From an optimization exercise on the open Yosys and OpenROAD flow, aimed at small area and a short achievable clock period; shortcuts taken in it are not production practice.
At most, simulation tests tie the RTL to the original design; equivalence was not proved.
Some runs may be left out. An edit can pass the tests and still lose a function that they never use.
The RTL of runs 8 and 11 was laid out without a check of its function.
No activity file was given, so power comes from the tool's default toggle rates.

--- flow/design.v: outline only ---
// module mul32lo: 1250 lines
// module c_a222oi: 3 lines
// module c_a21oi: 3 lines
// module c_o21ai: 3 lines
// module c_o22ai: 3 lines
// module c_nand2: 3 lines
// module c_nand3: 3 lines
// module c_nand4: 3 lines
// module c_nor2: 3 lines
// module c_inv: 3 lines
// module c_xor2: 3 lines
// module c_xnor2: 3 lines
// module c_fa: 4 lines
// module c_ha: 4 lines
// module c_or3: 3 lines
// module c_nor3: 3 lines
// module c_o31ai: 3 lines
// module c_mux2: 3 lines
// module c_nand4b: 3 lines
// module register_bank: 97 lines
// module arctos32_top: 152 lines
// module alu_add: 3 lines
// module alu_shl: 3 lines
// module alu_logic: 8 lines
module arctos32_top (
    input         clock,
    input         reset,
    output [26:0] imem_addr,
    output        imem_en,
    input  [31:0] imem_rdata,
    output [22:0] dmem_addr,
    output [31:0] dmem_wdata,
    output        dmem_we,
    output        dmem_re,
    input  [31:0] dmem_rdata
);
  // ...
==> flow/flow/run.sh <==
#!/bin/bash
# Own flow: the standard layout (standard synthesis included, unchanged)
# with changes that only steer optimisation; the SDC is unchanged:
#  - repair_timing is asked for a setup margin (flow/margin.txt), so the
#    layout is optimised for a shorter period than the 25 ns constraint;
#  - the port buffers are buf_4 (buffer_ports would otherwise pick a slow
#    delay cell);
#  - clock tree synthesis clusters the sinks more coarsely and adds no dummy
#    loads (a smaller clock tree; every register still gets the clock
#    through the same balanced tree);
set -euo pipefail
MARGIN=$(cat flow/margin.txt)
bash standard.sh synth > standard_synth.log 2>&1
bash standard.sh SETUP_SLACK_MARGIN=$MARGIN POST_GLOBAL_ROUTE_TCL=$PWD/flow/post_grt.tcl \
    "BUFFER_PORTS_ARGS=-buffer_cell sky130_fd_sc_hd__buf_4" \
    "CTS_ARGS=-sink_clustering_enable -repair_clock_nets -dont_use_dummy_load -sink_clustering_size 24 -sink_clustering_max_diameter 70" \
    finish > standard_flow.log 2>&1
==> flow/flow/margin.txt <==
18.75
==> flow/flow/post_grt.tcl <==
# Sourced by ORFS's global_route.tcl (POST_GLOBAL_ROUTE_TCL) after its
# repair_timing: repair max slew and capacitance once more, with a wider
# margin, then legalise and re-route the changed nets incrementally.
puts "post_grt: repair_design after repair_timing"
estimate_parasitics -global_routing
repair_design -slew_margin 35 -cap_margin 35 -verbose
global_route -start_incremental
detailed_placement
global_route -end_incremental
estimate_parasitics -global_routing
report_check_types -max_slew -max_cap -violators
==> flow/standard.sh <==
#!/bin/bash
# synth_recipe.tcl (not shown) runs the flow's synth.tcl, then flattens the netlist and writes it again
# the make line also repeats each setting of config.mk as NAME=value (left out here)
make -C /OpenROAD-flow-scripts/flow DESIGN_CONFIG=/design/flow/config.mk WORK_HOME=/design/flow/orfs CLKGATE_MAP_FILE= SYNTH_SCRIPT=/design/flow/synth_recipe.tcl "${@:-finish}"
==> flow/config.mk <==
export PLATFORM = sky130hd
export DESIGN_NAME = arctos32_top
export DESIGN_NICKNAME = arctos32_top
export VERILOG_FILES = /design/flow/design.v
export SDC_FILE = /design/flow/constraint.sdc
export NUM_CORES = 8
export LEC_CHECK = 0
export CAP_MARGIN = 20
export CORE_MARGIN = 2
export CORE_UTILIZATION = 50
export SLEW_MARGIN = 20
export SYNTH_HIERARCHICAL = 1
==> flow/constraint.sdc <==
create_clock -name core_clock -period 25.0 [get_ports {clock}]
set_input_delay 5.0000 -clock core_clock [delete_from_list [all_inputs] [get_ports {clock}]]
set_output_delay 5.0000 -clock core_clock [all_outputs]
set_load 0.01 [all_outputs]
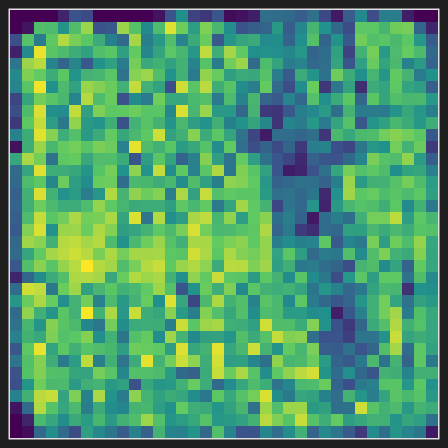
Figure 1: run 1, placement density heat map.
The die is cut into 36 by 36 equal tiles; dark purple is low, yellow is high, 0 to 100% covered.
tiles over 75% full = 22%
fullest tile = 100%
nearly empty tiles = 1.1%
mean over tiles = 58%
final core utilization: 61.9%
Initial Util: 50.5%
core area: 128,000 sq um

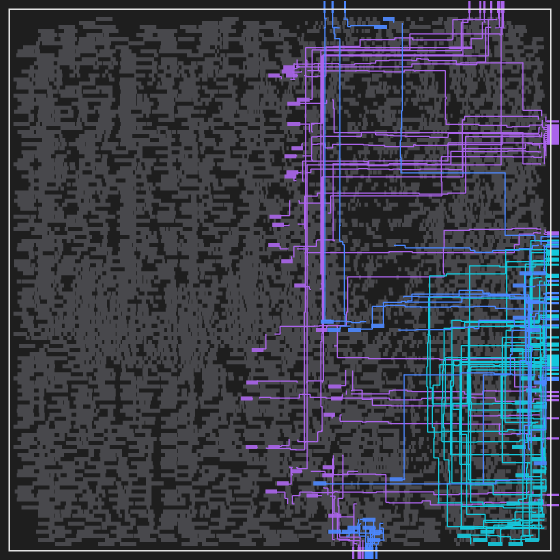
Figure 2: run 1, wires at chosen ports, followed through buffers.
purple -> `dmem_wdata`  # bits 32, direction output, end cells 32, wire 7,020 um
cyan -> `imem_addr`  # bits 27, direction output, end cells 27, wire 5,070 um
blue -> `dmem_addr`  # bits 23, direction output, end cells 23, wire 2,860 um

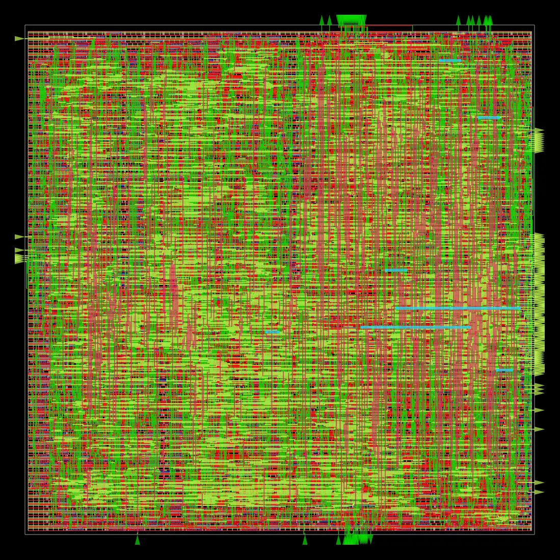
Figure 3: run 1, routing view.
via count: 58,700
Routed WL: 313,000 um
met3 wire len: 52,600 um
metal2 WL: 131,000 um
drt wl/cell: 41.2 um

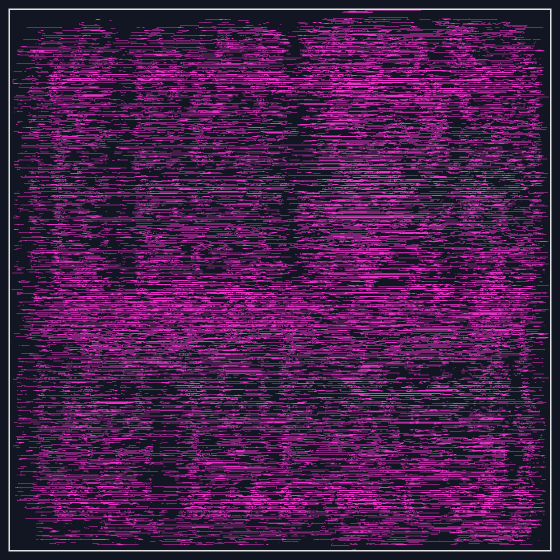
Figure 4: run 1, the metal 1 layer.
wire length on this layer = 102 mm
main direction = horizontal
nets with wire on the layer = 5,843
longest straight run = 99.4 um
met1 usage: 55.9%

==> results.json, run 1 <==
{
  "h-tree-depth": 3,
  "outcome": "finished clean",
  "period_minus_slack_ns": 6.72,
  "post-cts-setup-buffers": 275,
  "largest_register_ff_count": 992,
  "cp_max_fo": 16,
  "synthCells": 5175,
  "setup_slack_ns": 18.28,
  "cp_num_buf_inv": 4,
  "clk_path_buf_depth": 3,
  "cp_slowest_stage_delay_ns": 0.52,
  "viasPerCell": 7.72,
  "drive_gt1_share_pct": 26.5,
  "rows": 131,
  "avgSynthCellArea_sq_um": 12.5,
  "ys.warnings.count": 8,
  "clk_pin_slew_ns": 0.05,
  "hold_path_depth": 1,
  "ys_ff_latch": 1151,
  "cp-start-kind": "primary input",
  "clkLatencyLatePin_ns": 0.75,
  "grt_use_total_pct": 45.5,
  "rrSetupSlack_ns": 18.63,
  "cts_sinks": 1151,
  "hold_buffers": 0,
  "cts_buffers": 84,
  "crit_slowest_cell": "a222oi_1",
  "post_dp_cell_area_sq_um": 69300,
  "max_freq_mhz": 149,
  "port_buffers": 150,
  "synth_top_cell_area_share_pct": 46.0,
  "crit_cells": 10,
  "maxSlewHeadroom_pct": 32.2,
  "dr.first_iter.drc_count": 12600,
  "setup_viol": 0,
  "post_cts_resized": 648,
  "dieArea_sq_um": 132000,
  "critPathKind": "in -> reg",
  "synth_common_cells": "992 x edfxtp_1, 648 x a222oi_1, 470 x nand2_1",
  "grt_start_max_net_pins": 49,
  "mostFrequentLayoutCells": "992 x edfxtp_1, 648 x a222oi_1, 487 x buf_4",
  "nNetsFinal": 6202,
  "drv_cap": 0,
  "p_leak_nw": 28.0,
  "grt_first_pass_wirelength_um": 422000,
  "vdd_drop_max_mv": 0.197,
  "gp_congestion": 1.08,
  "crit_chain": "buf_16, buf_4, nand4_1, buf_12, o22ai_1, buf_4, a222oi_1, nand4_1, nor3_2, nand2_1",
  "netlist_area_sq_um": 64700,
  "grt_pass1_vias": 54600,
  "cts_root_buf": "clkbuf_16",
  "min_path_type": "reg -> reg",
  "synth_area_leaders": "edfxtp_1 46%, a222oi_1 10%, fa_1 6.6%",
  "dp_hpwl_um": 193000,
  "use_met3_pct": 17.8,
  "worst_pin_slew_ns": 1.02,
  "top_usage_layer": "met2",
  "powerDensity_nw_per_um2": 71.5,
  "place_ws_ns": 16.80,
  "drcViolationCount": 0,
  "stdcell_area_sq_um": 79200,
  "drv_slew": 0,
  "ys.flop_type": "edfxtp_1",
  "hold_viol": 0,
  "required_ns": 25.55,
  "ios": 151,
  "firstDrtPassIters": 11,
  "yosysMostFrequentCell": "edfxtp_1",
  "fin_worst_skew_ns": 0.111,
  "ant_nets": 0,
  "synth.distinct_cells": 105,
  "overflow": 0,
  "die_w_um": 364,
  "finalCritPeriodShare_pct": 26.9,
  "seq_area_frac_synth_pct": 51.5,
  "fin_setup_tns_ns": 0,
  "worstSetupEndpointType": "register",
  "worst_ep_arrival_time_ns": 7.27,
  "die_h_um": 364,
  "area_growth_syn_to_layout_pct": 22.5,
  "synth-edff-count": 992,
  "final_common_cell": "edfxtp_1",
  "whs_ns": 0.477,
  "ff2ff_path_depth": 24,
  "grt_use_met2_pct": 66.9,
  "cts_tree": "done",
  "antenna_found_initial": 19,
  "async_flop_share_pct": 6.17,
  "synth_top_area_cell": "edfxtp_1",
  "syn-num-nets": 5515,
  "worst_path_dominant_cell_family": "simple AND/OR/NAND/NOR gates"
}
[run 1: metrics by stage]
step                cells  total power (W)
CTS                  7462          0.00520
detailed placement   7073          0.00372
global placement     7071          0.00373
floorplan            5175          0.00339
finish               7604          0.00566
[run 1: routing by layer]
layer | up-vias | routed length (um)
met1 | 28800 | 102000
met4 | 14 | 27200
met2 | 5540 | 131000
met3 | 1378 | 52600
li1 | 23100 | -
met5 | - | 223
[run 1: kinds of logic after synthesis]
group                    after synthesis  share of synthesized area, %
AO/OA/AOI/OAI                       1571                          19.2
adder cells (fa/ha/maj)              274                          7.76
flip-flops                          1151                          51.5
AND/OR/NAND/NOR                     1356                          10.5
buffers and inverters                300                          2.23
multiplexers                         134                          3.48
XOR/XNOR                             389                          5.27
[run 1: cell type report]
type	instances	area (sq um)
well taps	1729	2160
repair buffers	753	8000
clock buffers	84	2100
diodes	15	37.5
fillers	9914	48800
multi-input cells	3744	32800
flip-flops and latches	1151	33600
inverters	128	531
[run 1: report_power, final]
part | switching [W] | total, W | internal [W]
logic | 0.00145 | 0.00232 | 0.000873
clock network | 0.000648 | 0.00124 | 0.000591
registers | 0.0000174 | 0.00210 | 0.00209
total | 0.00211 | 0.00566 | 0.00355
==> run 2, diff against run 1 <==
==> flow/flow/margin.txt (replaced) <==
18.5
--- a/flow/config.mk
+++ b/flow/config.mk
@@ -10,2 +10,3 @@
 export CORE_UTILIZATION = 50
+export PLACE_DENSITY = 0.72
 export SLEW_MARGIN = 20
==> run 2 against run 1 <==
Clock power shrank about 10%. Setup slack lost 0.091 ns. Clock skew grew 0.024 ns. Largest power group is now registers. Area after synthesis is the same. Still clean on timing, DRC and antenna. Flip-flop and latch count is the same. First-iteration DRC count grew 16%. Sequential power is essentially flat. Global-route usage shrank 4.8 points. Core utilization shrank 3.5 points. Fmax shrank 1.3%. Count of clock-buffer cells in the layout shrank 14. Critical path depth shrank 1.
==> results.json, run 2 <==
{
  "grt_use_met2_pct": 59.9,
  "viasPerCell": 7.87,
  "maxSlewHeadroom_pct": 24.2,
  "worstSetupEndpointType": "register",
  "outcome": "finished clean",
  "post-cts-setup-buffers": 53,
  "finalCritPeriodShare_pct": 27.3,
  "cts_sinks": 1151,
  "start_util_pct": 50.5,
  "post_cts_resized": 153,
  "die_h_um": 364,
  "ff2ff_path_depth": 15,
  "worst_pin_slew_ns": 1.13,
  "use_met3_pct": 15.4,
  "setup_viol": 0,
  "dieArea_sq_um": 132000,
  "wl_per_cell_um": 38.9,
  "fin_worst_skew_ns": 0.135,
  "setup_slack_ns": 18.19,
  "ys.warnings.count": 8,
  "hold_buffers": 0,
  "hold_path_depth": 2,
  "required_ns": 25.51,
  "fin_total_pwr_w": 0.00484,
  "port_buffers": 150,
  "grt_first_pass_wirelength_um": 386000,
  "avgSynthCellArea_sq_um": 12.5,
  "synthAdderAreaFrac_pct": 7.76,
  "synth_top_family_by_area": "compound AO/OA/AOI/OAI gates",
  "met3_length_um": 49200,
  "dr_wl_met2_um": 120000,
  "synthMuxAreaShare_pct": 3.48,
  "synth-edff-count": 992,
  "crit_slowest_cell": "nand4_1",
  "drive_gt1_share_pct": 20.0,
  "drt-met1-wl_um": 93500,
  "max_freq_mhz": 147,
  "min_path_type": "reg -> reg",
  "powerDensity_nw_per_um2": 64.8,
  "area_growth_syn_to_layout_pct": 15.5,
  "post_dp_cell_area_sq_um": 69200,
  "netlist_area_sq_um": 64700,
  "crit_chain": "buf_16, buf_4, nand4_1, o22ai_2, buf_6, a222oi_1, nand4_1, nor3_2, nand2_1",
  "cp-start-kind": "primary input",
  "ys_ff_latch": 1151,
  "ios": 151,
  "synth_xor_area_share_pct": 5.27,
  "gp_congestion": 1.04,
  "vias": 57800,
  "grt_use_met1_pct": 51.4,
  "ys.flop_type": "edfxtp_1",
  "cts_buffers": 70,
  "firstDrtPassIters": 15,
  "place_ws_ns": 17.13,
  "seq_area_sq_um": 33400,
  "crit_cells": 9,
  "rows": 131,
  "nNetsFinal": 5956,
  "clk_pin_slew_ns": 0.04,
  "synth_area_leaders": "edfxtp_1 46%, a222oi_1 10%, fa_1 6.6%",
  "drv_cap": 0,
  "cts_tree": "done",
  "drcViolationCount": 0,
  "top_usage_layer": "met2",
  "syn-num-nets": 5515,
  "h-tree-depth": 3,
  "final_common_cell": "edfxtp_1",
  "dr.first_iter.drc_count": 14600,
  "async_flop_share_pct": 6.17,
  "largest_register_ff_count": 992,
  "synth.distinct_cells": 105,
  "drv_slew": 0,
  "grt_pass1_vias": 53200,
  "crit_top_cell": "nand4_1",
  "synth_common_cells": "992 x edfxtp_1, 648 x a222oi_1, 470 x nand2_1",
  "coreArea_sq_um": 128000,
  "grt_start_max_net_pins": 52,
  "worst_path_dominant_cell_family": "simple AND/OR/NAND/NOR gates",
  "yosysMostFrequentCell": "edfxtp_1",
  "mostFrequentLayoutCells": "992 x edfxtp_1, 648 x a222oi_1, 429 x nand2_1",
  "overflow": 0,
  "period_minus_slack_ns": 6.82,
  "cts_root_buf": "clkbuf_16",
  "seq_area_frac_synth_pct": 51.5,
  "ant_nets": 0,
  "die_w_um": 364,
  "hold_viol": 0,
  "cp_num_buf_inv": 3,
  "synth-compound-area-share_pct": 19.2,
  "critPathKind": "in -> reg",
  "rrSetupSlack_ns": 18.44,
  "cp_max_fo": 5,
  "synthCells": 5175,
  "fill_cells": 10100,
  "worst_ep_arrival_time_ns": 7.33,
  "wirelength_um": 286000,
  "clk_path_buf_depth": 3,
  "synthSimpleGateAreaFrac_pct": 10.5,
  "p_leak_nw": 26.1,
  "multiInputGateArea_sq_um": 31700,
  "highest_layer": "met5",
  "vdd_drop_max_mv": 0.0929,
  "synth_top_area_cell": "edfxtp_1",
  "stdcell_area_sq_um": 74700,
  "cp_slowest_stage_delay_ns": 0.58,
  "fin_setup_tns_ns": 0,
  "grt_use_total_pct": 40.7,
  "synth_top_cell_area_share_pct": 46.0,
  "dp_hpwl_um": 187000,
  "clkLatencyLatePin_ns": 0.76,
  "antenna_found_initial": 17
}
run 2: cell count changes in the layout (fill, tap and decap cells not counted), moves of 18 or more:
| cell | change |
|---|---|
| buf_12 | -57 |
| nor2_4 | -35 |
| o21ai_1 | +20 |
| buf_6 | -37 |
| dfxtp_4 | -41 |
| dfxtp_1 | +56 |
| nor2_1 | +40 |
| buf_4 | -119 |
| o22ai_1 | +18 |
run 2: per-stage QoR:
step,cells,utilization [%],hold WS (ns)
2_1_floorplan,5175,-,0.432
3_3_place_gp,7091,54.0,0.447
3_5_place_dp,7094,54.1,0.460
4_1_cts,7222,56.4,0.467
6_report,7353,58.4,0.475
run 2: area by class of cell:
type	count	share of cell area, %
Multi-Input combinational cell	3727	42.4
Antenna cell	10	0.0335
Tap cell	1729	2.89
Timing Repair inverter	4	0.0402
Clock buffer	70	2.34
Inverter	128	0.678
Timing Repair Buffer	534	6.92
Sequential cell	1151	44.7
run 2: report_power, final:
part           internal, W  total, W  switching, W  leakage, nW
sequential         0.00209   0.00211     0.0000190         10.6
clock             0.000497   0.00111      0.000610        0.863
combinational     0.000584   0.00163       0.00104         14.7
total              0.00317   0.00484       0.00167         26.1
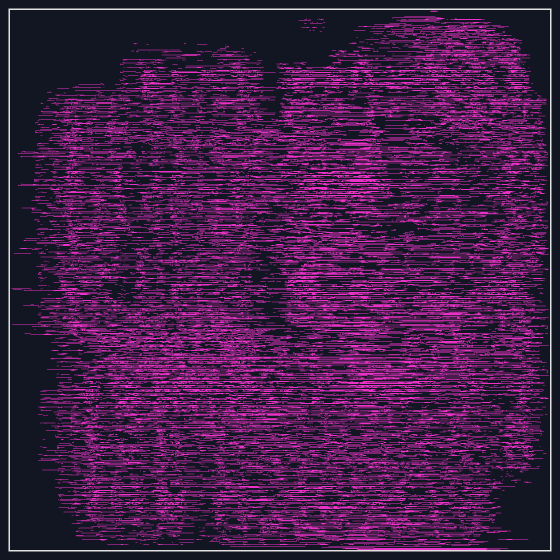
Figure 5: run 2, the metal 1 layer.
main direction = horizontal
share of all routed wire = 33%

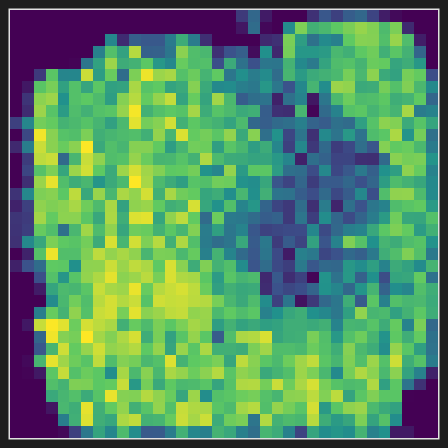
Figure 6: run 2, placement density heat map.
The die is cut into 36 by 36 equal tiles; dark purple is low, yellow is high, 0 to 100% covered.
densest ninth of the die = bottom middle
fullest tile = 100%
mean over tiles = 55%
nearly empty tiles = 10%
tiles over 75% full = 28%

==> run 3, diff against run 2 <==
--- a/flow/config.mk
+++ b/flow/config.mk
@@ -10,3 +10,2 @@
 export CORE_UTILIZATION = 50
-export PLACE_DENSITY = 0.72
 export SLEW_MARGIN = 20
==> run 3 against run 2 <==
Fmax increased by 3.0%. First-iteration DRC count fell by 19%. Setup slack better by 0.20 ns. Combinational power up 13%. Hold slack is essentially flat. Total power is 6.5% higher. Core utilization grew 0.73 points. Sequential power about the same. Sequential share of layout area down 0.52 points. Via count is 2.6% lower. Die area unchanged. Critical endpoint is now a[5]$_DFF_P_.
==> results.json, run 3 <==
{
  "overflow": 0,
  "ff2ff_path_depth": 23,
  "cp-start-kind": "primary input",
  "worstSetupEndpointType": "register",
  "setup_viol": 0,
  "grt_use_total_pct": 40.4,
  "area_growth_syn_to_layout_pct": 17.0,
  "outcome": "finished clean",
  "ys.flop_type": "edfxtp_1",
  "fin_total_pwr_w": 0.00515,
  "max_freq_mhz": 151,
  "gp_congestion": 1.01,
  "synth-edff-count": 992,
  "period_minus_slack_ns": 6.62,
  "rows": 131,
  "synthCells": 5175,
  "drv_cap": 0,
  "drive_gt1_share_pct": 21.0,
  "post_cts_resized": 191,
  "die_h_um": 364,
  "synth_area_leaders": "edfxtp_1 46%, a222oi_1 10%, fa_1 6.6%",
  "netlist_area_sq_um": 64700,
  "ios": 151,
  "clkLatencyLatePin_ns": 0.74,
  "finalCritPeriodShare_pct": 26.5,
  "synthMuxAreaShare_pct": 3.48,
  "synth_common_cells": "992 x edfxtp_1, 648 x a222oi_1, 470 x nand2_1",
  "fin_worst_skew_ns": 0.103,
  "vdd_drop_max_mv": 0.0862,
  "avgSynthCellArea_sq_um": 12.5,
  "syn-num-nets": 5515,
  "grt_pass1_vias": 52000,
  "dp_hpwl_um": 189000,
  "hold_viol": 0,
  "whs_ns": 0.475,
  "post-route-util_pct": 59.1,
  "synth.distinct_cells": 105,
  "nNetsFinal": 6031,
  "required_ns": 25.59,
  "mostFrequentLayoutCells": "992 x edfxtp_1, 648 x a222oi_1, 437 x nand2_1",
  "port_buffers": 150,
  "wirelength_um": 282000,
  "hold_buffers": 0,
  "worst_ep_arrival_time_ns": 7.21,
  "grt_first_pass_wirelength_um": 383000,
  "h-tree-depth": 3,
  "grt_start_max_net_pins": 67,
  "coreArea_sq_um": 128000,
  "ant_nets": 0,
  "cts_root_buf": "clkbuf_16",
  "hold_path_depth": 1,
  "min_path_type": "reg -> reg",
  "synth_xor_area_share_pct": 5.27,
  "cts_buffers": 81,
  "synth_top_cell_area_share_pct": 46.0,
  "ys_ff_latch": 1151,
  "cp_max_fo": 10,
  "final_common_cell": "edfxtp_1",
  "antenna_found_initial": 10,
  "die_w_um": 364,
  "viasPerCell": 7.59,
  "synth_top_family_by_area": "compound AO/OA/AOI/OAI gates",
  "post-cts-setup-buffers": 68,
  "async_flop_share_pct": 6.17,
  "clk_path_buf_depth": 3,
  "powerDensity_nw_per_um2": 68.1,
  "rrSetupSlack_ns": 18.63,
  "worst_pin_slew_ns": 1.07,
  "start_util_pct": 50.5,
  "largest_register_ff_count": 992,
  "p_leak_nw": 26.7
}
## run 3: power breakdown
part,switching (W),leakage (nW),internal [W]
clock,0.000632,0.998,0.000571
sequential,0.0000164,10.6,0.00209
combinational,0.00120,15.1,0.000650
total,0.00185,26.7,0.00331
## run 3: final cells by class
class	instances	area, sq um
Multi-Input combinational cell	3728	31700
Timing Repair Buffer	598	5800
Clock buffer	81	2030
Sequential cell	1151	33400
Antenna cell	5	12.5
Fill cell	10300	52300
Tap cell	1729	2160
Timing Repair inverter	3	20.0
Inverter	128	518
## run 3: stage by stage
step,std cells,area [sq um],worst slack (ns)
finish,7423,75700,18.38
CTS,7278,73000,18.50
detailed placement,7124,69400,17.24
global placement,7121,69400,17.23
floorplan,5175,64800,18.39
## run 3: metal layers
metal  routed length [um]  vias to the layer above  global-route usage (%)
met5                   53                        -                       0
met2               121000                     4958                    60.1
met4                16800                       12                    17.6
met3                43800                      916                    12.3
li1                     -                    22700                       -
met1               101000                    27800                    54.7
## run 3: critical path: stages
cell and delay [ns]:
buf_16 0.15, clkinvlp_4 0.19, buf_4 0.19, nand3_4 0.15
o22ai_2 0.24, a222oi_1 0.40, nand4_1 0.49, nor3_2 0.29
nand2_1 0.07
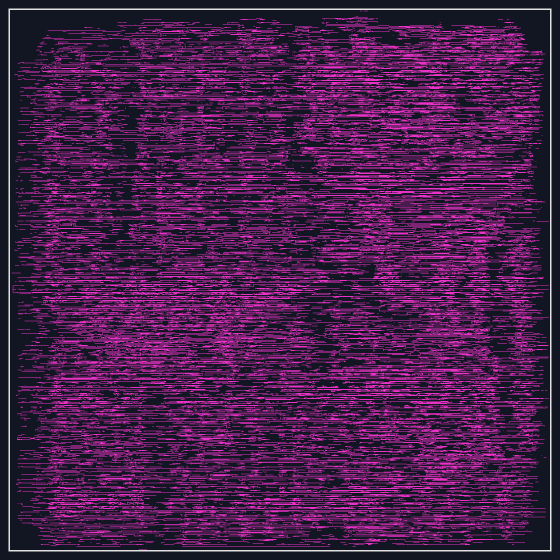
Figure 7: run 3, the metal 1 layer.
main direction = horizontal
longest straight run = 151 um
nets with wire on the layer = 5,673
share of all routed wire = 36%

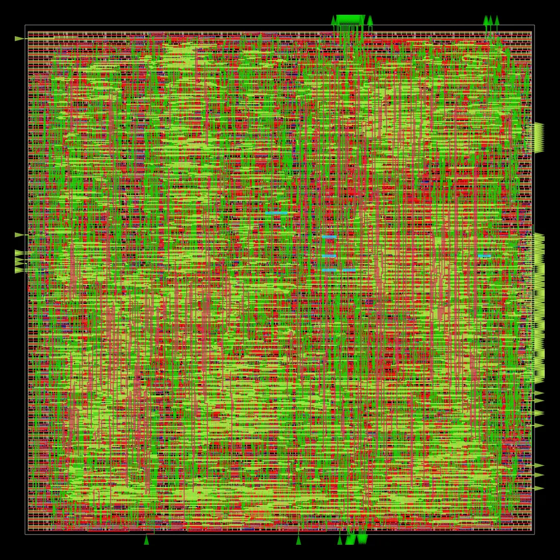
Figure 8: run 3, routing view.
post-route met1 wirelength: 101,000 um
via count: 56,300
drt wl/cell: 38.0 um

==> run 4, diff against run 3 <==
--- a/flow/config.mk
+++ b/flow/config.mk
@@ -9,3 +9,3 @@
 export CORE_MARGIN = 2
-export CORE_UTILIZATION = 50
+export CORE_UTILIZATION = 58
 export SLEW_MARGIN = 20
==> run 4 against run 3 <==
Hold slack worse by 0.012 ns. Combinational power is 12% lower. Via count is 1.8% higher. Largest cell class unchanged. Sequential power hardly changed. Largest power group unchanged. Fmax is 2.0% lower. Synthesized cell count stayed put. Critical path depth is 2 higher. Core utilization is 9.1 points higher. Still clean on timing, DRC and antenna. Register-to-register slack worse by 0.04 ns.
==> results.json, run 4 <==
{
  "outcome": "finished clean",
  "clk_pin_slew_ns": 0.09,
  "mostFrequentLayoutCells": "992 x edfxtp_1, 648 x a222oi_1, 460 x buf_4",
  "p_sw_w": 0.00167,
  "stdcell_area_sq_um": 75500,
  "clkLatencyLatePin_ns": 0.71,
  "grt_first_pass_wirelength_um": 368000,
  "seq_area_sq_um": 33400,
  "worst_pin_slew_ns": 1.08,
  "coreArea_sq_um": 111000,
  "vdd_drop_max_mv": 0.0933,
  "swShare_pct": 34.3,
  "min_path_type": "reg -> reg",
  "vias": 57400,
  "internal_power_w": 0.00319,
  "synth.distinct_cells": 105,
  "firstDrtPassIters": 13,
  "ys_ff_latch": 1151,
  "dieArea_sq_um": 114000,
  "synth-compound-area-share_pct": 19.2,
  "gp_congestion": 1.08,
  "post_cts_resized": 179,
  "area_growth_syn_to_layout_pct": 16.7,
  "port_buffers": 150,
  "nNetsFinal": 6078,
  "hold_buffers": 0,
  "multi_input_area_share_pct": 42.0,
  "finalCritPeriodShare_pct": 27.0,
  "grt_pass1_vias": 51600,
  "cts_buffers": 72,
  "whs_ns": 0.462,
  "n_all_buffers": 651,
  "inverters": 130,
  "clkPwrFrac_pct": 23.1,
  "antenna_found_initial": 9,
  "dp_hpwl_um": 178000,
  "h-tree-depth": 3,
  "cp_max_fo": 7,
  "buffer_area_share_pct": 8.21,
  "cts_root_buf": "clkbuf_16",
  "n_tap_cell": 1488,
  "post-route-util_pct": 68.2,
  "synth-edff-count": 992,
  "rrSetupSlack_ns": 18.59,
  "seq-cell-share_pct": 44.2,
  "period_minus_slack_ns": 6.75,
  "netlist_area_sq_um": 64700,
  "avgSynthCellArea_sq_um": 12.5,
  "max_freq_mhz": 148,
  "synth_top_family_by_area": "compound AO/OA/AOI/OAI gates",
  "hold_path_depth": 2,
  "multiInputGateArea_sq_um": 31700,
  "place_ws_ns": 17.23,
  "area_dominant_class": "registers",
  "drv_cap": 0,
  "p_leak_nw": 26.8,
  "ys.flop_type": "edfxtp_1",
  "grt_start_max_net_pins": 51,
  "dr.first_iter.drc_count": 12900,
  "die_w_um": 338,
  "rows": 122,
  "cp-start-kind": "primary input",
  "final-clk-cell-share_pct": 2.39,
  "worstSetupEndpointType": "register",
  "maxSlewHeadroom_pct": 28.2,
  "fin_setup_tns_ns": 0,
  "synthCells": 5175,
  "viasPerCell": 7.93,
  "drive_gt1_share_pct": 21.2,
  "synth_top_cell_area_share_pct": 46.0,
  "fill_cells": 7949,
  "drv_slew": 0,
  "ant_nets": 0,
  "synth_area_leaders": "edfxtp_1 46%, a222oi_1 10%, fa_1 6.6%",
  "setup_viol": 0,
  "final_common_cell": "edfxtp_1",
  "clk_path_buf_depth": 3,
  "critPathKind": "in -> reg",
  "powerDensity_nw_per_um2": 64.2,
  "worst_ep_arrival_time_ns": 7.30,
  "cts_sinks": 1151
}
## run 4: cell count changes in the layout (fill, tap and decap cells not counted), sizes merged
| cell | change |
|---|---|
| clkbuf | -11 |
| bufbuf | +1 |
| diode | +2 |
| inv | -1 |
| buf | +54 |
| o22ai | +4 |
## run 4: routing by layer
layer  routed length, um  global-route usage (%)  part of all wire (%)  vias up
met1               92000                    58.9                    33    27800
met4               22700                    25.4                   8.2        8
met3               45300                    15.2                    16     1204
met5                  51                       0                 0.018        -
li1                    -                       -                     -    22700
met2              117000                    66.4                    42     5614
## run 4: worst max-delay path: stages
cell and delay (ns):
buf_4 0.20, inv_1 0.12, nand4_1 0.15, buf_6 0.16
o22ai_4 0.13, buf_6 0.19, buf_4 0.15, a222oi_1 0.48
nand4_1 0.38, nor3_2 0.27, nand2_1 0.06
## run 4: power by group through the flow
| stage | logic [W] | registers (W) | clock network [W] |
|---|---|---|---|
| floorplan | 0.00124 | 0.00215 | 0 |
| global placement | 0.00147 | 0.00215 | 0 |
| detailed placement | 0.00144 | 0.00215 | 0 |
| CTS | 0.00152 | 0.00210 | 0.00111 |
| finish | 0.00163 | 0.00210 | 0.00112 |
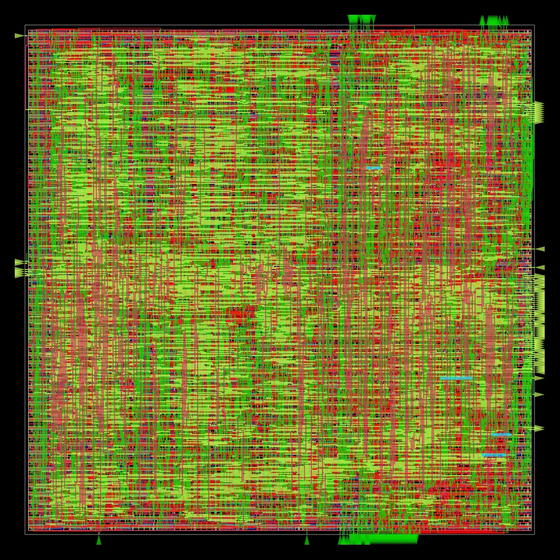
Figure 9: run 4, routing view.
metal2 WL: 117,000 um
met3 wire len: 45,300 um
post-route met1 wirelength: 92,000 um

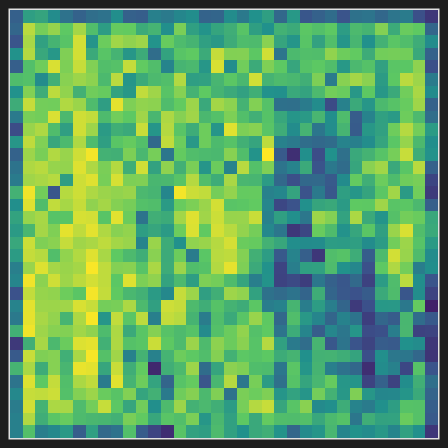
Figure 10: run 4, placement density heat map.
The die is cut into 34 by 34 equal tiles; dark purple is low, yellow is high, 0 to 100% covered.
tiles over 75% full = 35%
densest ninth of the die = left middle
mean over tiles = 65%

==> run 5, diff against run 4 <==
--- a/flow/flow/run.sh
+++ b/flow/flow/run.sh
@@ -5,3 +5,3 @@
 #    layout is optimised for a shorter period than the 25 ns constraint;
-#  - the port buffers are buf_4 (buffer_ports would otherwise pick a slow
+#  - the port buffers are buf_2 (buffer_ports would otherwise pick a slow
 #    delay cell);
@@ -14,3 +14,3 @@
 bash standard.sh SETUP_SLACK_MARGIN=$MARGIN POST_GLOBAL_ROUTE_TCL=$PWD/flow/post_grt.tcl \
-    "BUFFER_PORTS_ARGS=-buffer_cell sky130_fd_sc_hd__buf_4" \
+    "BUFFER_PORTS_ARGS=-buffer_cell sky130_fd_sc_hd__buf_2" \
     "CTS_ARGS=-sink_clustering_enable -repair_clock_nets -dont_use_dummy_load -sink_clustering_size 24 -sink_clustering_max_diameter 70" \
--- a/flow/config.mk
+++ b/flow/config.mk
@@ -9,3 +9,3 @@
 export CORE_MARGIN = 2
-export CORE_UTILIZATION = 58
+export CORE_UTILIZATION = 50
 export SLEW_MARGIN = 20
==> run 5 against run 4 <==
Largest cell class unchanged. Largest power group unchanged. Sequential power about the same. Total power is 4.3% higher. Highest routed layer unchanged. Via count down 1.4%. Clock skew down 0.017 ns. Area after synthesis did not move. Register-to-register slack hardly changed. Setup slack gained 0.050 ns. Sequential share of layout area is essentially flat. Cell count rose by 2.8%. Die area increased by 16%. Global-route usage shrank 4.2 points. Wire length rose by 3.7%.
==> results.json, run 5 <==
{
  "clkLatencyLatePin_ns": 0.73,
  "ios": 151,
  "cp_max_fo": 8,
  "largest_register_ff_count": 992,
  "async_flop_share_pct": 6.17,
  "cts_root_buf": "clkbuf_16",
  "synth_area_leaders": "edfxtp_1 46%, a222oi_1 10%, fa_1 6.6%",
  "rrSetupSlack_ns": 18.58,
  "n_tap_cell": 1729,
  "clk_pin_slew_ns": 0.06,
  "max_freq_mhz": 149,
  "die_w_um": 364,
  "grt_first_pass_wirelength_um": 386000,
  "met3_length_um": 44000,
  "area_dominant_class": "registers",
  "wirelength_um": 287000,
  "n_all_buffers": 606,
  "h-tree-depth": 3,
  "seq-cell-share_pct": 44.2,
  "seq_cell_count": 1151,
  "ys.flop_type": "edfxtp_1",
  "dr_wl_met2_um": 120000,
  "cts_tree": "done",
  "grt_pass1_vias": 52100,
  "cts_sinks": 1151,
  "final_common_cell": "edfxtp_1",
  "die_h_um": 364,
  "nClkBuffers": 79,
  "ys_ff_latch": 1151,
  "grt_start_max_net_pins": 52,
  "p_leak_nw": 26.7,
  "firstDrtPassIters": 17,
  "min_path_type": "reg -> reg",
  "outcome": "finished clean",
  "maxSlewHeadroom_pct": 27.2,
  "inverters": 128,
  "critPathKind": "in -> reg",
  "dp_hpwl_um": 188000,
  "num-multi-input-gates": 3733,
  "gp_congestion": 1.07,
  "vdd_drop_max_mv": 0.0915,
  "grt_use_total_pct": 41.0,
  "final-clk-cell-share_pct": 2.62,
  "dr.first_iter.drc_count": 12500,
  "clk_path_buf_depth": 3,
  "finalCritPeriodShare_pct": 26.8,
  "drcViolationCount": 0,
  "synth_common_cells": "992 x edfxtp_1, 648 x a222oi_1, 470 x nand2_1",
  "fill_cells": 10300,
  "nNetsFinal": 6039,
  "fin_total_pwr_w": 0.00506,
  "antenna_cells": 4,
  "synthCells": 5175,
  "avgSynthCellArea_sq_um": 12.5,
  "worst_pin_slew_ns": 1.08,
  "ant_nets": 0,
  "netlist_area_sq_um": 64700,
  "drv_cap": 0,
  "vias": 56500,
  "grt_use_met2_pct": 60.5,
  "post-cts-setup-buffers": 97,
  "required_ns": 25.52,
  "seq_area_frac_synth_pct": 51.5,
  "period_minus_slack_ns": 6.70,
  "post_cts_resized": 215,
  "setup_slack_ns": 18.30,
  "synth_top_area_cell": "edfxtp_1",
  "seq_area_sq_um": 33400,
  "buffer_area_share_pct": 7.52,
  "coreArea_sq_um": 128000,
  "synth.distinct_cells": 105,
  "ff2ff_path_depth": 20,
  "yosysMostFrequentCell": "edfxtp_1",
  "fin_worst_skew_ns": 0.126,
  "multi_input_area_share_pct": 42.1,
  "drv_slew": 0,
  "ys.warnings.count": 8
}
==> run 5: kinds of logic (layout without fill, tap and decap cells) <==
group | Yosys count | in the layout | synth area share [%]
flops | 1151 | 1151 | 51.5
mux | 134 | 134 | 3.48
simple gates | 1356 | 1359 | 10.5
xor+xnor | 389 | 389 | 5.27
buf+inv | 300 | 813 | 2.23
fa+ha+maj | 274 | 274 | 7.76
compound gates | 1571 | 1577 | 19.2
other cells | 0 | 4 | 0
==> run 5: power by group <==
part	switching (W)	internal, W	total, W
sequential	0.0000209	0.00209	0.00211
clock	0.000627	0.000558	0.00118
combinational	0.00113	0.000634	0.00177
==> run 5: critical path: stages <==
cell,delay (ns)
buf_16,0.09
clkinvlp_4,0.14
nand4_1,0.30
buf_6,0.20
buf_6,0.11
o22ai_4,0.16
a222oi_1,0.35
nand4_1,0.39
nor3_4,0.34
nand2_1,0.12
==> run 5: stage by stage <==
stage / util [%] / cells / hold WS (ns) / area [sq um]
floorplan: - / 5175 / 0.432 / 64800
global placement: 53.9 / 7116 / 0.447 / 69000
detailed placement: 53.9 / 7117 / 0.458 / 69000
CTS: 56.9 / 7296 / 0.466 / 72900
finish: 59.0 / 7430 / 0.477 / 75600
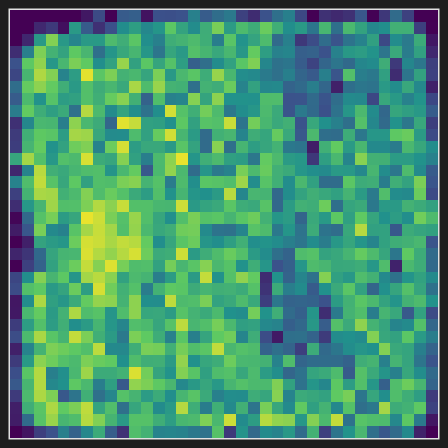
Figure 11: run 5, placement density heat map.
The die is cut into 36 by 36 equal tiles; dark purple is low, yellow is high, 0 to 100% covered.
tiles over 75% full = 15%
fullest tile = 97%
nearly empty tiles = 1.5%
emptiest ninth of the die = top right
mean over tiles = 56%
final core utilization: 59.0%

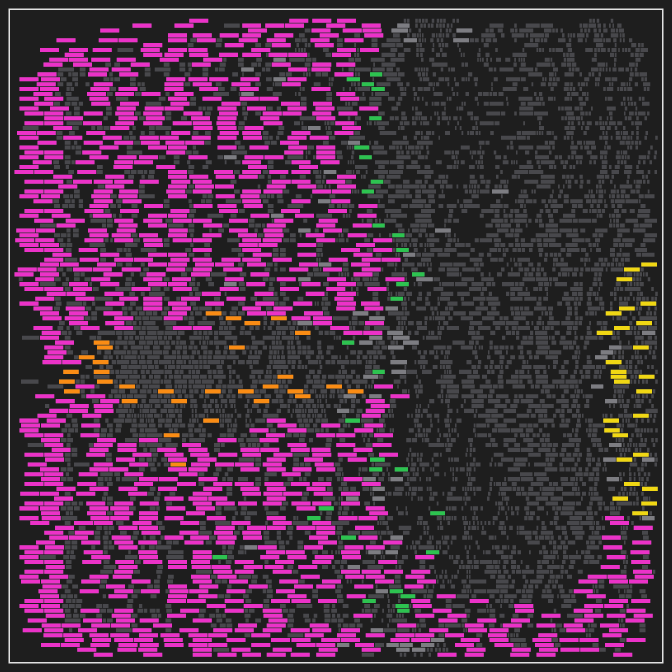
Figure 12: run 5, register map, names as in the netlist.
orange -> `RB.valid`  # flops 31
yellow -> `pc`  # flops 27, where right middle
magenta -> `RB.r.d`  # flops 992
green -> `b`  # flops 32, where a vertical strip down the middle
not colored = 69

==> run 6, diff against run 5 <==
--- a/flow/flow/run.sh
+++ b/flow/flow/run.sh
@@ -5,3 +5,3 @@
 #    layout is optimised for a shorter period than the 25 ns constraint;
-#  - the port buffers are buf_2 (buffer_ports would otherwise pick a slow
+#  - the port buffers are buf_4 (buffer_ports would otherwise pick a slow
 #    delay cell);
@@ -10,2 +10,7 @@
 #    through the same balanced tree);
+#  - timing is repaired once, after clock tree synthesis; global routing
+#    skips its own incremental repair (SKIP_INCREMENTAL_REPAIR), and
+#    flow/post_grt.tcl repairs max slew and capacitance after it instead.
+# make's output goes to standard_synth.log and standard_flow.log; each ORFS
+# step writes its own log under orfs/logs.
 set -euo pipefail
@@ -14,3 +19,4 @@
 bash standard.sh SETUP_SLACK_MARGIN=$MARGIN POST_GLOBAL_ROUTE_TCL=$PWD/flow/post_grt.tcl \
-    "BUFFER_PORTS_ARGS=-buffer_cell sky130_fd_sc_hd__buf_2" \
+    SKIP_INCREMENTAL_REPAIR=1 \
+    "BUFFER_PORTS_ARGS=-buffer_cell sky130_fd_sc_hd__buf_4" \
     "CTS_ARGS=-sink_clustering_enable -repair_clock_nets -dont_use_dummy_load -sink_clustering_size 24 -sink_clustering_max_diameter 70" \
--- a/flow/flow/post_grt.tcl
+++ b/flow/flow/post_grt.tcl
@@ -1,3 +1,3 @@
-# Sourced by ORFS's global_route.tcl (POST_GLOBAL_ROUTE_TCL) after its
-# repair_timing: repair max slew and capacitance once more, with a wider
+# Sourced by ORFS's global_route.tcl (POST_GLOBAL_ROUTE_TCL) after global
+# routing: repair max slew and capacitance once more, with a wider
 # margin, then legalise and re-route the changed nets incrementally.
==> run 6 against run 5 <==
Count of clock-buffer cells in the layout grew 2. Hold slack got worse by 0.0030 ns. Setup slack lost 0.069 ns. Non-clock buffer count shrank 138. Die area unchanged. Sequential share of layout area grew 1.5 points. Combinational power shrank 2%. Clock power barely moved. Area after synthesis is the same. Critical endpoint is now a[6]$_DFF_P_. Cell area is 3.2% lower. Global-route usage fell by 0.64 points.
==> results.json, run 6 <==
{
  "ff2ff_path_depth": 17,
  "top_power_group": "registers",
  "port_buffers": 150,
  "post_dp_cell_area_sq_um": 69400,
  "cp-start-kind": "primary input",
  "drv_cap": 0,
  "ant_nets": 0,
  "hold_buffers": 0,
  "period_minus_slack_ns": 6.77,
  "ys.warnings.count": 8,
  "critPathKind": "in -> reg",
  "async_flop_share_pct": 6.17,
  "crit_cells": 9,
  "nNetsFinal": 5899,
  "setup_viol": 0,
  "seqPwrFrac_pct": 41.7,
  "worst_path_dominant_cell_family": "simple AND/OR/NAND/NOR gates",
  "post-cts-setup-buffers": 68,
  "grt_pass1_vias": 52000,
  "yosysMostFrequentCell": "edfxtp_1",
  "cts_tree": "done",
  "fin_setup_tns_ns": 0,
  "p_leak_nw": 25.6,
  "vdd_drop_max_mv": 0.0798,
  "syn-num-nets": 5515,
  "rrSetupSlack_ns": 18.23,
  "gp_congestion": 1.01,
  "start_util_pct": 50.5,
  "required_ns": 25.59,
  "h-tree-depth": 3,
  "finalNonFillerCells": 7292,
  "antenna_found_initial": 8,
  "cp_num_buf_inv": 3,
  "viasPerCell": 7.56,
  "mostFrequentLayoutCells": "992 x edfxtp_1, 648 x a222oi_1, 442 x nand2_1",
  "post_cts_resized": 191,
  "synth_top_cell_area_share_pct": 46.0,
  "final_common_cell": "edfxtp_1",
  "stdcell_area_sq_um": 73100,
  "finalCritPeriodShare_pct": 27.1,
  "hold_viol": 0,
  "largest_register_ff_count": 992,
  "synthCells": 5175,
  "synth_area_leaders": "edfxtp_1 46%, a222oi_1 10%, fa_1 6.6%",
  "crit_chain": "buf_8, clkinvlp_4, nand3_1, o22ai_1, buf_4, a222oi_1, nand4_1, nor3_2, nand2_1",
  "internal_power_w": 0.00325,
  "drcViolationCount": 0,
  "place_ws_ns": 17.24,
  "overflow": 0,
  "cp_max_fo": 20,
  "avgSynthCellArea_sq_um": 12.5,
  "worstSetupEndpointType": "register",
  "max_freq_mhz": 148,
  "p_sw_w": 0.00179,
  "setup_slack_ns": 18.23,
  "ys_ff_latch": 1151,
  "worst_ep_arrival_time_ns": 7.37,
  "min_path_type": "reg -> reg",
  "cts_root_buf": "clkbuf_16",
  "drive_gt1_share_pct": 17.6,
  "coreArea_sq_um": 128000,
  "wirelength_um": 272000,
  "firstDrtPassIters": 13,
  "fin_worst_skew_ns": 0.106,
  "p_seq_w": 0.00210,
  "outcome": "finished clean",
  "cts_buffers": 81,
  "dp_hpwl_um": 189000,
  "hold_path_depth": 1,
  "clk_pin_slew_ns": 0.06,
  "maxSlewHeadroom_pct": 27.5,
  "grt_first_pass_wirelength_um": 383000,
  "synth_common_cells": "992 x edfxtp_1, 648 x a222oi_1, 470 x nand2_1",
  "die_w_um": 364,
  "placed_cells": 7124,
  "wl_per_cell_um": 37.3,
  "vias": 55200,
  "powerComb_w": 0.00173,
  "ios": 151,
  "dieArea_sq_um": 132000,
  "p_clk_w": 0.00120,
  "ys.flop_type": "edfxtp_1",
  "clkPwrFrac_pct": 23.9,
  "die_h_um": 364,
  "cts_sinks": 1151,
  "cp_slowest_stage_delay_ns": 0.56,
  "grt_start_max_net_pins": 67,
  "clk_path_buf_depth": 3,
  "synth-edff-count": 992,
  "crit_slowest_cell": "nand4_1",
  "drv_slew": 0,
  "synth_top_area_cell": "edfxtp_1",
  "powerDensity_nw_per_um2": 68.9,
  "dr.first_iter.drc_count": 11000,
  "fin_total_pwr_w": 0.00504,
  "seq_area_frac_synth_pct": 51.5,
  "synth.distinct_cells": 105,
  "rows": 131,
  "swShare_pct": 35.5,
  "netlist_area_sq_um": 64700,
  "power_frac_comb_pct": 34.4,
  "clkLatencyLatePin_ns": 0.74,
  "area_growth_syn_to_layout_pct": 13.1,
  "grt_use_total_pct": 40.4,
  "worst_pin_slew_ns": 1.08
}
## run 6: cell counts after synthesis
No cell type changed its count.
## run 6: cell families after synthesis
family / share of synthesized area (%)
buffers and inverters: 2.23
flip-flops: 51.5
AO/OA/AOI/OAI: 19.2
XOR/XNOR: 5.27
AND/OR/NAND/NOR: 10.5
adder cells (fa/ha/maj): 7.76
multiplexers: 3.48
## run 6: per-layer routing
layer	track usage (%)	up-vias	part of all wire [%]
li1	-	22400	-
met1	54.7	27400	37
met2	60.1	4603	43
met3	12.3	764	15
met4	17.6	14	5.1
met5	0	-	0.029
## run 6: cell type report
class	instances	area [sq um]
flip-flops and latches	1151	33400
fillers	10600	54900
clock buffers	81	2030
repair buffers	468	4000
well taps	1729	2160
repair inverters	3	17.5
diodes	6	15.0
inverters	128	503
multi-input cells	3726	31000
## run 6: stage by stage
step	util, %	hold WS, ns
final	57.1	0.474
after detailed placement	54.2	0.462
after global placement	54.2	0.456
after CTS	57.1	0.475
after floorplan	-	0.432
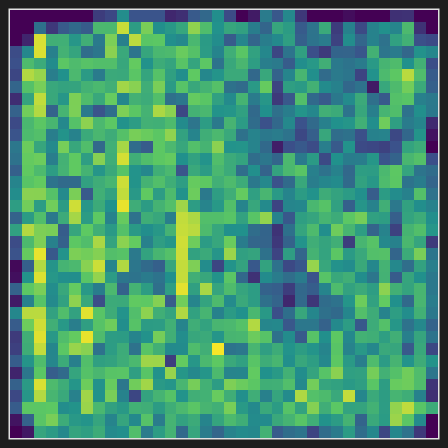
Figure 13: run 6, placement density heat map.
The die is cut into 36 by 36 equal tiles; dark purple is low, yellow is high, 0 to 100% covered.
fullest tile = 99%
emptiest ninth of the die = top right
nearly empty tiles = 1.9%
tiles over 75% full = 12%
mean over tiles = 54%

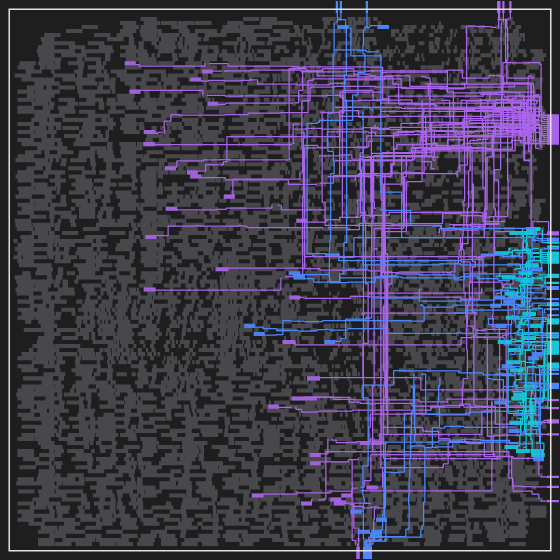
Figure 14: run 6, wires at chosen ports, followed through buffers.
cyan -> `imem_addr`  # bits 27, direction output, end cells 27, wire 1,660 um
blue -> `dmem_addr`  # bits 23, direction output, end cells 23, wire 4,510 um
purple -> `dmem_wdata`  # bits 32, direction output, end cells 32, wire 15,200 um

==> run 7, diff against run 6 <==
==> flow/flow/margin.txt (replaced) <==
18.75
==> run 7 against run 6 <==
The run now fails in global routing (5_1_grt). Area after synthesis unchanged. Synthesized cell count unchanged.
==> results.json, run 7 <==
{
  "cts_buffers": 84,
  "avgSynthCellArea_sq_um": 12.5,
  "die_h_um": 364,
  "ys_ff_latch": 1151,
  "synth_top_cell_area_share_pct": 46.0,
  "stop_stage": "global routing (5_1_grt)",
  "synth-edff-count": 992,
  "clk_path_buf_depth": 3,
  "yosysMostFrequentCell": "edfxtp_1",
  "cts_root_buf": "clkbuf_16",
  "cts_sinks": 1151,
  "ys.flop_type": "edfxtp_1",
  "die_w_um": 364,
  "gp_congestion": 1.08,
  "netlist_area_sq_um": 64700,
  "synthCells": 5175,
  "outcome": "stopped before the end",
  "port_buffers": 150,
  "synth_top_area_cell": "edfxtp_1",
  "synth_common_cells": "992 x edfxtp_1, 648 x a222oi_1, 470 x nand2_1",
  "seq_area_frac_synth_pct": 51.5,
  "ios": 151,
  "post_dp_cell_area_sq_um": 69300,
  "tool.error": "[ERROR EST-0104] inconsistent parasitics state",
  "synth.distinct_cells": 105,
  "synth_area_leaders": "edfxtp_1 46%, a222oi_1 10%, fa_1 6.6%",
  "grt_start_max_net_pins": 49,
  "syn-num-nets": 5515,
  "dp_hpwl_um": 193000,
  "rows": 131,
  "async_flop_share_pct": 6.17,
  "h-tree-depth": 3,
  "ys.warnings.count": 8,
  "antenna_found_initial": 22,
  "start_util_pct": 50.5
}
[run 7: cell counts after synthesis]
No cell type changed its count.
[run 7: what timing repair did]
action                     in CTS
hold buffers                    0
resized for setup             648
setup endpoints to repair     953
hold endpoints to repair        0
buffers inserted              275
pin swaps                     252
cloned                         30
[run 7: power groups by stage]
stage / clock network (W) / registers (W) / logic [W]
CTS: 0.00124 / 0.00210 / 0.00186
detailed placement: 0 / 0.00215 / 0.00157
global placement: 0 / 0.00215 / 0.00158
floorplan: 0 / 0.00215 / 0.00125
[run 7: logic make-up after synthesis]
logic type | share of synthesized area (%)
AND/OR/NAND/NOR | 10.5
buffers and inverters | 2.23
multiplexers | 3.48
flip-flops | 51.5
adder cells (fa/ha/maj) | 7.76
XOR/XNOR | 5.27
AO/OA/AOI/OAI | 19.2
[run 7: metrics by stage]
stage | total power, W | util [%] | setup slack [ns] | hold WS (ns) | cells
2_1_floorplan | 0.00339 | - | 18.39 | 0.432 | 5175
3_3_place_gp | 0.00373 | 54.1 | 16.80 | 0.455 | 7071
3_5_place_dp | 0.00372 | 54.1 | 16.80 | 0.462 | 7073
4_1_cts | 0.00520 | 60.3 | 18.48 | 0.475 | 7462
==> run 8, diff against run 7 <==
--- a/flow/design.v
+++ b/flow/design.v
@@ -1345,2 +1345,3 @@
 wire [7:0]  pa0_n, pa1_n, pb_n;      
+wire [3:0]  ph0, ph1, phb;           
 wire [31:1] rd_ok = valid & ~wsel;
@@ -1361,7 +1362,12 @@
     end
+    for (k = 0; k < 4; k = k + 1) begin : h
+        c_nor2 h0 (.Y(ph0[k]), .A(k & 1 ? ra0_n[3] : ra0[3]), .B(k & 2 ? ra0_n[4] : ra0[4]));
+        c_nor2 h1 (.Y(ph1[k]), .A(k & 1 ? ra1_n[3] : ra1[3]), .B(k & 2 ? ra1_n[4] : ra1[4]));
+        c_nor2 hb (.Y(phb[k]), .A(k & 1 ? rb_n[3] : rb[3]),   .B(k & 2 ? rb_n[4] : rb[4]));
+    end
     for (k = 1; k < 32; k = k + 1) begin : s
         wire ha0_n, ha1_n, hb_n;
-        c_nand3 ha0 (.Y(ha0_n), .A(rd_ok[k]), .B(k & 8 ? ra0[3] : ra0_n[3]), .C(k & 16 ? ra0[4] : ra0_n[4]));
-        c_nand3 ha1 (.Y(ha1_n), .A(rd_ok[k]), .B(k & 8 ? ra1[3] : ra1_n[3]), .C(k & 16 ? ra1[4] : ra1_n[4]));
-        c_nand3 hb  (.Y(hb_n),  .A(rd_ok[k]), .B(k & 8 ? rb[3] : rb_n[3]),   .C(k & 16 ? rb[4] : rb_n[4]));
+        c_nand2 ha0 (.Y(ha0_n), .A(rd_ok[k]), .B(ph0[k / 8]));
+        c_nand2 ha1 (.Y(ha1_n), .A(rd_ok[k]), .B(ph1[k / 8]));
+        c_nand2 hb  (.Y(hb_n),  .A(rd_ok[k]), .B(phb[k / 8]));
         c_o22ai sa  (.Y(s_a[k]),  .A1(pa0_n[k % 8]), .A2(ha0_n), .B1(pa1_n[k % 8]), .B2(ha1_n));
--- a/flow/flow/run.sh
+++ b/flow/flow/run.sh
@@ -10,7 +10,2 @@
 #    through the same balanced tree);
-#  - timing is repaired once, after clock tree synthesis; global routing
-#    skips its own incremental repair (SKIP_INCREMENTAL_REPAIR), and
-#    flow/post_grt.tcl repairs max slew and capacitance after it instead.
-# make's output goes to standard_synth.log and standard_flow.log; each ORFS
-# step writes its own log under orfs/logs.
 set -euo pipefail
@@ -19,3 +14,2 @@
 bash standard.sh SETUP_SLACK_MARGIN=$MARGIN POST_GLOBAL_ROUTE_TCL=$PWD/flow/post_grt.tcl \
-    SKIP_INCREMENTAL_REPAIR=1 \
     "BUFFER_PORTS_ARGS=-buffer_cell sky130_fd_sc_hd__buf_4" \
==> flow/flow/margin.txt (replaced) <==
18.5
--- a/flow/flow/post_grt.tcl
+++ b/flow/flow/post_grt.tcl
@@ -1,3 +1,3 @@
-# Sourced by ORFS's global_route.tcl (POST_GLOBAL_ROUTE_TCL) after global
-# routing: repair max slew and capacitance once more, with a wider
+# Sourced by ORFS's global_route.tcl (POST_GLOBAL_ROUTE_TCL) after its
+# repair_timing: repair max slew and capacitance once more, with a wider
 # margin, then legalise and re-route the changed nets incrementally.
==> run 8 against run 7 <==
Now clean on timing, DRC and antenna. Area after synthesis decreased by 0.11%. Synthesized cell count grew 0.23%.
==> results.json, run 8 <==
{
  "clkLatencyLatePin_ns": 0.73,
  "hold_viol": 0,
  "fin_worst_skew_ns": 0.134,
  "wl_per_cell_um": 36.0,
  "p_sw_w": 0.00180,
  "dp_hpwl_um": 177000,
  "final_common_cell": "edfxtp_1",
  "required_ns": 25.51,
  "synth_top_area_cell": "edfxtp_1",
  "overflow": 0,
  "synth_xor_area_share_pct": 5.27,
  "met3_length_um": 36600,
  "critPathKind": "in -> reg",
  "avgSynthCellArea_sq_um": 12.5,
  "cts_sinks": 1151,
  "worstSetupEndpointType": "register",
  "ant_nets": 0,
  "synth-edff-count": 992,
  "fin_total_pwr_w": 0.00508,
  "cp_max_fo": 8,
  "synth_top_family_by_area": "compound AO/OA/AOI/OAI gates",
  "period_minus_slack_ns": 6.71,
  "grt_start_max_net_pins": 59,
  "clk_pin_slew_ns": 0.06,
  "dr_wl_met2_um": 118000,
  "synth_common_cells": "992 x edfxtp_1, 648 x a222oi_1, 563 x nand2_1",
  "ys_ff_latch": 1151,
  "mostFrequentLayoutCells": "992 x edfxtp_1, 648 x a222oi_1, 518 x nand2_1",
  "place_ws_ns": 16.66,
  "setup_viol": 0,
  "netlist_area_sq_um": 64600,
  "ff2ff_path_depth": 19,
  "synth_area_leaders": "edfxtp_1 46%, a222oi_1 10%, fa_1 6.6%",
  "stdcell_area_sq_um": 74700,
  "hold_buffers": 0,
  "synth-compound-area-share_pct": 19.3,
  "powerComb_w": 0.00179,
  "cp-start-kind": "primary input",
  "gp_congestion": 1.04,
  "post_cts_resized": 205,
  "grt_first_pass_wirelength_um": 365000,
  "vdd_drop_max_mv": 0.127,
  "dr.first_iter.drc_count": 10800,
  "top_power_group": "registers",
  "max_freq_mhz": 149,
  "viasPerCell": 7.49,
  "placed_cells": 7044,
  "internal_power_w": 0.00328,
  "highest_layer": "met5",
  "clkPwrFrac_pct": 23.4,
  "swShare_pct": 35.5,
  "clk_path_buf_depth": 3,
  "start_util_pct": 50.5,
  "hold_path_depth": 2,
  "drive_gt1_share_pct": 20.1,
  "synthCells": 5187,
  "nNetsFinal": 5988,
  "setup_slack_ns": 18.29,
  "synthAdderAreaFrac_pct": 7.77,
  "finalCritPeriodShare_pct": 26.9,
  "drv_slew": 0,
  "synthSimpleGateAreaFrac_pct": 10.4,
  "largest_register_ff_count": 992,
  "seq_area_frac_synth_pct": 51.6,
  "maxSlewHeadroom_pct": 36.3,
  "powerDensity_nw_per_um2": 67.9,
  "async_flop_share_pct": 6.17,
  "ys.flop_type": "edfxtp_1",
  "drv_cap": 0,
  "h-tree-depth": 3,
  "synth_top_cell_area_share_pct": 46.1,
  "fin_setup_tns_ns": 0,
  "worst_pin_slew_ns": 0.955,
  "p_clk_w": 0.00119,
  "dieArea_sq_um": 132000,
  "coreArea_sq_um": 128000,
  "power_frac_comb_pct": 35.2,
  "die_h_um": 363,
  "cts_buffers": 79,
  "cts_tree": "done",
  "yosysMostFrequentCell": "edfxtp_1",
  "worst_ep_arrival_time_ns": 7.23,
  "min_path_type": "reg -> reg",
  "fill_cells": 10400,
  "rows": 131,
  "seqPwrFrac_pct": 41.4,
  "cts_root_buf": "clkbuf_16",
  "area_growth_syn_to_layout_pct": 15.7,
  "finalNonFillerCells": 7311,
  "die_w_um": 363,
  "synthMuxAreaShare_pct": 3.48,
  "grt_use_total_pct": 38.2,
  "syn-num-nets": 5527,
  "grt_pass1_vias": 51900,
  "drt-met1-wl_um": 92800,
  "ios": 151,
  "post_dp_cell_area_sq_um": 69200,
  "synth.distinct_cells": 105,
  "rrSetupSlack_ns": 18.56,
  "outcome": "finished clean",
  "firstDrtPassIters": 13,
  "p_leak_nw": 26.5,
  "ys.warnings.count": 8
}
## run 8: cell count changes after synthesis
| cell | delta |
|---|---|
| nand2_1 | +93 |
| nand3_1 | -93 |
| nor2_1 | +12 |
## run 8: per-layer routing
metal / track usage (%) / up-vias
li1: - / 22400
met2: 58.9 / 4315
met5: 0 / -
met1: 49.4 / 27200
met3: 11.4 / 829
met4: 18.5 / 2
## run 8: critical path: stages
cell      delay [ns]
buf_4           0.19
inv_1           0.11
nand4_1         0.17
buf_12          0.16
o22ai_4         0.11
buf_12          0.17
a222oi_1        0.39
nand4_1         0.49
nor3_2          0.33
nand2_1         0.08
## run 8: per-stage QoR
step,hold WS (ns),utilization (%)
after detailed placement,0.451,54.1
after CTS,0.458,57.0
after global placement,0.449,54.1
after floorplan,0.432,-
final,0.455,58.5
## run 8: final cells by class
cell class	count	area [sq um]	area share (%)
diodes	3	7.51	0.0100
clock buffers	79	1980	2.65
inverters	128	509	0.681
multi-input cells	3738	31600	42.2
flip-flops and latches	1151	33400	44.7
well taps	1662	2080	2.78
repair buffers	550	5190	6.95
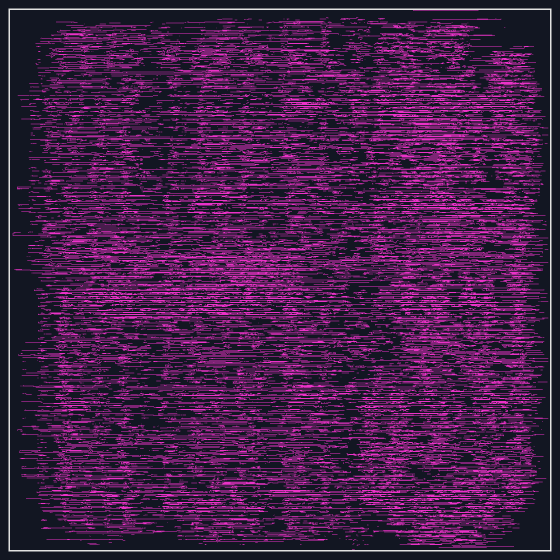
Figure 15: run 8, the metal 1 layer.
share of all routed wire = 35%
nets with wire on the layer = 5,621
wire length on this layer = 92.8 mm
main direction = horizontal
Routed WL: 263,000 um
met1 usage: 49.4%
via count: 54,700

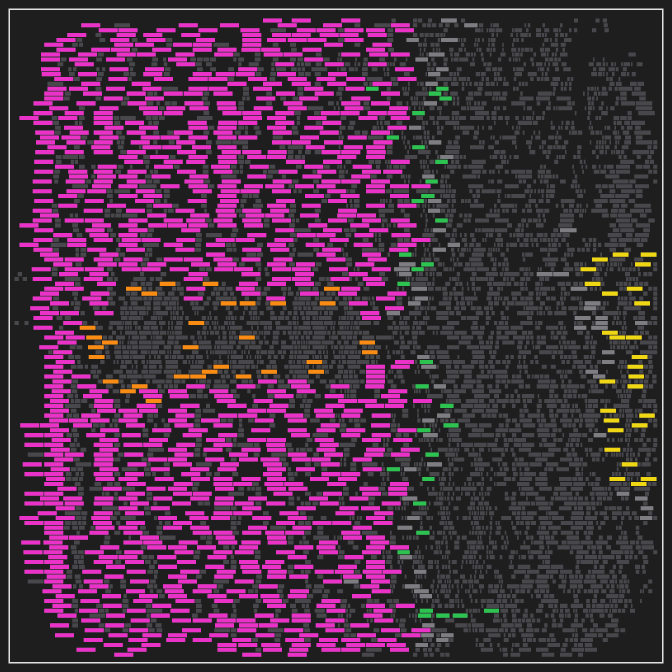
Figure 16: run 8, register map, names as in the netlist.
orange -> `RB.valid`  # flops 31
green -> `b`  # flops 32
yellow -> `pc`  # flops 27, where right middle
magenta -> `RB.r.d`  # flops 992
final core utilization: 58.5%
Seq power: 0.00210 W

==> run 9, diff against run 8 <==
--- a/flow/design.v
+++ b/flow/design.v
@@ -1345,3 +1345,2 @@
 wire [7:0]  pa0_n, pa1_n, pb_n;      
-wire [3:0]  ph0, ph1, phb;           
 wire [31:1] rd_ok = valid & ~wsel;
@@ -1362,12 +1361,7 @@
     end
-    for (k = 0; k < 4; k = k + 1) begin : h
-        c_nor2 h0 (.Y(ph0[k]), .A(k & 1 ? ra0_n[3] : ra0[3]), .B(k & 2 ? ra0_n[4] : ra0[4]));
-        c_nor2 h1 (.Y(ph1[k]), .A(k & 1 ? ra1_n[3] : ra1[3]), .B(k & 2 ? ra1_n[4] : ra1[4]));
-        c_nor2 hb (.Y(phb[k]), .A(k & 1 ? rb_n[3] : rb[3]),   .B(k & 2 ? rb_n[4] : rb[4]));
-    end
     for (k = 1; k < 32; k = k + 1) begin : s
         wire ha0_n, ha1_n, hb_n;
-        c_nand2 ha0 (.Y(ha0_n), .A(rd_ok[k]), .B(ph0[k / 8]));
-        c_nand2 ha1 (.Y(ha1_n), .A(rd_ok[k]), .B(ph1[k / 8]));
-        c_nand2 hb  (.Y(hb_n),  .A(rd_ok[k]), .B(phb[k / 8]));
+        c_nand3 ha0 (.Y(ha0_n), .A(rd_ok[k]), .B(k & 8 ? ra0[3] : ra0_n[3]), .C(k & 16 ? ra0[4] : ra0_n[4]));
+        c_nand3 ha1 (.Y(ha1_n), .A(rd_ok[k]), .B(k & 8 ? ra1[3] : ra1_n[3]), .C(k & 16 ? ra1[4] : ra1_n[4]));
+        c_nand3 hb  (.Y(hb_n),  .A(rd_ok[k]), .B(k & 8 ? rb[3] : rb_n[3]),   .C(k & 16 ? rb[4] : rb_n[4]));
         c_o22ai sa  (.Y(s_a[k]),  .A1(pa0_n[k % 8]), .A2(ha0_n), .B1(pa1_n[k % 8]), .B2(ha1_n));
--- a/flow/flow/run.sh
+++ b/flow/flow/run.sh
@@ -10,2 +10,4 @@
 #    through the same balanced tree);
+#  - after floorplanning, flow/post_fp.tcl upsizes the gates that drive the
+#    long wires from the register-bank read trees to the operand registers;
 set -euo pipefail
@@ -14,2 +16,3 @@
 bash standard.sh SETUP_SLACK_MARGIN=$MARGIN POST_GLOBAL_ROUTE_TCL=$PWD/flow/post_grt.tcl \
+    POST_FLOORPLAN_TCL=$PWD/flow/post_fp.tcl \
     "BUFFER_PORTS_ARGS=-buffer_cell sky130_fd_sc_hd__buf_4" \
==> flow/flow/post_fp.tcl (new file) <==
# Sourced by ORFS's floorplan.tcl (POST_FLOORPLAN_TCL): upsize the nand gates
# that drive the last stage (nor3) of each register-bank read tree. Those
# nets run from the register bank to the operand registers, a long wire the
# minimum-size nand drives slowly.
set block [ord::get_db_block]
set n 0
foreach inst [$block getInsts] {
  if {![string match "sky130_fd_sc_hd__nor3_*" [[$inst getMaster] getName]]} { continue }
  foreach it [$inst getITerms] {
    if {![$it isInputSignal]} { continue }
    set net [$it getNet]
    if {$net eq "NULL"} { continue }
    foreach d [$net getITerms] {
      if {![$d isOutputSignal]} { continue }
      set di [$d getInst]
      set dm [[$di getMaster] getName]
      if {$dm eq "sky130_fd_sc_hd__nand4_1"} {
        replace_cell $di sky130_fd_sc_hd__nand4_2
        incr n
      } elseif {$dm eq "sky130_fd_sc_hd__nand3_1"} {
        replace_cell $di sky130_fd_sc_hd__nand3_2
        incr n
      }
    }
  }
}
puts "post_fp: upsized $n read-tree nand gates"
==> run 9 against run 8 <==
The run now fails in floorplan (2_1_floorplan). Synthesized cell count is 0.23% lower. Area after synthesis grew 0.11%.
==> results.json, run 9 <==
{
  "outcome": "stopped before the end",
  "synth_area_leaders": "edfxtp_1 46%, a222oi_1 10%, fa_1 6.6%",
  "ys.flop_type": "edfxtp_1",
  "netlist_area_sq_um": 64700,
  "synthCells": 5175,
  "ys_ff_latch": 1151,
  "yosysMostFrequentCell": "edfxtp_1",
  "synth_top_family_by_area": "compound AO/OA/AOI/OAI gates",
  "synthAdderAreaFrac_pct": 7.76,
  "seq_area_frac_synth_pct": 51.5,
  "rows": 131,
  "synthSimpleGateAreaFrac_pct": 10.5,
  "avgSynthCellArea_sq_um": 12.5,
  "tool.error": "[ERROR STA-0124] instance type 'odb__dbInst' is not an instance.",
  "async_flop_share_pct": 6.17,
  "synth_top_area_cell": "edfxtp_1",
  "synth-edff-count": 992,
  "die_w_um": 364,
  "synth_common_cells": "992 x edfxtp_1, 648 x a222oi_1, 470 x nand2_1",
  "synth.distinct_cells": 105,
  "die_h_um": 364,
  "stop_stage": "floorplan (2_1_floorplan)",
  "synth_xor_area_share_pct": 5.27,
  "start_util_pct": 50.5,
  "synth_top_cell_area_share_pct": 46.0,
  "ys.warnings.count": 8,
  "syn-num-nets": 5515,
  "synth-compound-area-share_pct": 19.2,
  "synthMuxAreaShare_pct": 3.48
}
-- run 9: logic make-up after synthesis --
logic type,Yosys count
buffers and inverters,300
AND/OR/NAND/NOR,1356
XOR/XNOR,389
multiplexers,134
adder cells (fa/ha/maj),274
AO/OA/AOI/OAI,1571
flip-flops,1151
==> run 10, diff against run 9 <==
--- a/flow/flow/post_fp.tcl
+++ b/flow/flow/post_fp.tcl
@@ -5,2 +5,5 @@
 set block [ord::get_db_block]
+set db [ord::get_db]
+set nand4_2 [$db findMaster sky130_fd_sc_hd__nand4_2]
+set nand3_2 [$db findMaster sky130_fd_sc_hd__nand3_2]
 set n 0
@@ -17,6 +20,6 @@
       if {$dm eq "sky130_fd_sc_hd__nand4_1"} {
-        replace_cell $di sky130_fd_sc_hd__nand4_2
+        $di swapMaster $nand4_2
         incr n
       } elseif {$dm eq "sky130_fd_sc_hd__nand3_1"} {
-        replace_cell $di sky130_fd_sc_hd__nand3_2
+        $di swapMaster $nand3_2
         incr n
==> run 10 against run 9 <==
Now clean on timing, DRC and antenna. Area after synthesis unchanged. Synthesized cell count unchanged.
==> results.json, run 10 <==
{
  "p_clk_w": 0.00125,
  "netlist_area_sq_um": 64700,
  "wirelength_um": 292000,
  "outcome": "finished clean",
  "hold_path_depth": 1,
  "overflow": 0,
  "seq_area_frac_synth_pct": 51.5,
  "hold_viol": 0,
  "grt_start_max_net_pins": 80,
  "max_freq_mhz": 151,
  "p_seq_w": 0.00210,
  "synthCells": 5175,
  "hold_buffers": 0,
  "clk_pin_slew_ns": 0.05,
  "synth_xor_area_share_pct": 5.27,
  "whs_ns": 0.476,
  "clkPwrFrac_pct": 23.7,
  "dieArea_sq_um": 132000,
  "critPathKind": "in -> reg",
  "ys_ff_latch": 1151,
  "area_growth_syn_to_layout_pct": 18.9,
  "ys.flop_type": "edfxtp_1",
  "drv_cap": 0,
  "final_common_cell": "edfxtp_1",
  "synthMuxAreaShare_pct": 3.48,
  "yosysMostFrequentCell": "edfxtp_1",
  "worstSetupEndpointType": "register",
  "cp_max_fo": 10,
  "grt_use_total_pct": 41.7,
  "ant_nets": 0,
  "finalCritPeriodShare_pct": 26.6,
  "post-route-util_pct": 60.1,
  "synth-edff-count": 992,
  "ff2ff_path_depth": 20,
  "dr.first_iter.drc_count": 11400,
  "synth_common_cells": "992 x edfxtp_1, 648 x a222oi_1, 470 x nand2_1",
  "antenna_found_initial": 11,
  "power_frac_comb_pct": 36.4,
  "synth.distinct_cells": 105,
  "fill_cells": 10300,
  "internal_power_w": 0.00336,
  "synthSimpleGateAreaFrac_pct": 10.5,
  "stdcell_area_sq_um": 76900,
  "ys.warnings.count": 8,
  "place_ws_ns": 17.01,
  "synth_top_family_by_area": "compound AO/OA/AOI/OAI gates",
  "synth-compound-area-share_pct": 19.2,
  "drive_gt1_share_pct": 24.5,
  "drcViolationCount": 0,
  "synth_top_area_cell": "edfxtp_1",
  "start_util_pct": 50.5,
  "period_minus_slack_ns": 6.64,
  "post-cts-setup-buffers": 85,
  "cts_tree": "done",
  "rrSetupSlack_ns": 18.53,
  "grt_pass1_vias": 53100,
  "grt_first_pass_wirelength_um": 391000,
  "port_buffers": 150,
  "swShare_pct": 36.2,
  "wl_per_cell_um": 39.1,
  "async_flop_share_pct": 6.17,
  "drv_slew": 0,
  "fin_worst_skew_ns": 0.124,
  "vdd_drop_max_mv": 0.0995,
  "fin_setup_tns_ns": 0,
  "min_path_type": "reg -> reg",
  "fin_total_pwr_w": 0.00527,
  "coreArea_sq_um": 128000,
  "cts_root_buf": "clkbuf_16",
  "synth_top_cell_area_share_pct": 46.0,
  "seqPwrFrac_pct": 39.9,
  "p_sw_w": 0.00191,
  "synth_area_leaders": "edfxtp_1 46%, a222oi_1 10%, fa_1 6.6%",
  "p_leak_nw": 27.3,
  "powerComb_w": 0.00192,
  "top_power_group": "registers",
  "gp_congestion": 1.06,
  "syn-num-nets": 5515,
  "ios": 151,
  "clk_path_buf_depth": 3,
  "avgSynthCellArea_sq_um": 12.5,
  "cts_buffers": 85,
  "largest_register_ff_count": 992,
  "clkLatencyLatePin_ns": 0.76,
  "worst_ep_arrival_time_ns": 7.18,
  "synthAdderAreaFrac_pct": 7.76,
  "nNetsFinal": 6060
}
-- run 10: cell counts after synthesis --
No cell type changed its count.
-- run 10: kinds of logic after synthesis --
| group | Yosys count |
|---|---|
| xor+xnor | 389 |
| compound gates | 1571 |
| mux | 134 |
| buf+inv | 300 |
| flops | 1151 |
| simple gates | 1356 |
| fa+ha+maj | 274 |
-- run 10: worst max-delay path: stages --
cell and delay (ns):
buf_16 0.14, clkinvlp_4 0.26, nand3_2 0.19, o22ai_2 0.12, buf_6 0.19, buf_6 0.18
a222oi_1 0.33, nand4_2 0.33, nor3_4 0.31, nand2_1 0.09
-- run 10: layer usage --
metal  track usage (%)  wire length [um]  vias to the layer above
met5                 0               186                        -
met3              12.4             42300                      961
li1                  -                 -                    22700
met2              64.2            129000                     4781
met1              53.6            102000                    28300
met4              21.1             19200                        6
-- run 10: area by class of cell --
class                      count  area share [%]
antenna                       10          0.0325
clock buffer                  85            2.77
inverter                     128           0.672
multi-input combinational   3728            42.7
sequential                  1151            43.4
tap                         1729            2.81
timing repair buffer         623            7.61
timing repair inverter         3          0.0293
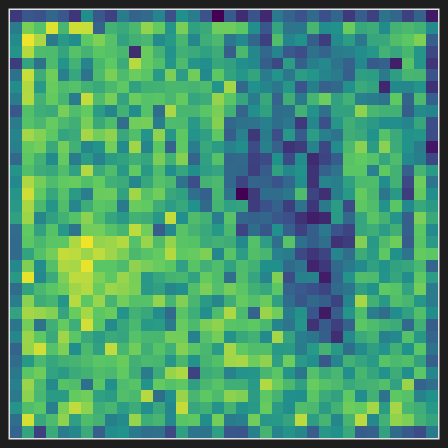
Figure 17: run 10, placement density heat map.
The die is cut into 36 by 36 equal tiles; dark purple is low, yellow is high, 0 to 100% covered.
mean over tiles = 56%
fullest tile = 98%
tiles over 75% full = 17%
nearly empty tiles = 0.20%

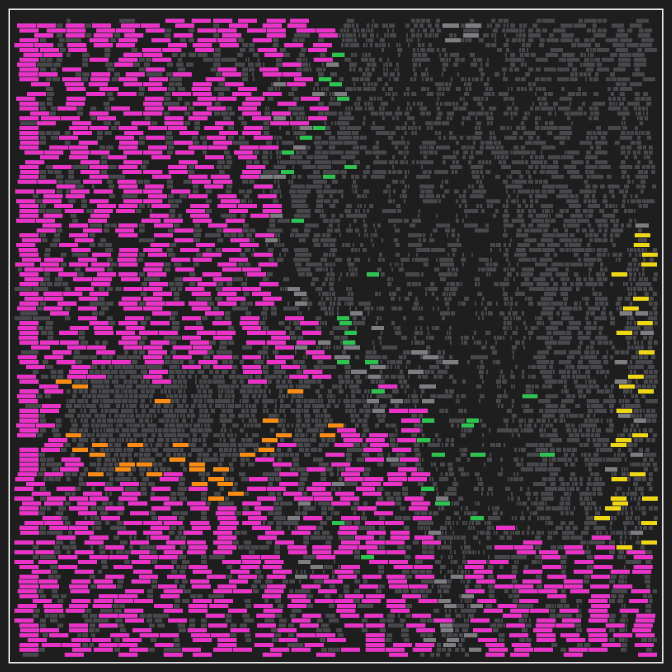
Figure 18: run 10, register map, names as in the netlist.
green -> `b`  # flops 32
yellow -> `pc`  # flops 27
magenta -> `RB.r.d`  # flops 992, where spread over the die
orange -> `RB.valid`  # flops 31

==> run 11, diff against run 10 <==
--- a/flow/design.v
+++ b/flow/design.v
@@ -1306,2 +1306,5 @@
 endmodule
+module c_nor4 (output Y, input A, B, C, D);
+    assign Y = ~(A | B | C | D);
+endmodule
 module register_bank (
@@ -1318,3 +1321,5 @@
     output [31:0] qa_n,      
-    output [31:0] qb_n       
+    output [31:0] qa_n2,
+    output [31:0] qb_n,      
+    output [31:0] qb_n2
 );
@@ -1380,22 +1385,20 @@
         wire [31:0] sb = j < 16 ? s_b : s_b2;
-        wire [10:0] na, nb;      
-        for (k = 0; k < 10; k = k + 1) begin : t
-            c_a222oi ua (.Y(na[k]),
-                .A1(sa[3*k+1]), .A2(q[3*k+1][j]), .B1(sa[3*k+2]), .B2(q[3*k+2][j]),
-                .C1(sa[3*k+3]), .C2(q[3*k+3][j]));
-            c_a222oi ub (.Y(nb[k]),
-                .A1(sb[3*k+1]), .A2(q[3*k+1][j]), .B1(sb[3*k+2]), .B2(q[3*k+2][j]),
-                .C1(sb[3*k+3]), .C2(q[3*k+3][j]));
+        wire [31:0] ta, tb;              
+        assign ta[0] = 1'b1;
+        assign tb[0] = 1'b1;
+        for (k = 1; k < 32; k = k + 1) begin : t
+            c_nand2 ua (.Y(ta[k]), .A(sa[k]), .B(q[k][j]));
+            c_nand2 ub (.Y(tb[k]), .A(sb[k]), .B(q[k][j]));
+        end
+        wire [7:0] pa, pb;               
+        c_nand3 a0 (.Y(pa[0]), .A(ta[1]), .B(ta[2]), .C(ta[3]));
+        c_nand3 b0 (.Y(pb[0]), .A(tb[1]), .B(tb[2]), .C(tb[3]));
+        for (k = 1; k < 8; k = k + 1) begin : g
+            c_nand4 a (.Y(pa[k]), .A(ta[4*k]), .B(ta[4*k+1]), .C(ta[4*k+2]), .D(ta[4*k+3]));
+            c_nand4 b (.Y(pb[k]), .A(tb[4*k]), .B(tb[4*k+1]), .C(tb[4*k+2]), .D(tb[4*k+3]));
         end
-        c_nand2 la (.Y(na[10]), .A(sa[31]), .B(q[31][j]));
-        c_nand2 lb (.Y(nb[10]), .A(sb[31]), .B(q[31][j]));
-        wire [2:0] oa, ob;
-        c_nand4 a0 (.Y(oa[0]), .A(na[0]), .B(na[1]), .C(na[2]), .D(na[3]));
-        c_nand4 a1 (.Y(oa[1]), .A(na[4]), .B(na[5]), .C(na[6]), .D(na[7]));
-        c_nand3 a2 (.Y(oa[2]), .A(na[8]), .B(na[9]), .C(na[10]));
-        c_nand4 b0 (.Y(ob[0]), .A(nb[0]), .B(nb[1]), .C(nb[2]), .D(nb[3]));
-        c_nand4 b1 (.Y(ob[1]), .A(nb[4]), .B(nb[5]), .C(nb[6]), .D(nb[7]));
-        c_nand3 b2 (.Y(ob[2]), .A(nb[8]), .B(nb[9]), .C(nb[10]));
-        c_nor3  oqa (.Y(qa_n[j]), .A(oa[0]), .B(oa[1]), .C(oa[2]));
-        c_nor3  oqb (.Y(qb_n[j]), .A(ob[0]), .B(ob[1]), .C(ob[2]));
+        c_nor4 na0 (.Y(qa_n[j]),  .A(pa[0]), .B(pa[1]), .C(pa[2]), .D(pa[3]));
+        c_nor4 na1 (.Y(qa_n2[j]), .A(pa[4]), .B(pa[5]), .C(pa[6]), .D(pa[7]));
+        c_nor4 nb0 (.Y(qb_n[j]),  .A(pb[0]), .B(pb[1]), .C(pb[2]), .D(pb[3]));
+        c_nor4 nb1 (.Y(qb_n2[j]), .A(pb[4]), .B(pb[5]), .C(pb[6]), .D(pb[7]));
     end
@@ -1463,6 +1466,6 @@
 wire [4:0]  rb_nxt = nx[14:10];
-wire [31:0] qa_n, qb_n;
+wire [31:0] qa_n, qa_n2, qb_n, qb_n2;
 register_bank RB (.clock(clock), .reset(reset), .we(we), .wa(wa), .wd(wd),
                   .ra_sel(nx[30]), .ra0(nx[19:15]), .ra1(nx[27:23]), .rb(rb_nxt), .rb_off(nx[29]),
-                  .qa_n(qa_n), .qb_n(qb_n));
+                  .qa_n(qa_n), .qa_n2(qa_n2), .qb_n(qb_n), .qb_n2(qb_n2));
 wire        fwd_a = we & (wa == ra_nxt) & (|ra_nxt);
@@ -1475,5 +1478,5 @@
         c_nand2 a0 (.Y(ta), .A(wd_f[j]), .B(fwd_a));
-        c_nand2 a2 (.Y(a_d[j]), .A(ta), .B(qa_n[j]));
+        c_nand3 a2 (.Y(a_d[j]), .A(ta), .B(qa_n[j]), .C(qa_n2[j]));
         c_nand2 b0 (.Y(tb), .A(wd_f[j]), .B(fwd_b));
-        c_nand3 b2 (.Y(b_d[j]), .A(tb), .B(qb_n[j]), .C(imm_n[j]));
+        c_nand4 b2 (.Y(b_d[j]), .A(tb), .B(qb_n[j]), .C(qb_n2[j]), .D(imm_n[j]));
     end
--- a/flow/flow/run.sh
+++ b/flow/flow/run.sh
@@ -10,4 +10,2 @@
 #    through the same balanced tree);
-#  - after floorplanning, flow/post_fp.tcl upsizes the gates that drive the
-#    long wires from the register-bank read trees to the operand registers;
 set -euo pipefail
@@ -16,3 +14,2 @@
 bash standard.sh SETUP_SLACK_MARGIN=$MARGIN POST_GLOBAL_ROUTE_TCL=$PWD/flow/post_grt.tcl \
-    POST_FLOORPLAN_TCL=$PWD/flow/post_fp.tcl \
     "BUFFER_PORTS_ARGS=-buffer_cell sky130_fd_sc_hd__buf_4" \
removed: flow/flow/post_fp.tcl
==> run 11 against run 10 <==
Still clean on timing, DRC and antenna. Global-route usage shrank 0.18 points. Non-clock buffer count shrank 40. Sequential power is essentially flat. Total power shrank 3.5%. Clock skew grew 0.011 ns. Die area grew 5.9%. Wire length grew 3.2%. Critical path depth is the same. Register-to-register slack gained 0.06 ns. Area after synthesis grew 5.9%. Highest routed layer unchanged.
==> results.json, run 11 <==
{
  "fin_total_pwr_w": 0.00509,
  "cp_num_buf_inv": 4,
  "use_met3_pct": 11.9,
  "grt_start_max_net_pins": 50,
  "coreArea_sq_um": 136000,
  "dr.first_iter.drc_count": 9480,
  "post-cts-setup-buffers": 82,
  "dr_wl_met2_um": 128000,
  "seq_area_frac_synth_pct": 48.6,
  "largest_register_ff_count": 992,
  "ys.flop_type": "edfxtp_1",
  "die_w_um": 374,
  "ys_ff_latch": 1151,
  "antenna_found_initial": 11,
  "vias": 61800,
  "hold_buffers": 0,
  "top_usage_layer": "met2",
  "drv_slew": 0,
  "syn-num-nets": 7179,
  "worst_ep_arrival_time_ns": 7.49,
  "seqPwrFrac_pct": 41.5,
  "grt_first_pass_wirelength_um": 415000,
  "overflow": 0,
  "cts_root_buf": "clkbuf_16",
  "clk_pin_slew_ns": 0.03,
  "gp_congestion": 1.04,
  "wirelength_um": 301000,
  "dp_hpwl_um": 204000,
  "drt-met1-wl_um": 109000,
  "grt_use_total_pct": 41.5,
  "netlist_area_sq_um": 68500,
  "cp-start-kind": "primary input",
  "highest_layer": "met5",
  "grt_pass1_vias": 57100,
  "ant_nets": 0,
  "fill_cells": 11400,
  "dieArea_sq_um": 140000,
  "rows": 135,
  "met3_length_um": 41800,
  "yosysMostFrequentCell": "nand2_1",
  "drv_cap": 0,
  "final_common_cell": "nand2_1",
  "drive_gt1_share_pct": 16.8,
  "placed_cells": 8851,
  "rrSetupSlack_ns": 18.59,
  "crit_cells": 10,
  "ios": 151,
  "powerDensity_nw_per_um2": 64.0,
  "setup_viol": 0,
  "clkLatencyLatePin_ns": 0.77,
  "mostFrequentLayoutCells": "2,321 x nand2_1, 992 x edfxtp_1, 513 x nand4_1",
  "async_flop_share_pct": 6.17,
  "cts_sinks": 1151,
  "vdd_drop_max_mv": 0.0803,
  "fin_setup_tns_ns": 0,
  "min_path_type": "reg -> reg",
  "h-tree-depth": 3,
  "nNetsFinal": 7679,
  "outcome": "finished clean",
  "p_sw_w": 0.00177,
  "wl_per_cell_um": 33.0,
  "start_util_pct": 50.5,
  "cts_buffers": 85,
  "period_minus_slack_ns": 7.31,
  "avgSynthCellArea_sq_um": 10.0,
  "synth_area_leaders": "edfxtp_1 43%, nand2_1 13%, fa_1 6.2%",
  "critPathKind": "in -> reg",
  "required_ns": 25.18,
  "synth.distinct_cells": 104,
  "p_clk_w": 0.00125,
  "post_cts_resized": 225,
  "synth_common_cells": "2,358 x nand2_1, 992 x edfxtp_1, 513 x nand4_1",
  "whs_ns": 0.459,
  "crit_slowest_cell": "nand4_1",
  "firstDrtPassIters": 8,
  "top_power_group": "registers",
  "drcViolationCount": 0,
  "synth_top_cell_area_share_pct": 43.5,
  "synth-edff-count": 992,
  "area_growth_syn_to_layout_pct": 16.0,
  "max_freq_mhz": 137,
  "fin_worst_skew_ns": 0.135,
  "power_frac_comb_pct": 34.0,
  "synthCells": 6839,
  "ff2ff_path_depth": 14,
  "viasPerCell": 6.76,
  "grt_use_met2_pct": 61.0,
  "hold_viol": 0,
  "multiInputGateArea_sq_um": 35400,
  "hold_path_depth": 2,
  "internal_power_w": 0.00331,
  "crit_chain": "buf_12, inv_8, nand4b_1, buf_4, nor2_4, buf_12, nand2_2, nand4_1, nor4_4, nand4_1",
  "grt_use_met1_pct": 54.7,
  "synth_top_area_cell": "edfxtp_1",
  "worst_path_dominant_cell_family": "simple AND/OR/NAND/NOR gates",
  "die_h_um": 374,
  "clkPwrFrac_pct": 24.5,
  "finalCritPeriodShare_pct": 29.2,
  "cp_slowest_stage_delay_ns": 0.85,
  "powerComb_w": 0.00173,
  "port_buffers": 150,
  "p_leak_nw": 28.8,
  "maxSlewHeadroom_pct": 26.4,
  "cts_tree": "done",
  "finalNonFillerCells": 9128,
  "worstSetupEndpointType": "register",
  "clk_path_buf_depth": 3,
  "cp_max_fo": 6,
  "swShare_pct": 34.9,
  "ys.warnings.count": 8,
  "worst_pin_slew_ns": 1.10
}
[run 11: cell count changes in the layout (fill, tap and decap cells not counted), moves of 25 or more]
cell | before | now
nand3_1 | 125 | 209
nand4_1 | 31 | 513
nor2_2 | 13 | 39
buf_12 | 31 | 56
nor4_4 | 0 | 44
buf_4 | 452 | 426
nor2_1 | 202 | 177
nand4_2 | 131 | 1
nor3_2 | 50 | 1
nor4_2 | 2 | 85
nand2_1 | 435 | 2321
nand3_2 | 90 | 11
a222oi_1 | 648 | 8
[run 11: per-stage QoR]
step / worst slack, ns / area [sq um]
floorplan: 18.37 / 68600
global placement: 16.45 / 73300
detailed placement: 16.40 / 73500
CTS: 17.85 / 77400
finish: 17.69 / 79500
[run 11: final cells by class]
class                      instances  area share, %
timing repair inverter             1        0.00944
sequential                      1151           42.0
inverter                         128          0.653
timing repair buffer             583           7.22
multi-input combinational       5389           44.6
tap                             1781           2.80
antenna                           10         0.0315
clock buffer                      85           2.68
[run 11: logic make-up after synthesis]
group / share of synthesized area (%)
adder cells (fa/ha/maj): 7.32
AO/OA/AOI/OAI: 8.82
flip-flops: 48.6
XOR/XNOR: 4.97
AND/OR/NAND/NOR: 24.9
multiplexers: 3.28
buffers and inverters: 2.10
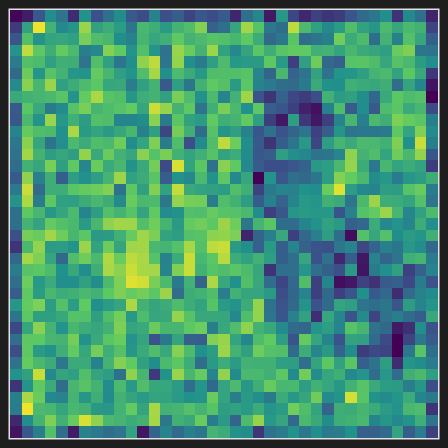
Figure 19: run 11, placement density heat map.
The die is cut into 37 by 37 equal tiles; dark purple is low, yellow is high, 0 to 100% covered.
fullest tile = 98%
densest ninth of the die = left middle
tiles over 75% full = 14%
mean over tiles = 55%
nearly empty tiles = 0.40%

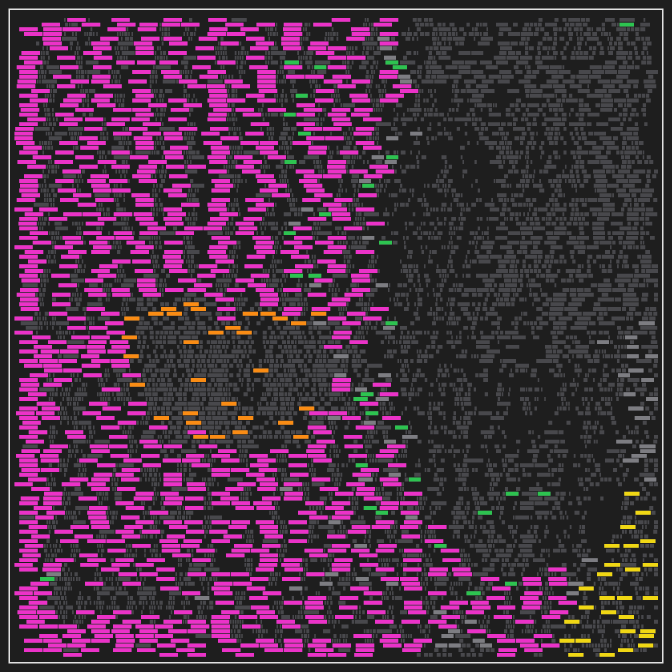
Figure 20: run 11, register map, names as in the netlist.
orange -> `RB.valid`  # flops 31
magenta -> `RB.r.d`  # flops 992
green -> `b`  # flops 32
yellow -> `pc`  # flops 27, where bottom right
not colored = 69
Register Area: 33,400 sq um
Seq power: 0.00211 W
Seq/total area: 42.0%
final core utilization: 58.5%


==> notes/layouts.md <==
Pictures saved along the way, in no particular order.

Wires at chosen ports, followed through buffers.
panel A
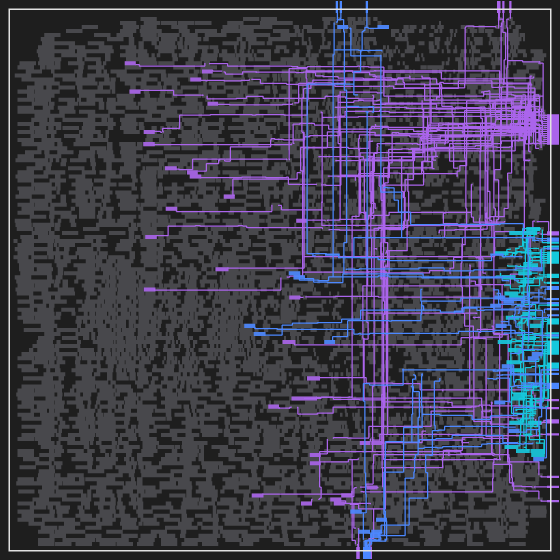
panel B
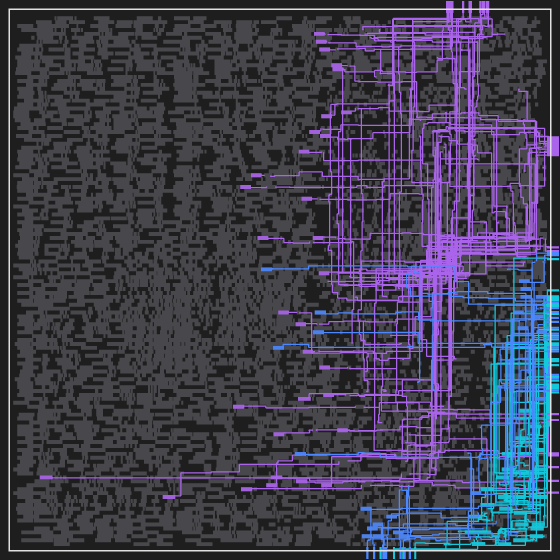
panel C
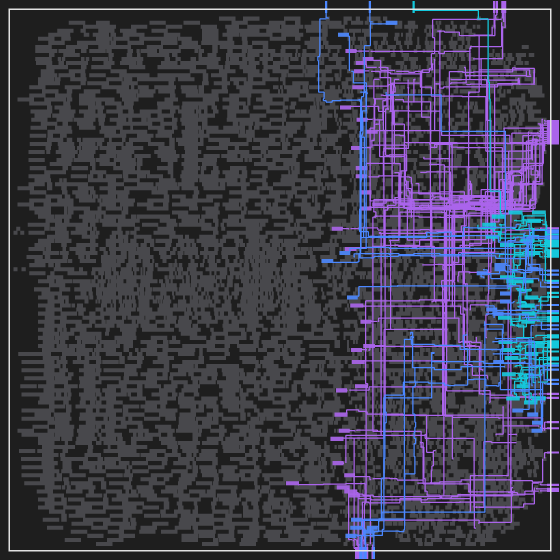
panel D
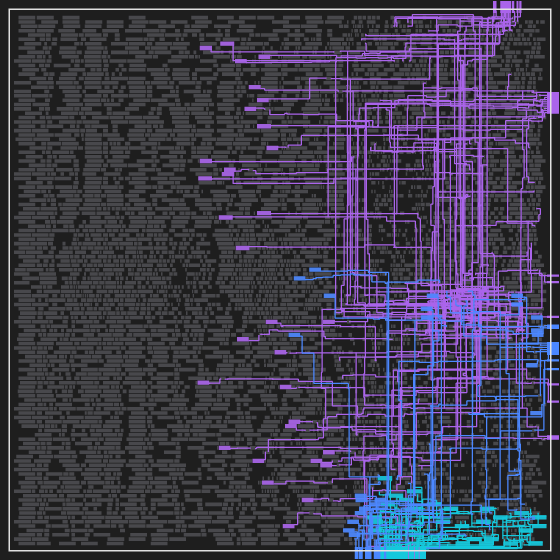
panel E
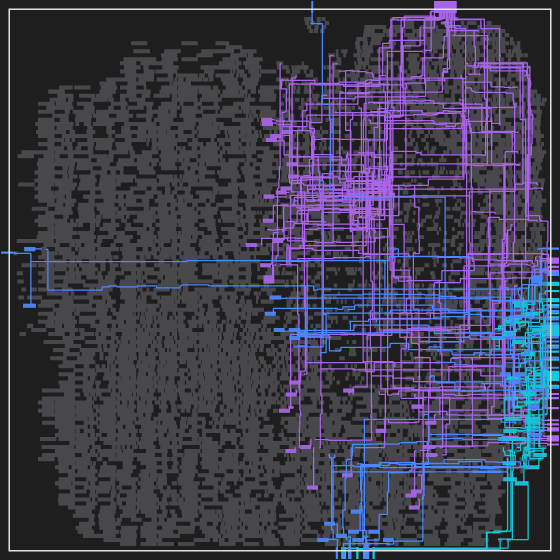
panel D: run 4
panel E: run 2
panel C: run 8
panel B: run 11
panel A: run 3

Key to panel B:
blue -> `dmem_addr`  # bits 23, direction output, end cells 23, wire 4,610 um
cyan -> `imem_addr`  # bits 27, direction output, end cells 27, wire 4,350 um
purple -> `dmem_wdata`  # bits 32, direction output, end cells 32, wire 16,000 um


==> screenshots <==
Register map, names as in the netlist.
image #1
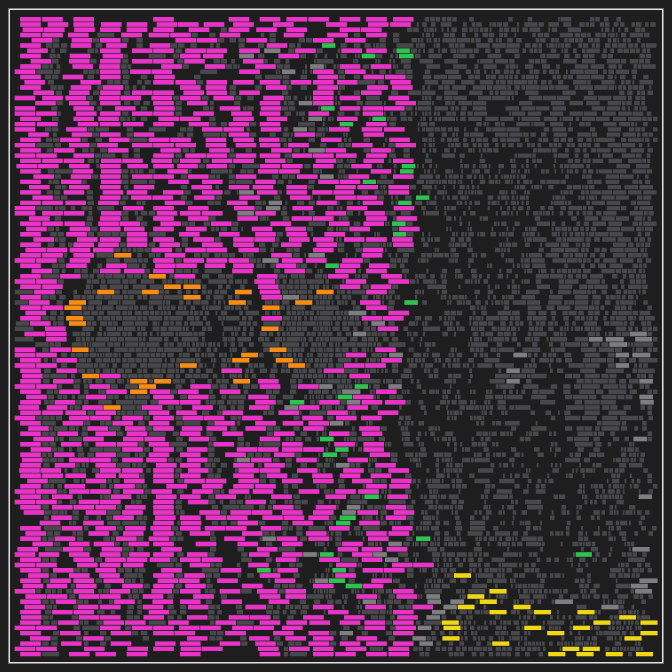
image #2
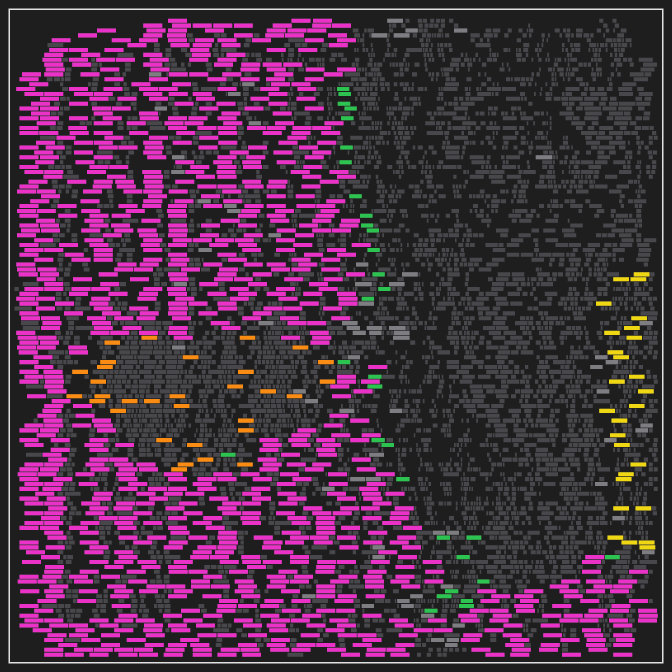
image #3
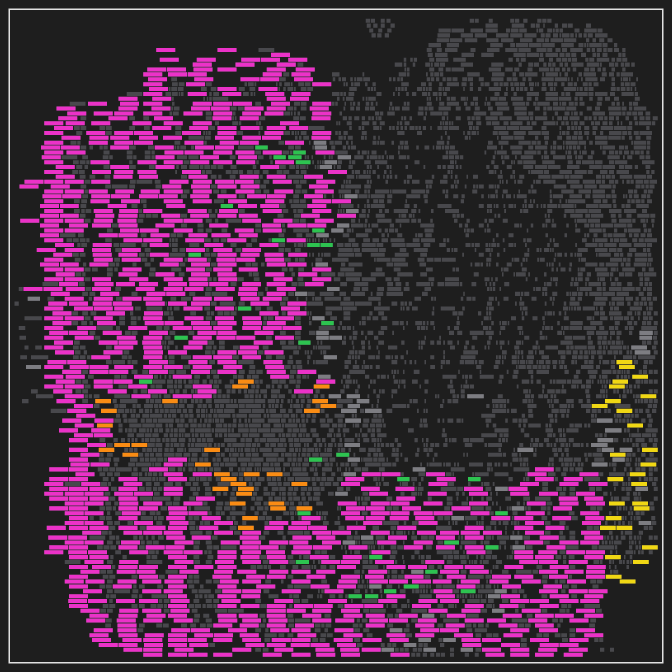
- image #1 = run 4
- image #2 = run 3
- image #3 = run 2

## re-timing with driven ports
No port has a modelled driver above. Below, the same layouts with a new extraction and two added sets of constraints. Step 1 assumes that a clkbuf_16 drives the clock port and a buf_2 every other input. Step 2, shift: input delay + t, output delay - t, t = (earliest + latest rising clock arrival at the registers) / 2. This alone moves slack from input paths to output paths. Three values: ideal, step 1, step 2; two values: the first two.
run	t (ns)	setup WS [ns]	hold WS [ns]	worst slew at a driven data input, ns
run 1	0.784	18.276 / 18.186 / 17.401	0.477 / 0.477 / 0.477	0.30
run 2	0.765	18.185 / 18.084 / 17.318	0.475 / 0.475 / 0.475	0.31
run 3	0.767	18.384 / 18.212 / 17.444	0.475 / 0.475 / 0.475	0.32
run 4	0.720	18.247 / 18.120 / 17.401	0.462 / 0.462 / 0.462	0.33
run 5	0.744	18.297 / 18.185 / 17.441	0.477 / 0.477 / 0.477	0.31
run 6	0.763	18.228 / 18.155 / 17.392	0.474 / 0.474 / 0.474	0.19
run 8	0.742	18.285 / 18.231 / 17.489	0.455 / 0.455 / 0.455	0.28
run 10	0.768	18.356 / 18.157 / 17.389	0.476 / 0.476 / 0.476	0.34
run 11	0.778	17.692 / 17.488 / 16.710	0.459 / 0.459 / 0.459	0.34
After both steps setup and hold are still met in every run listed. The setup slack of run 11, which loses most, moves by -0.204 ns with the drivers and by -0.982 ns with both steps.
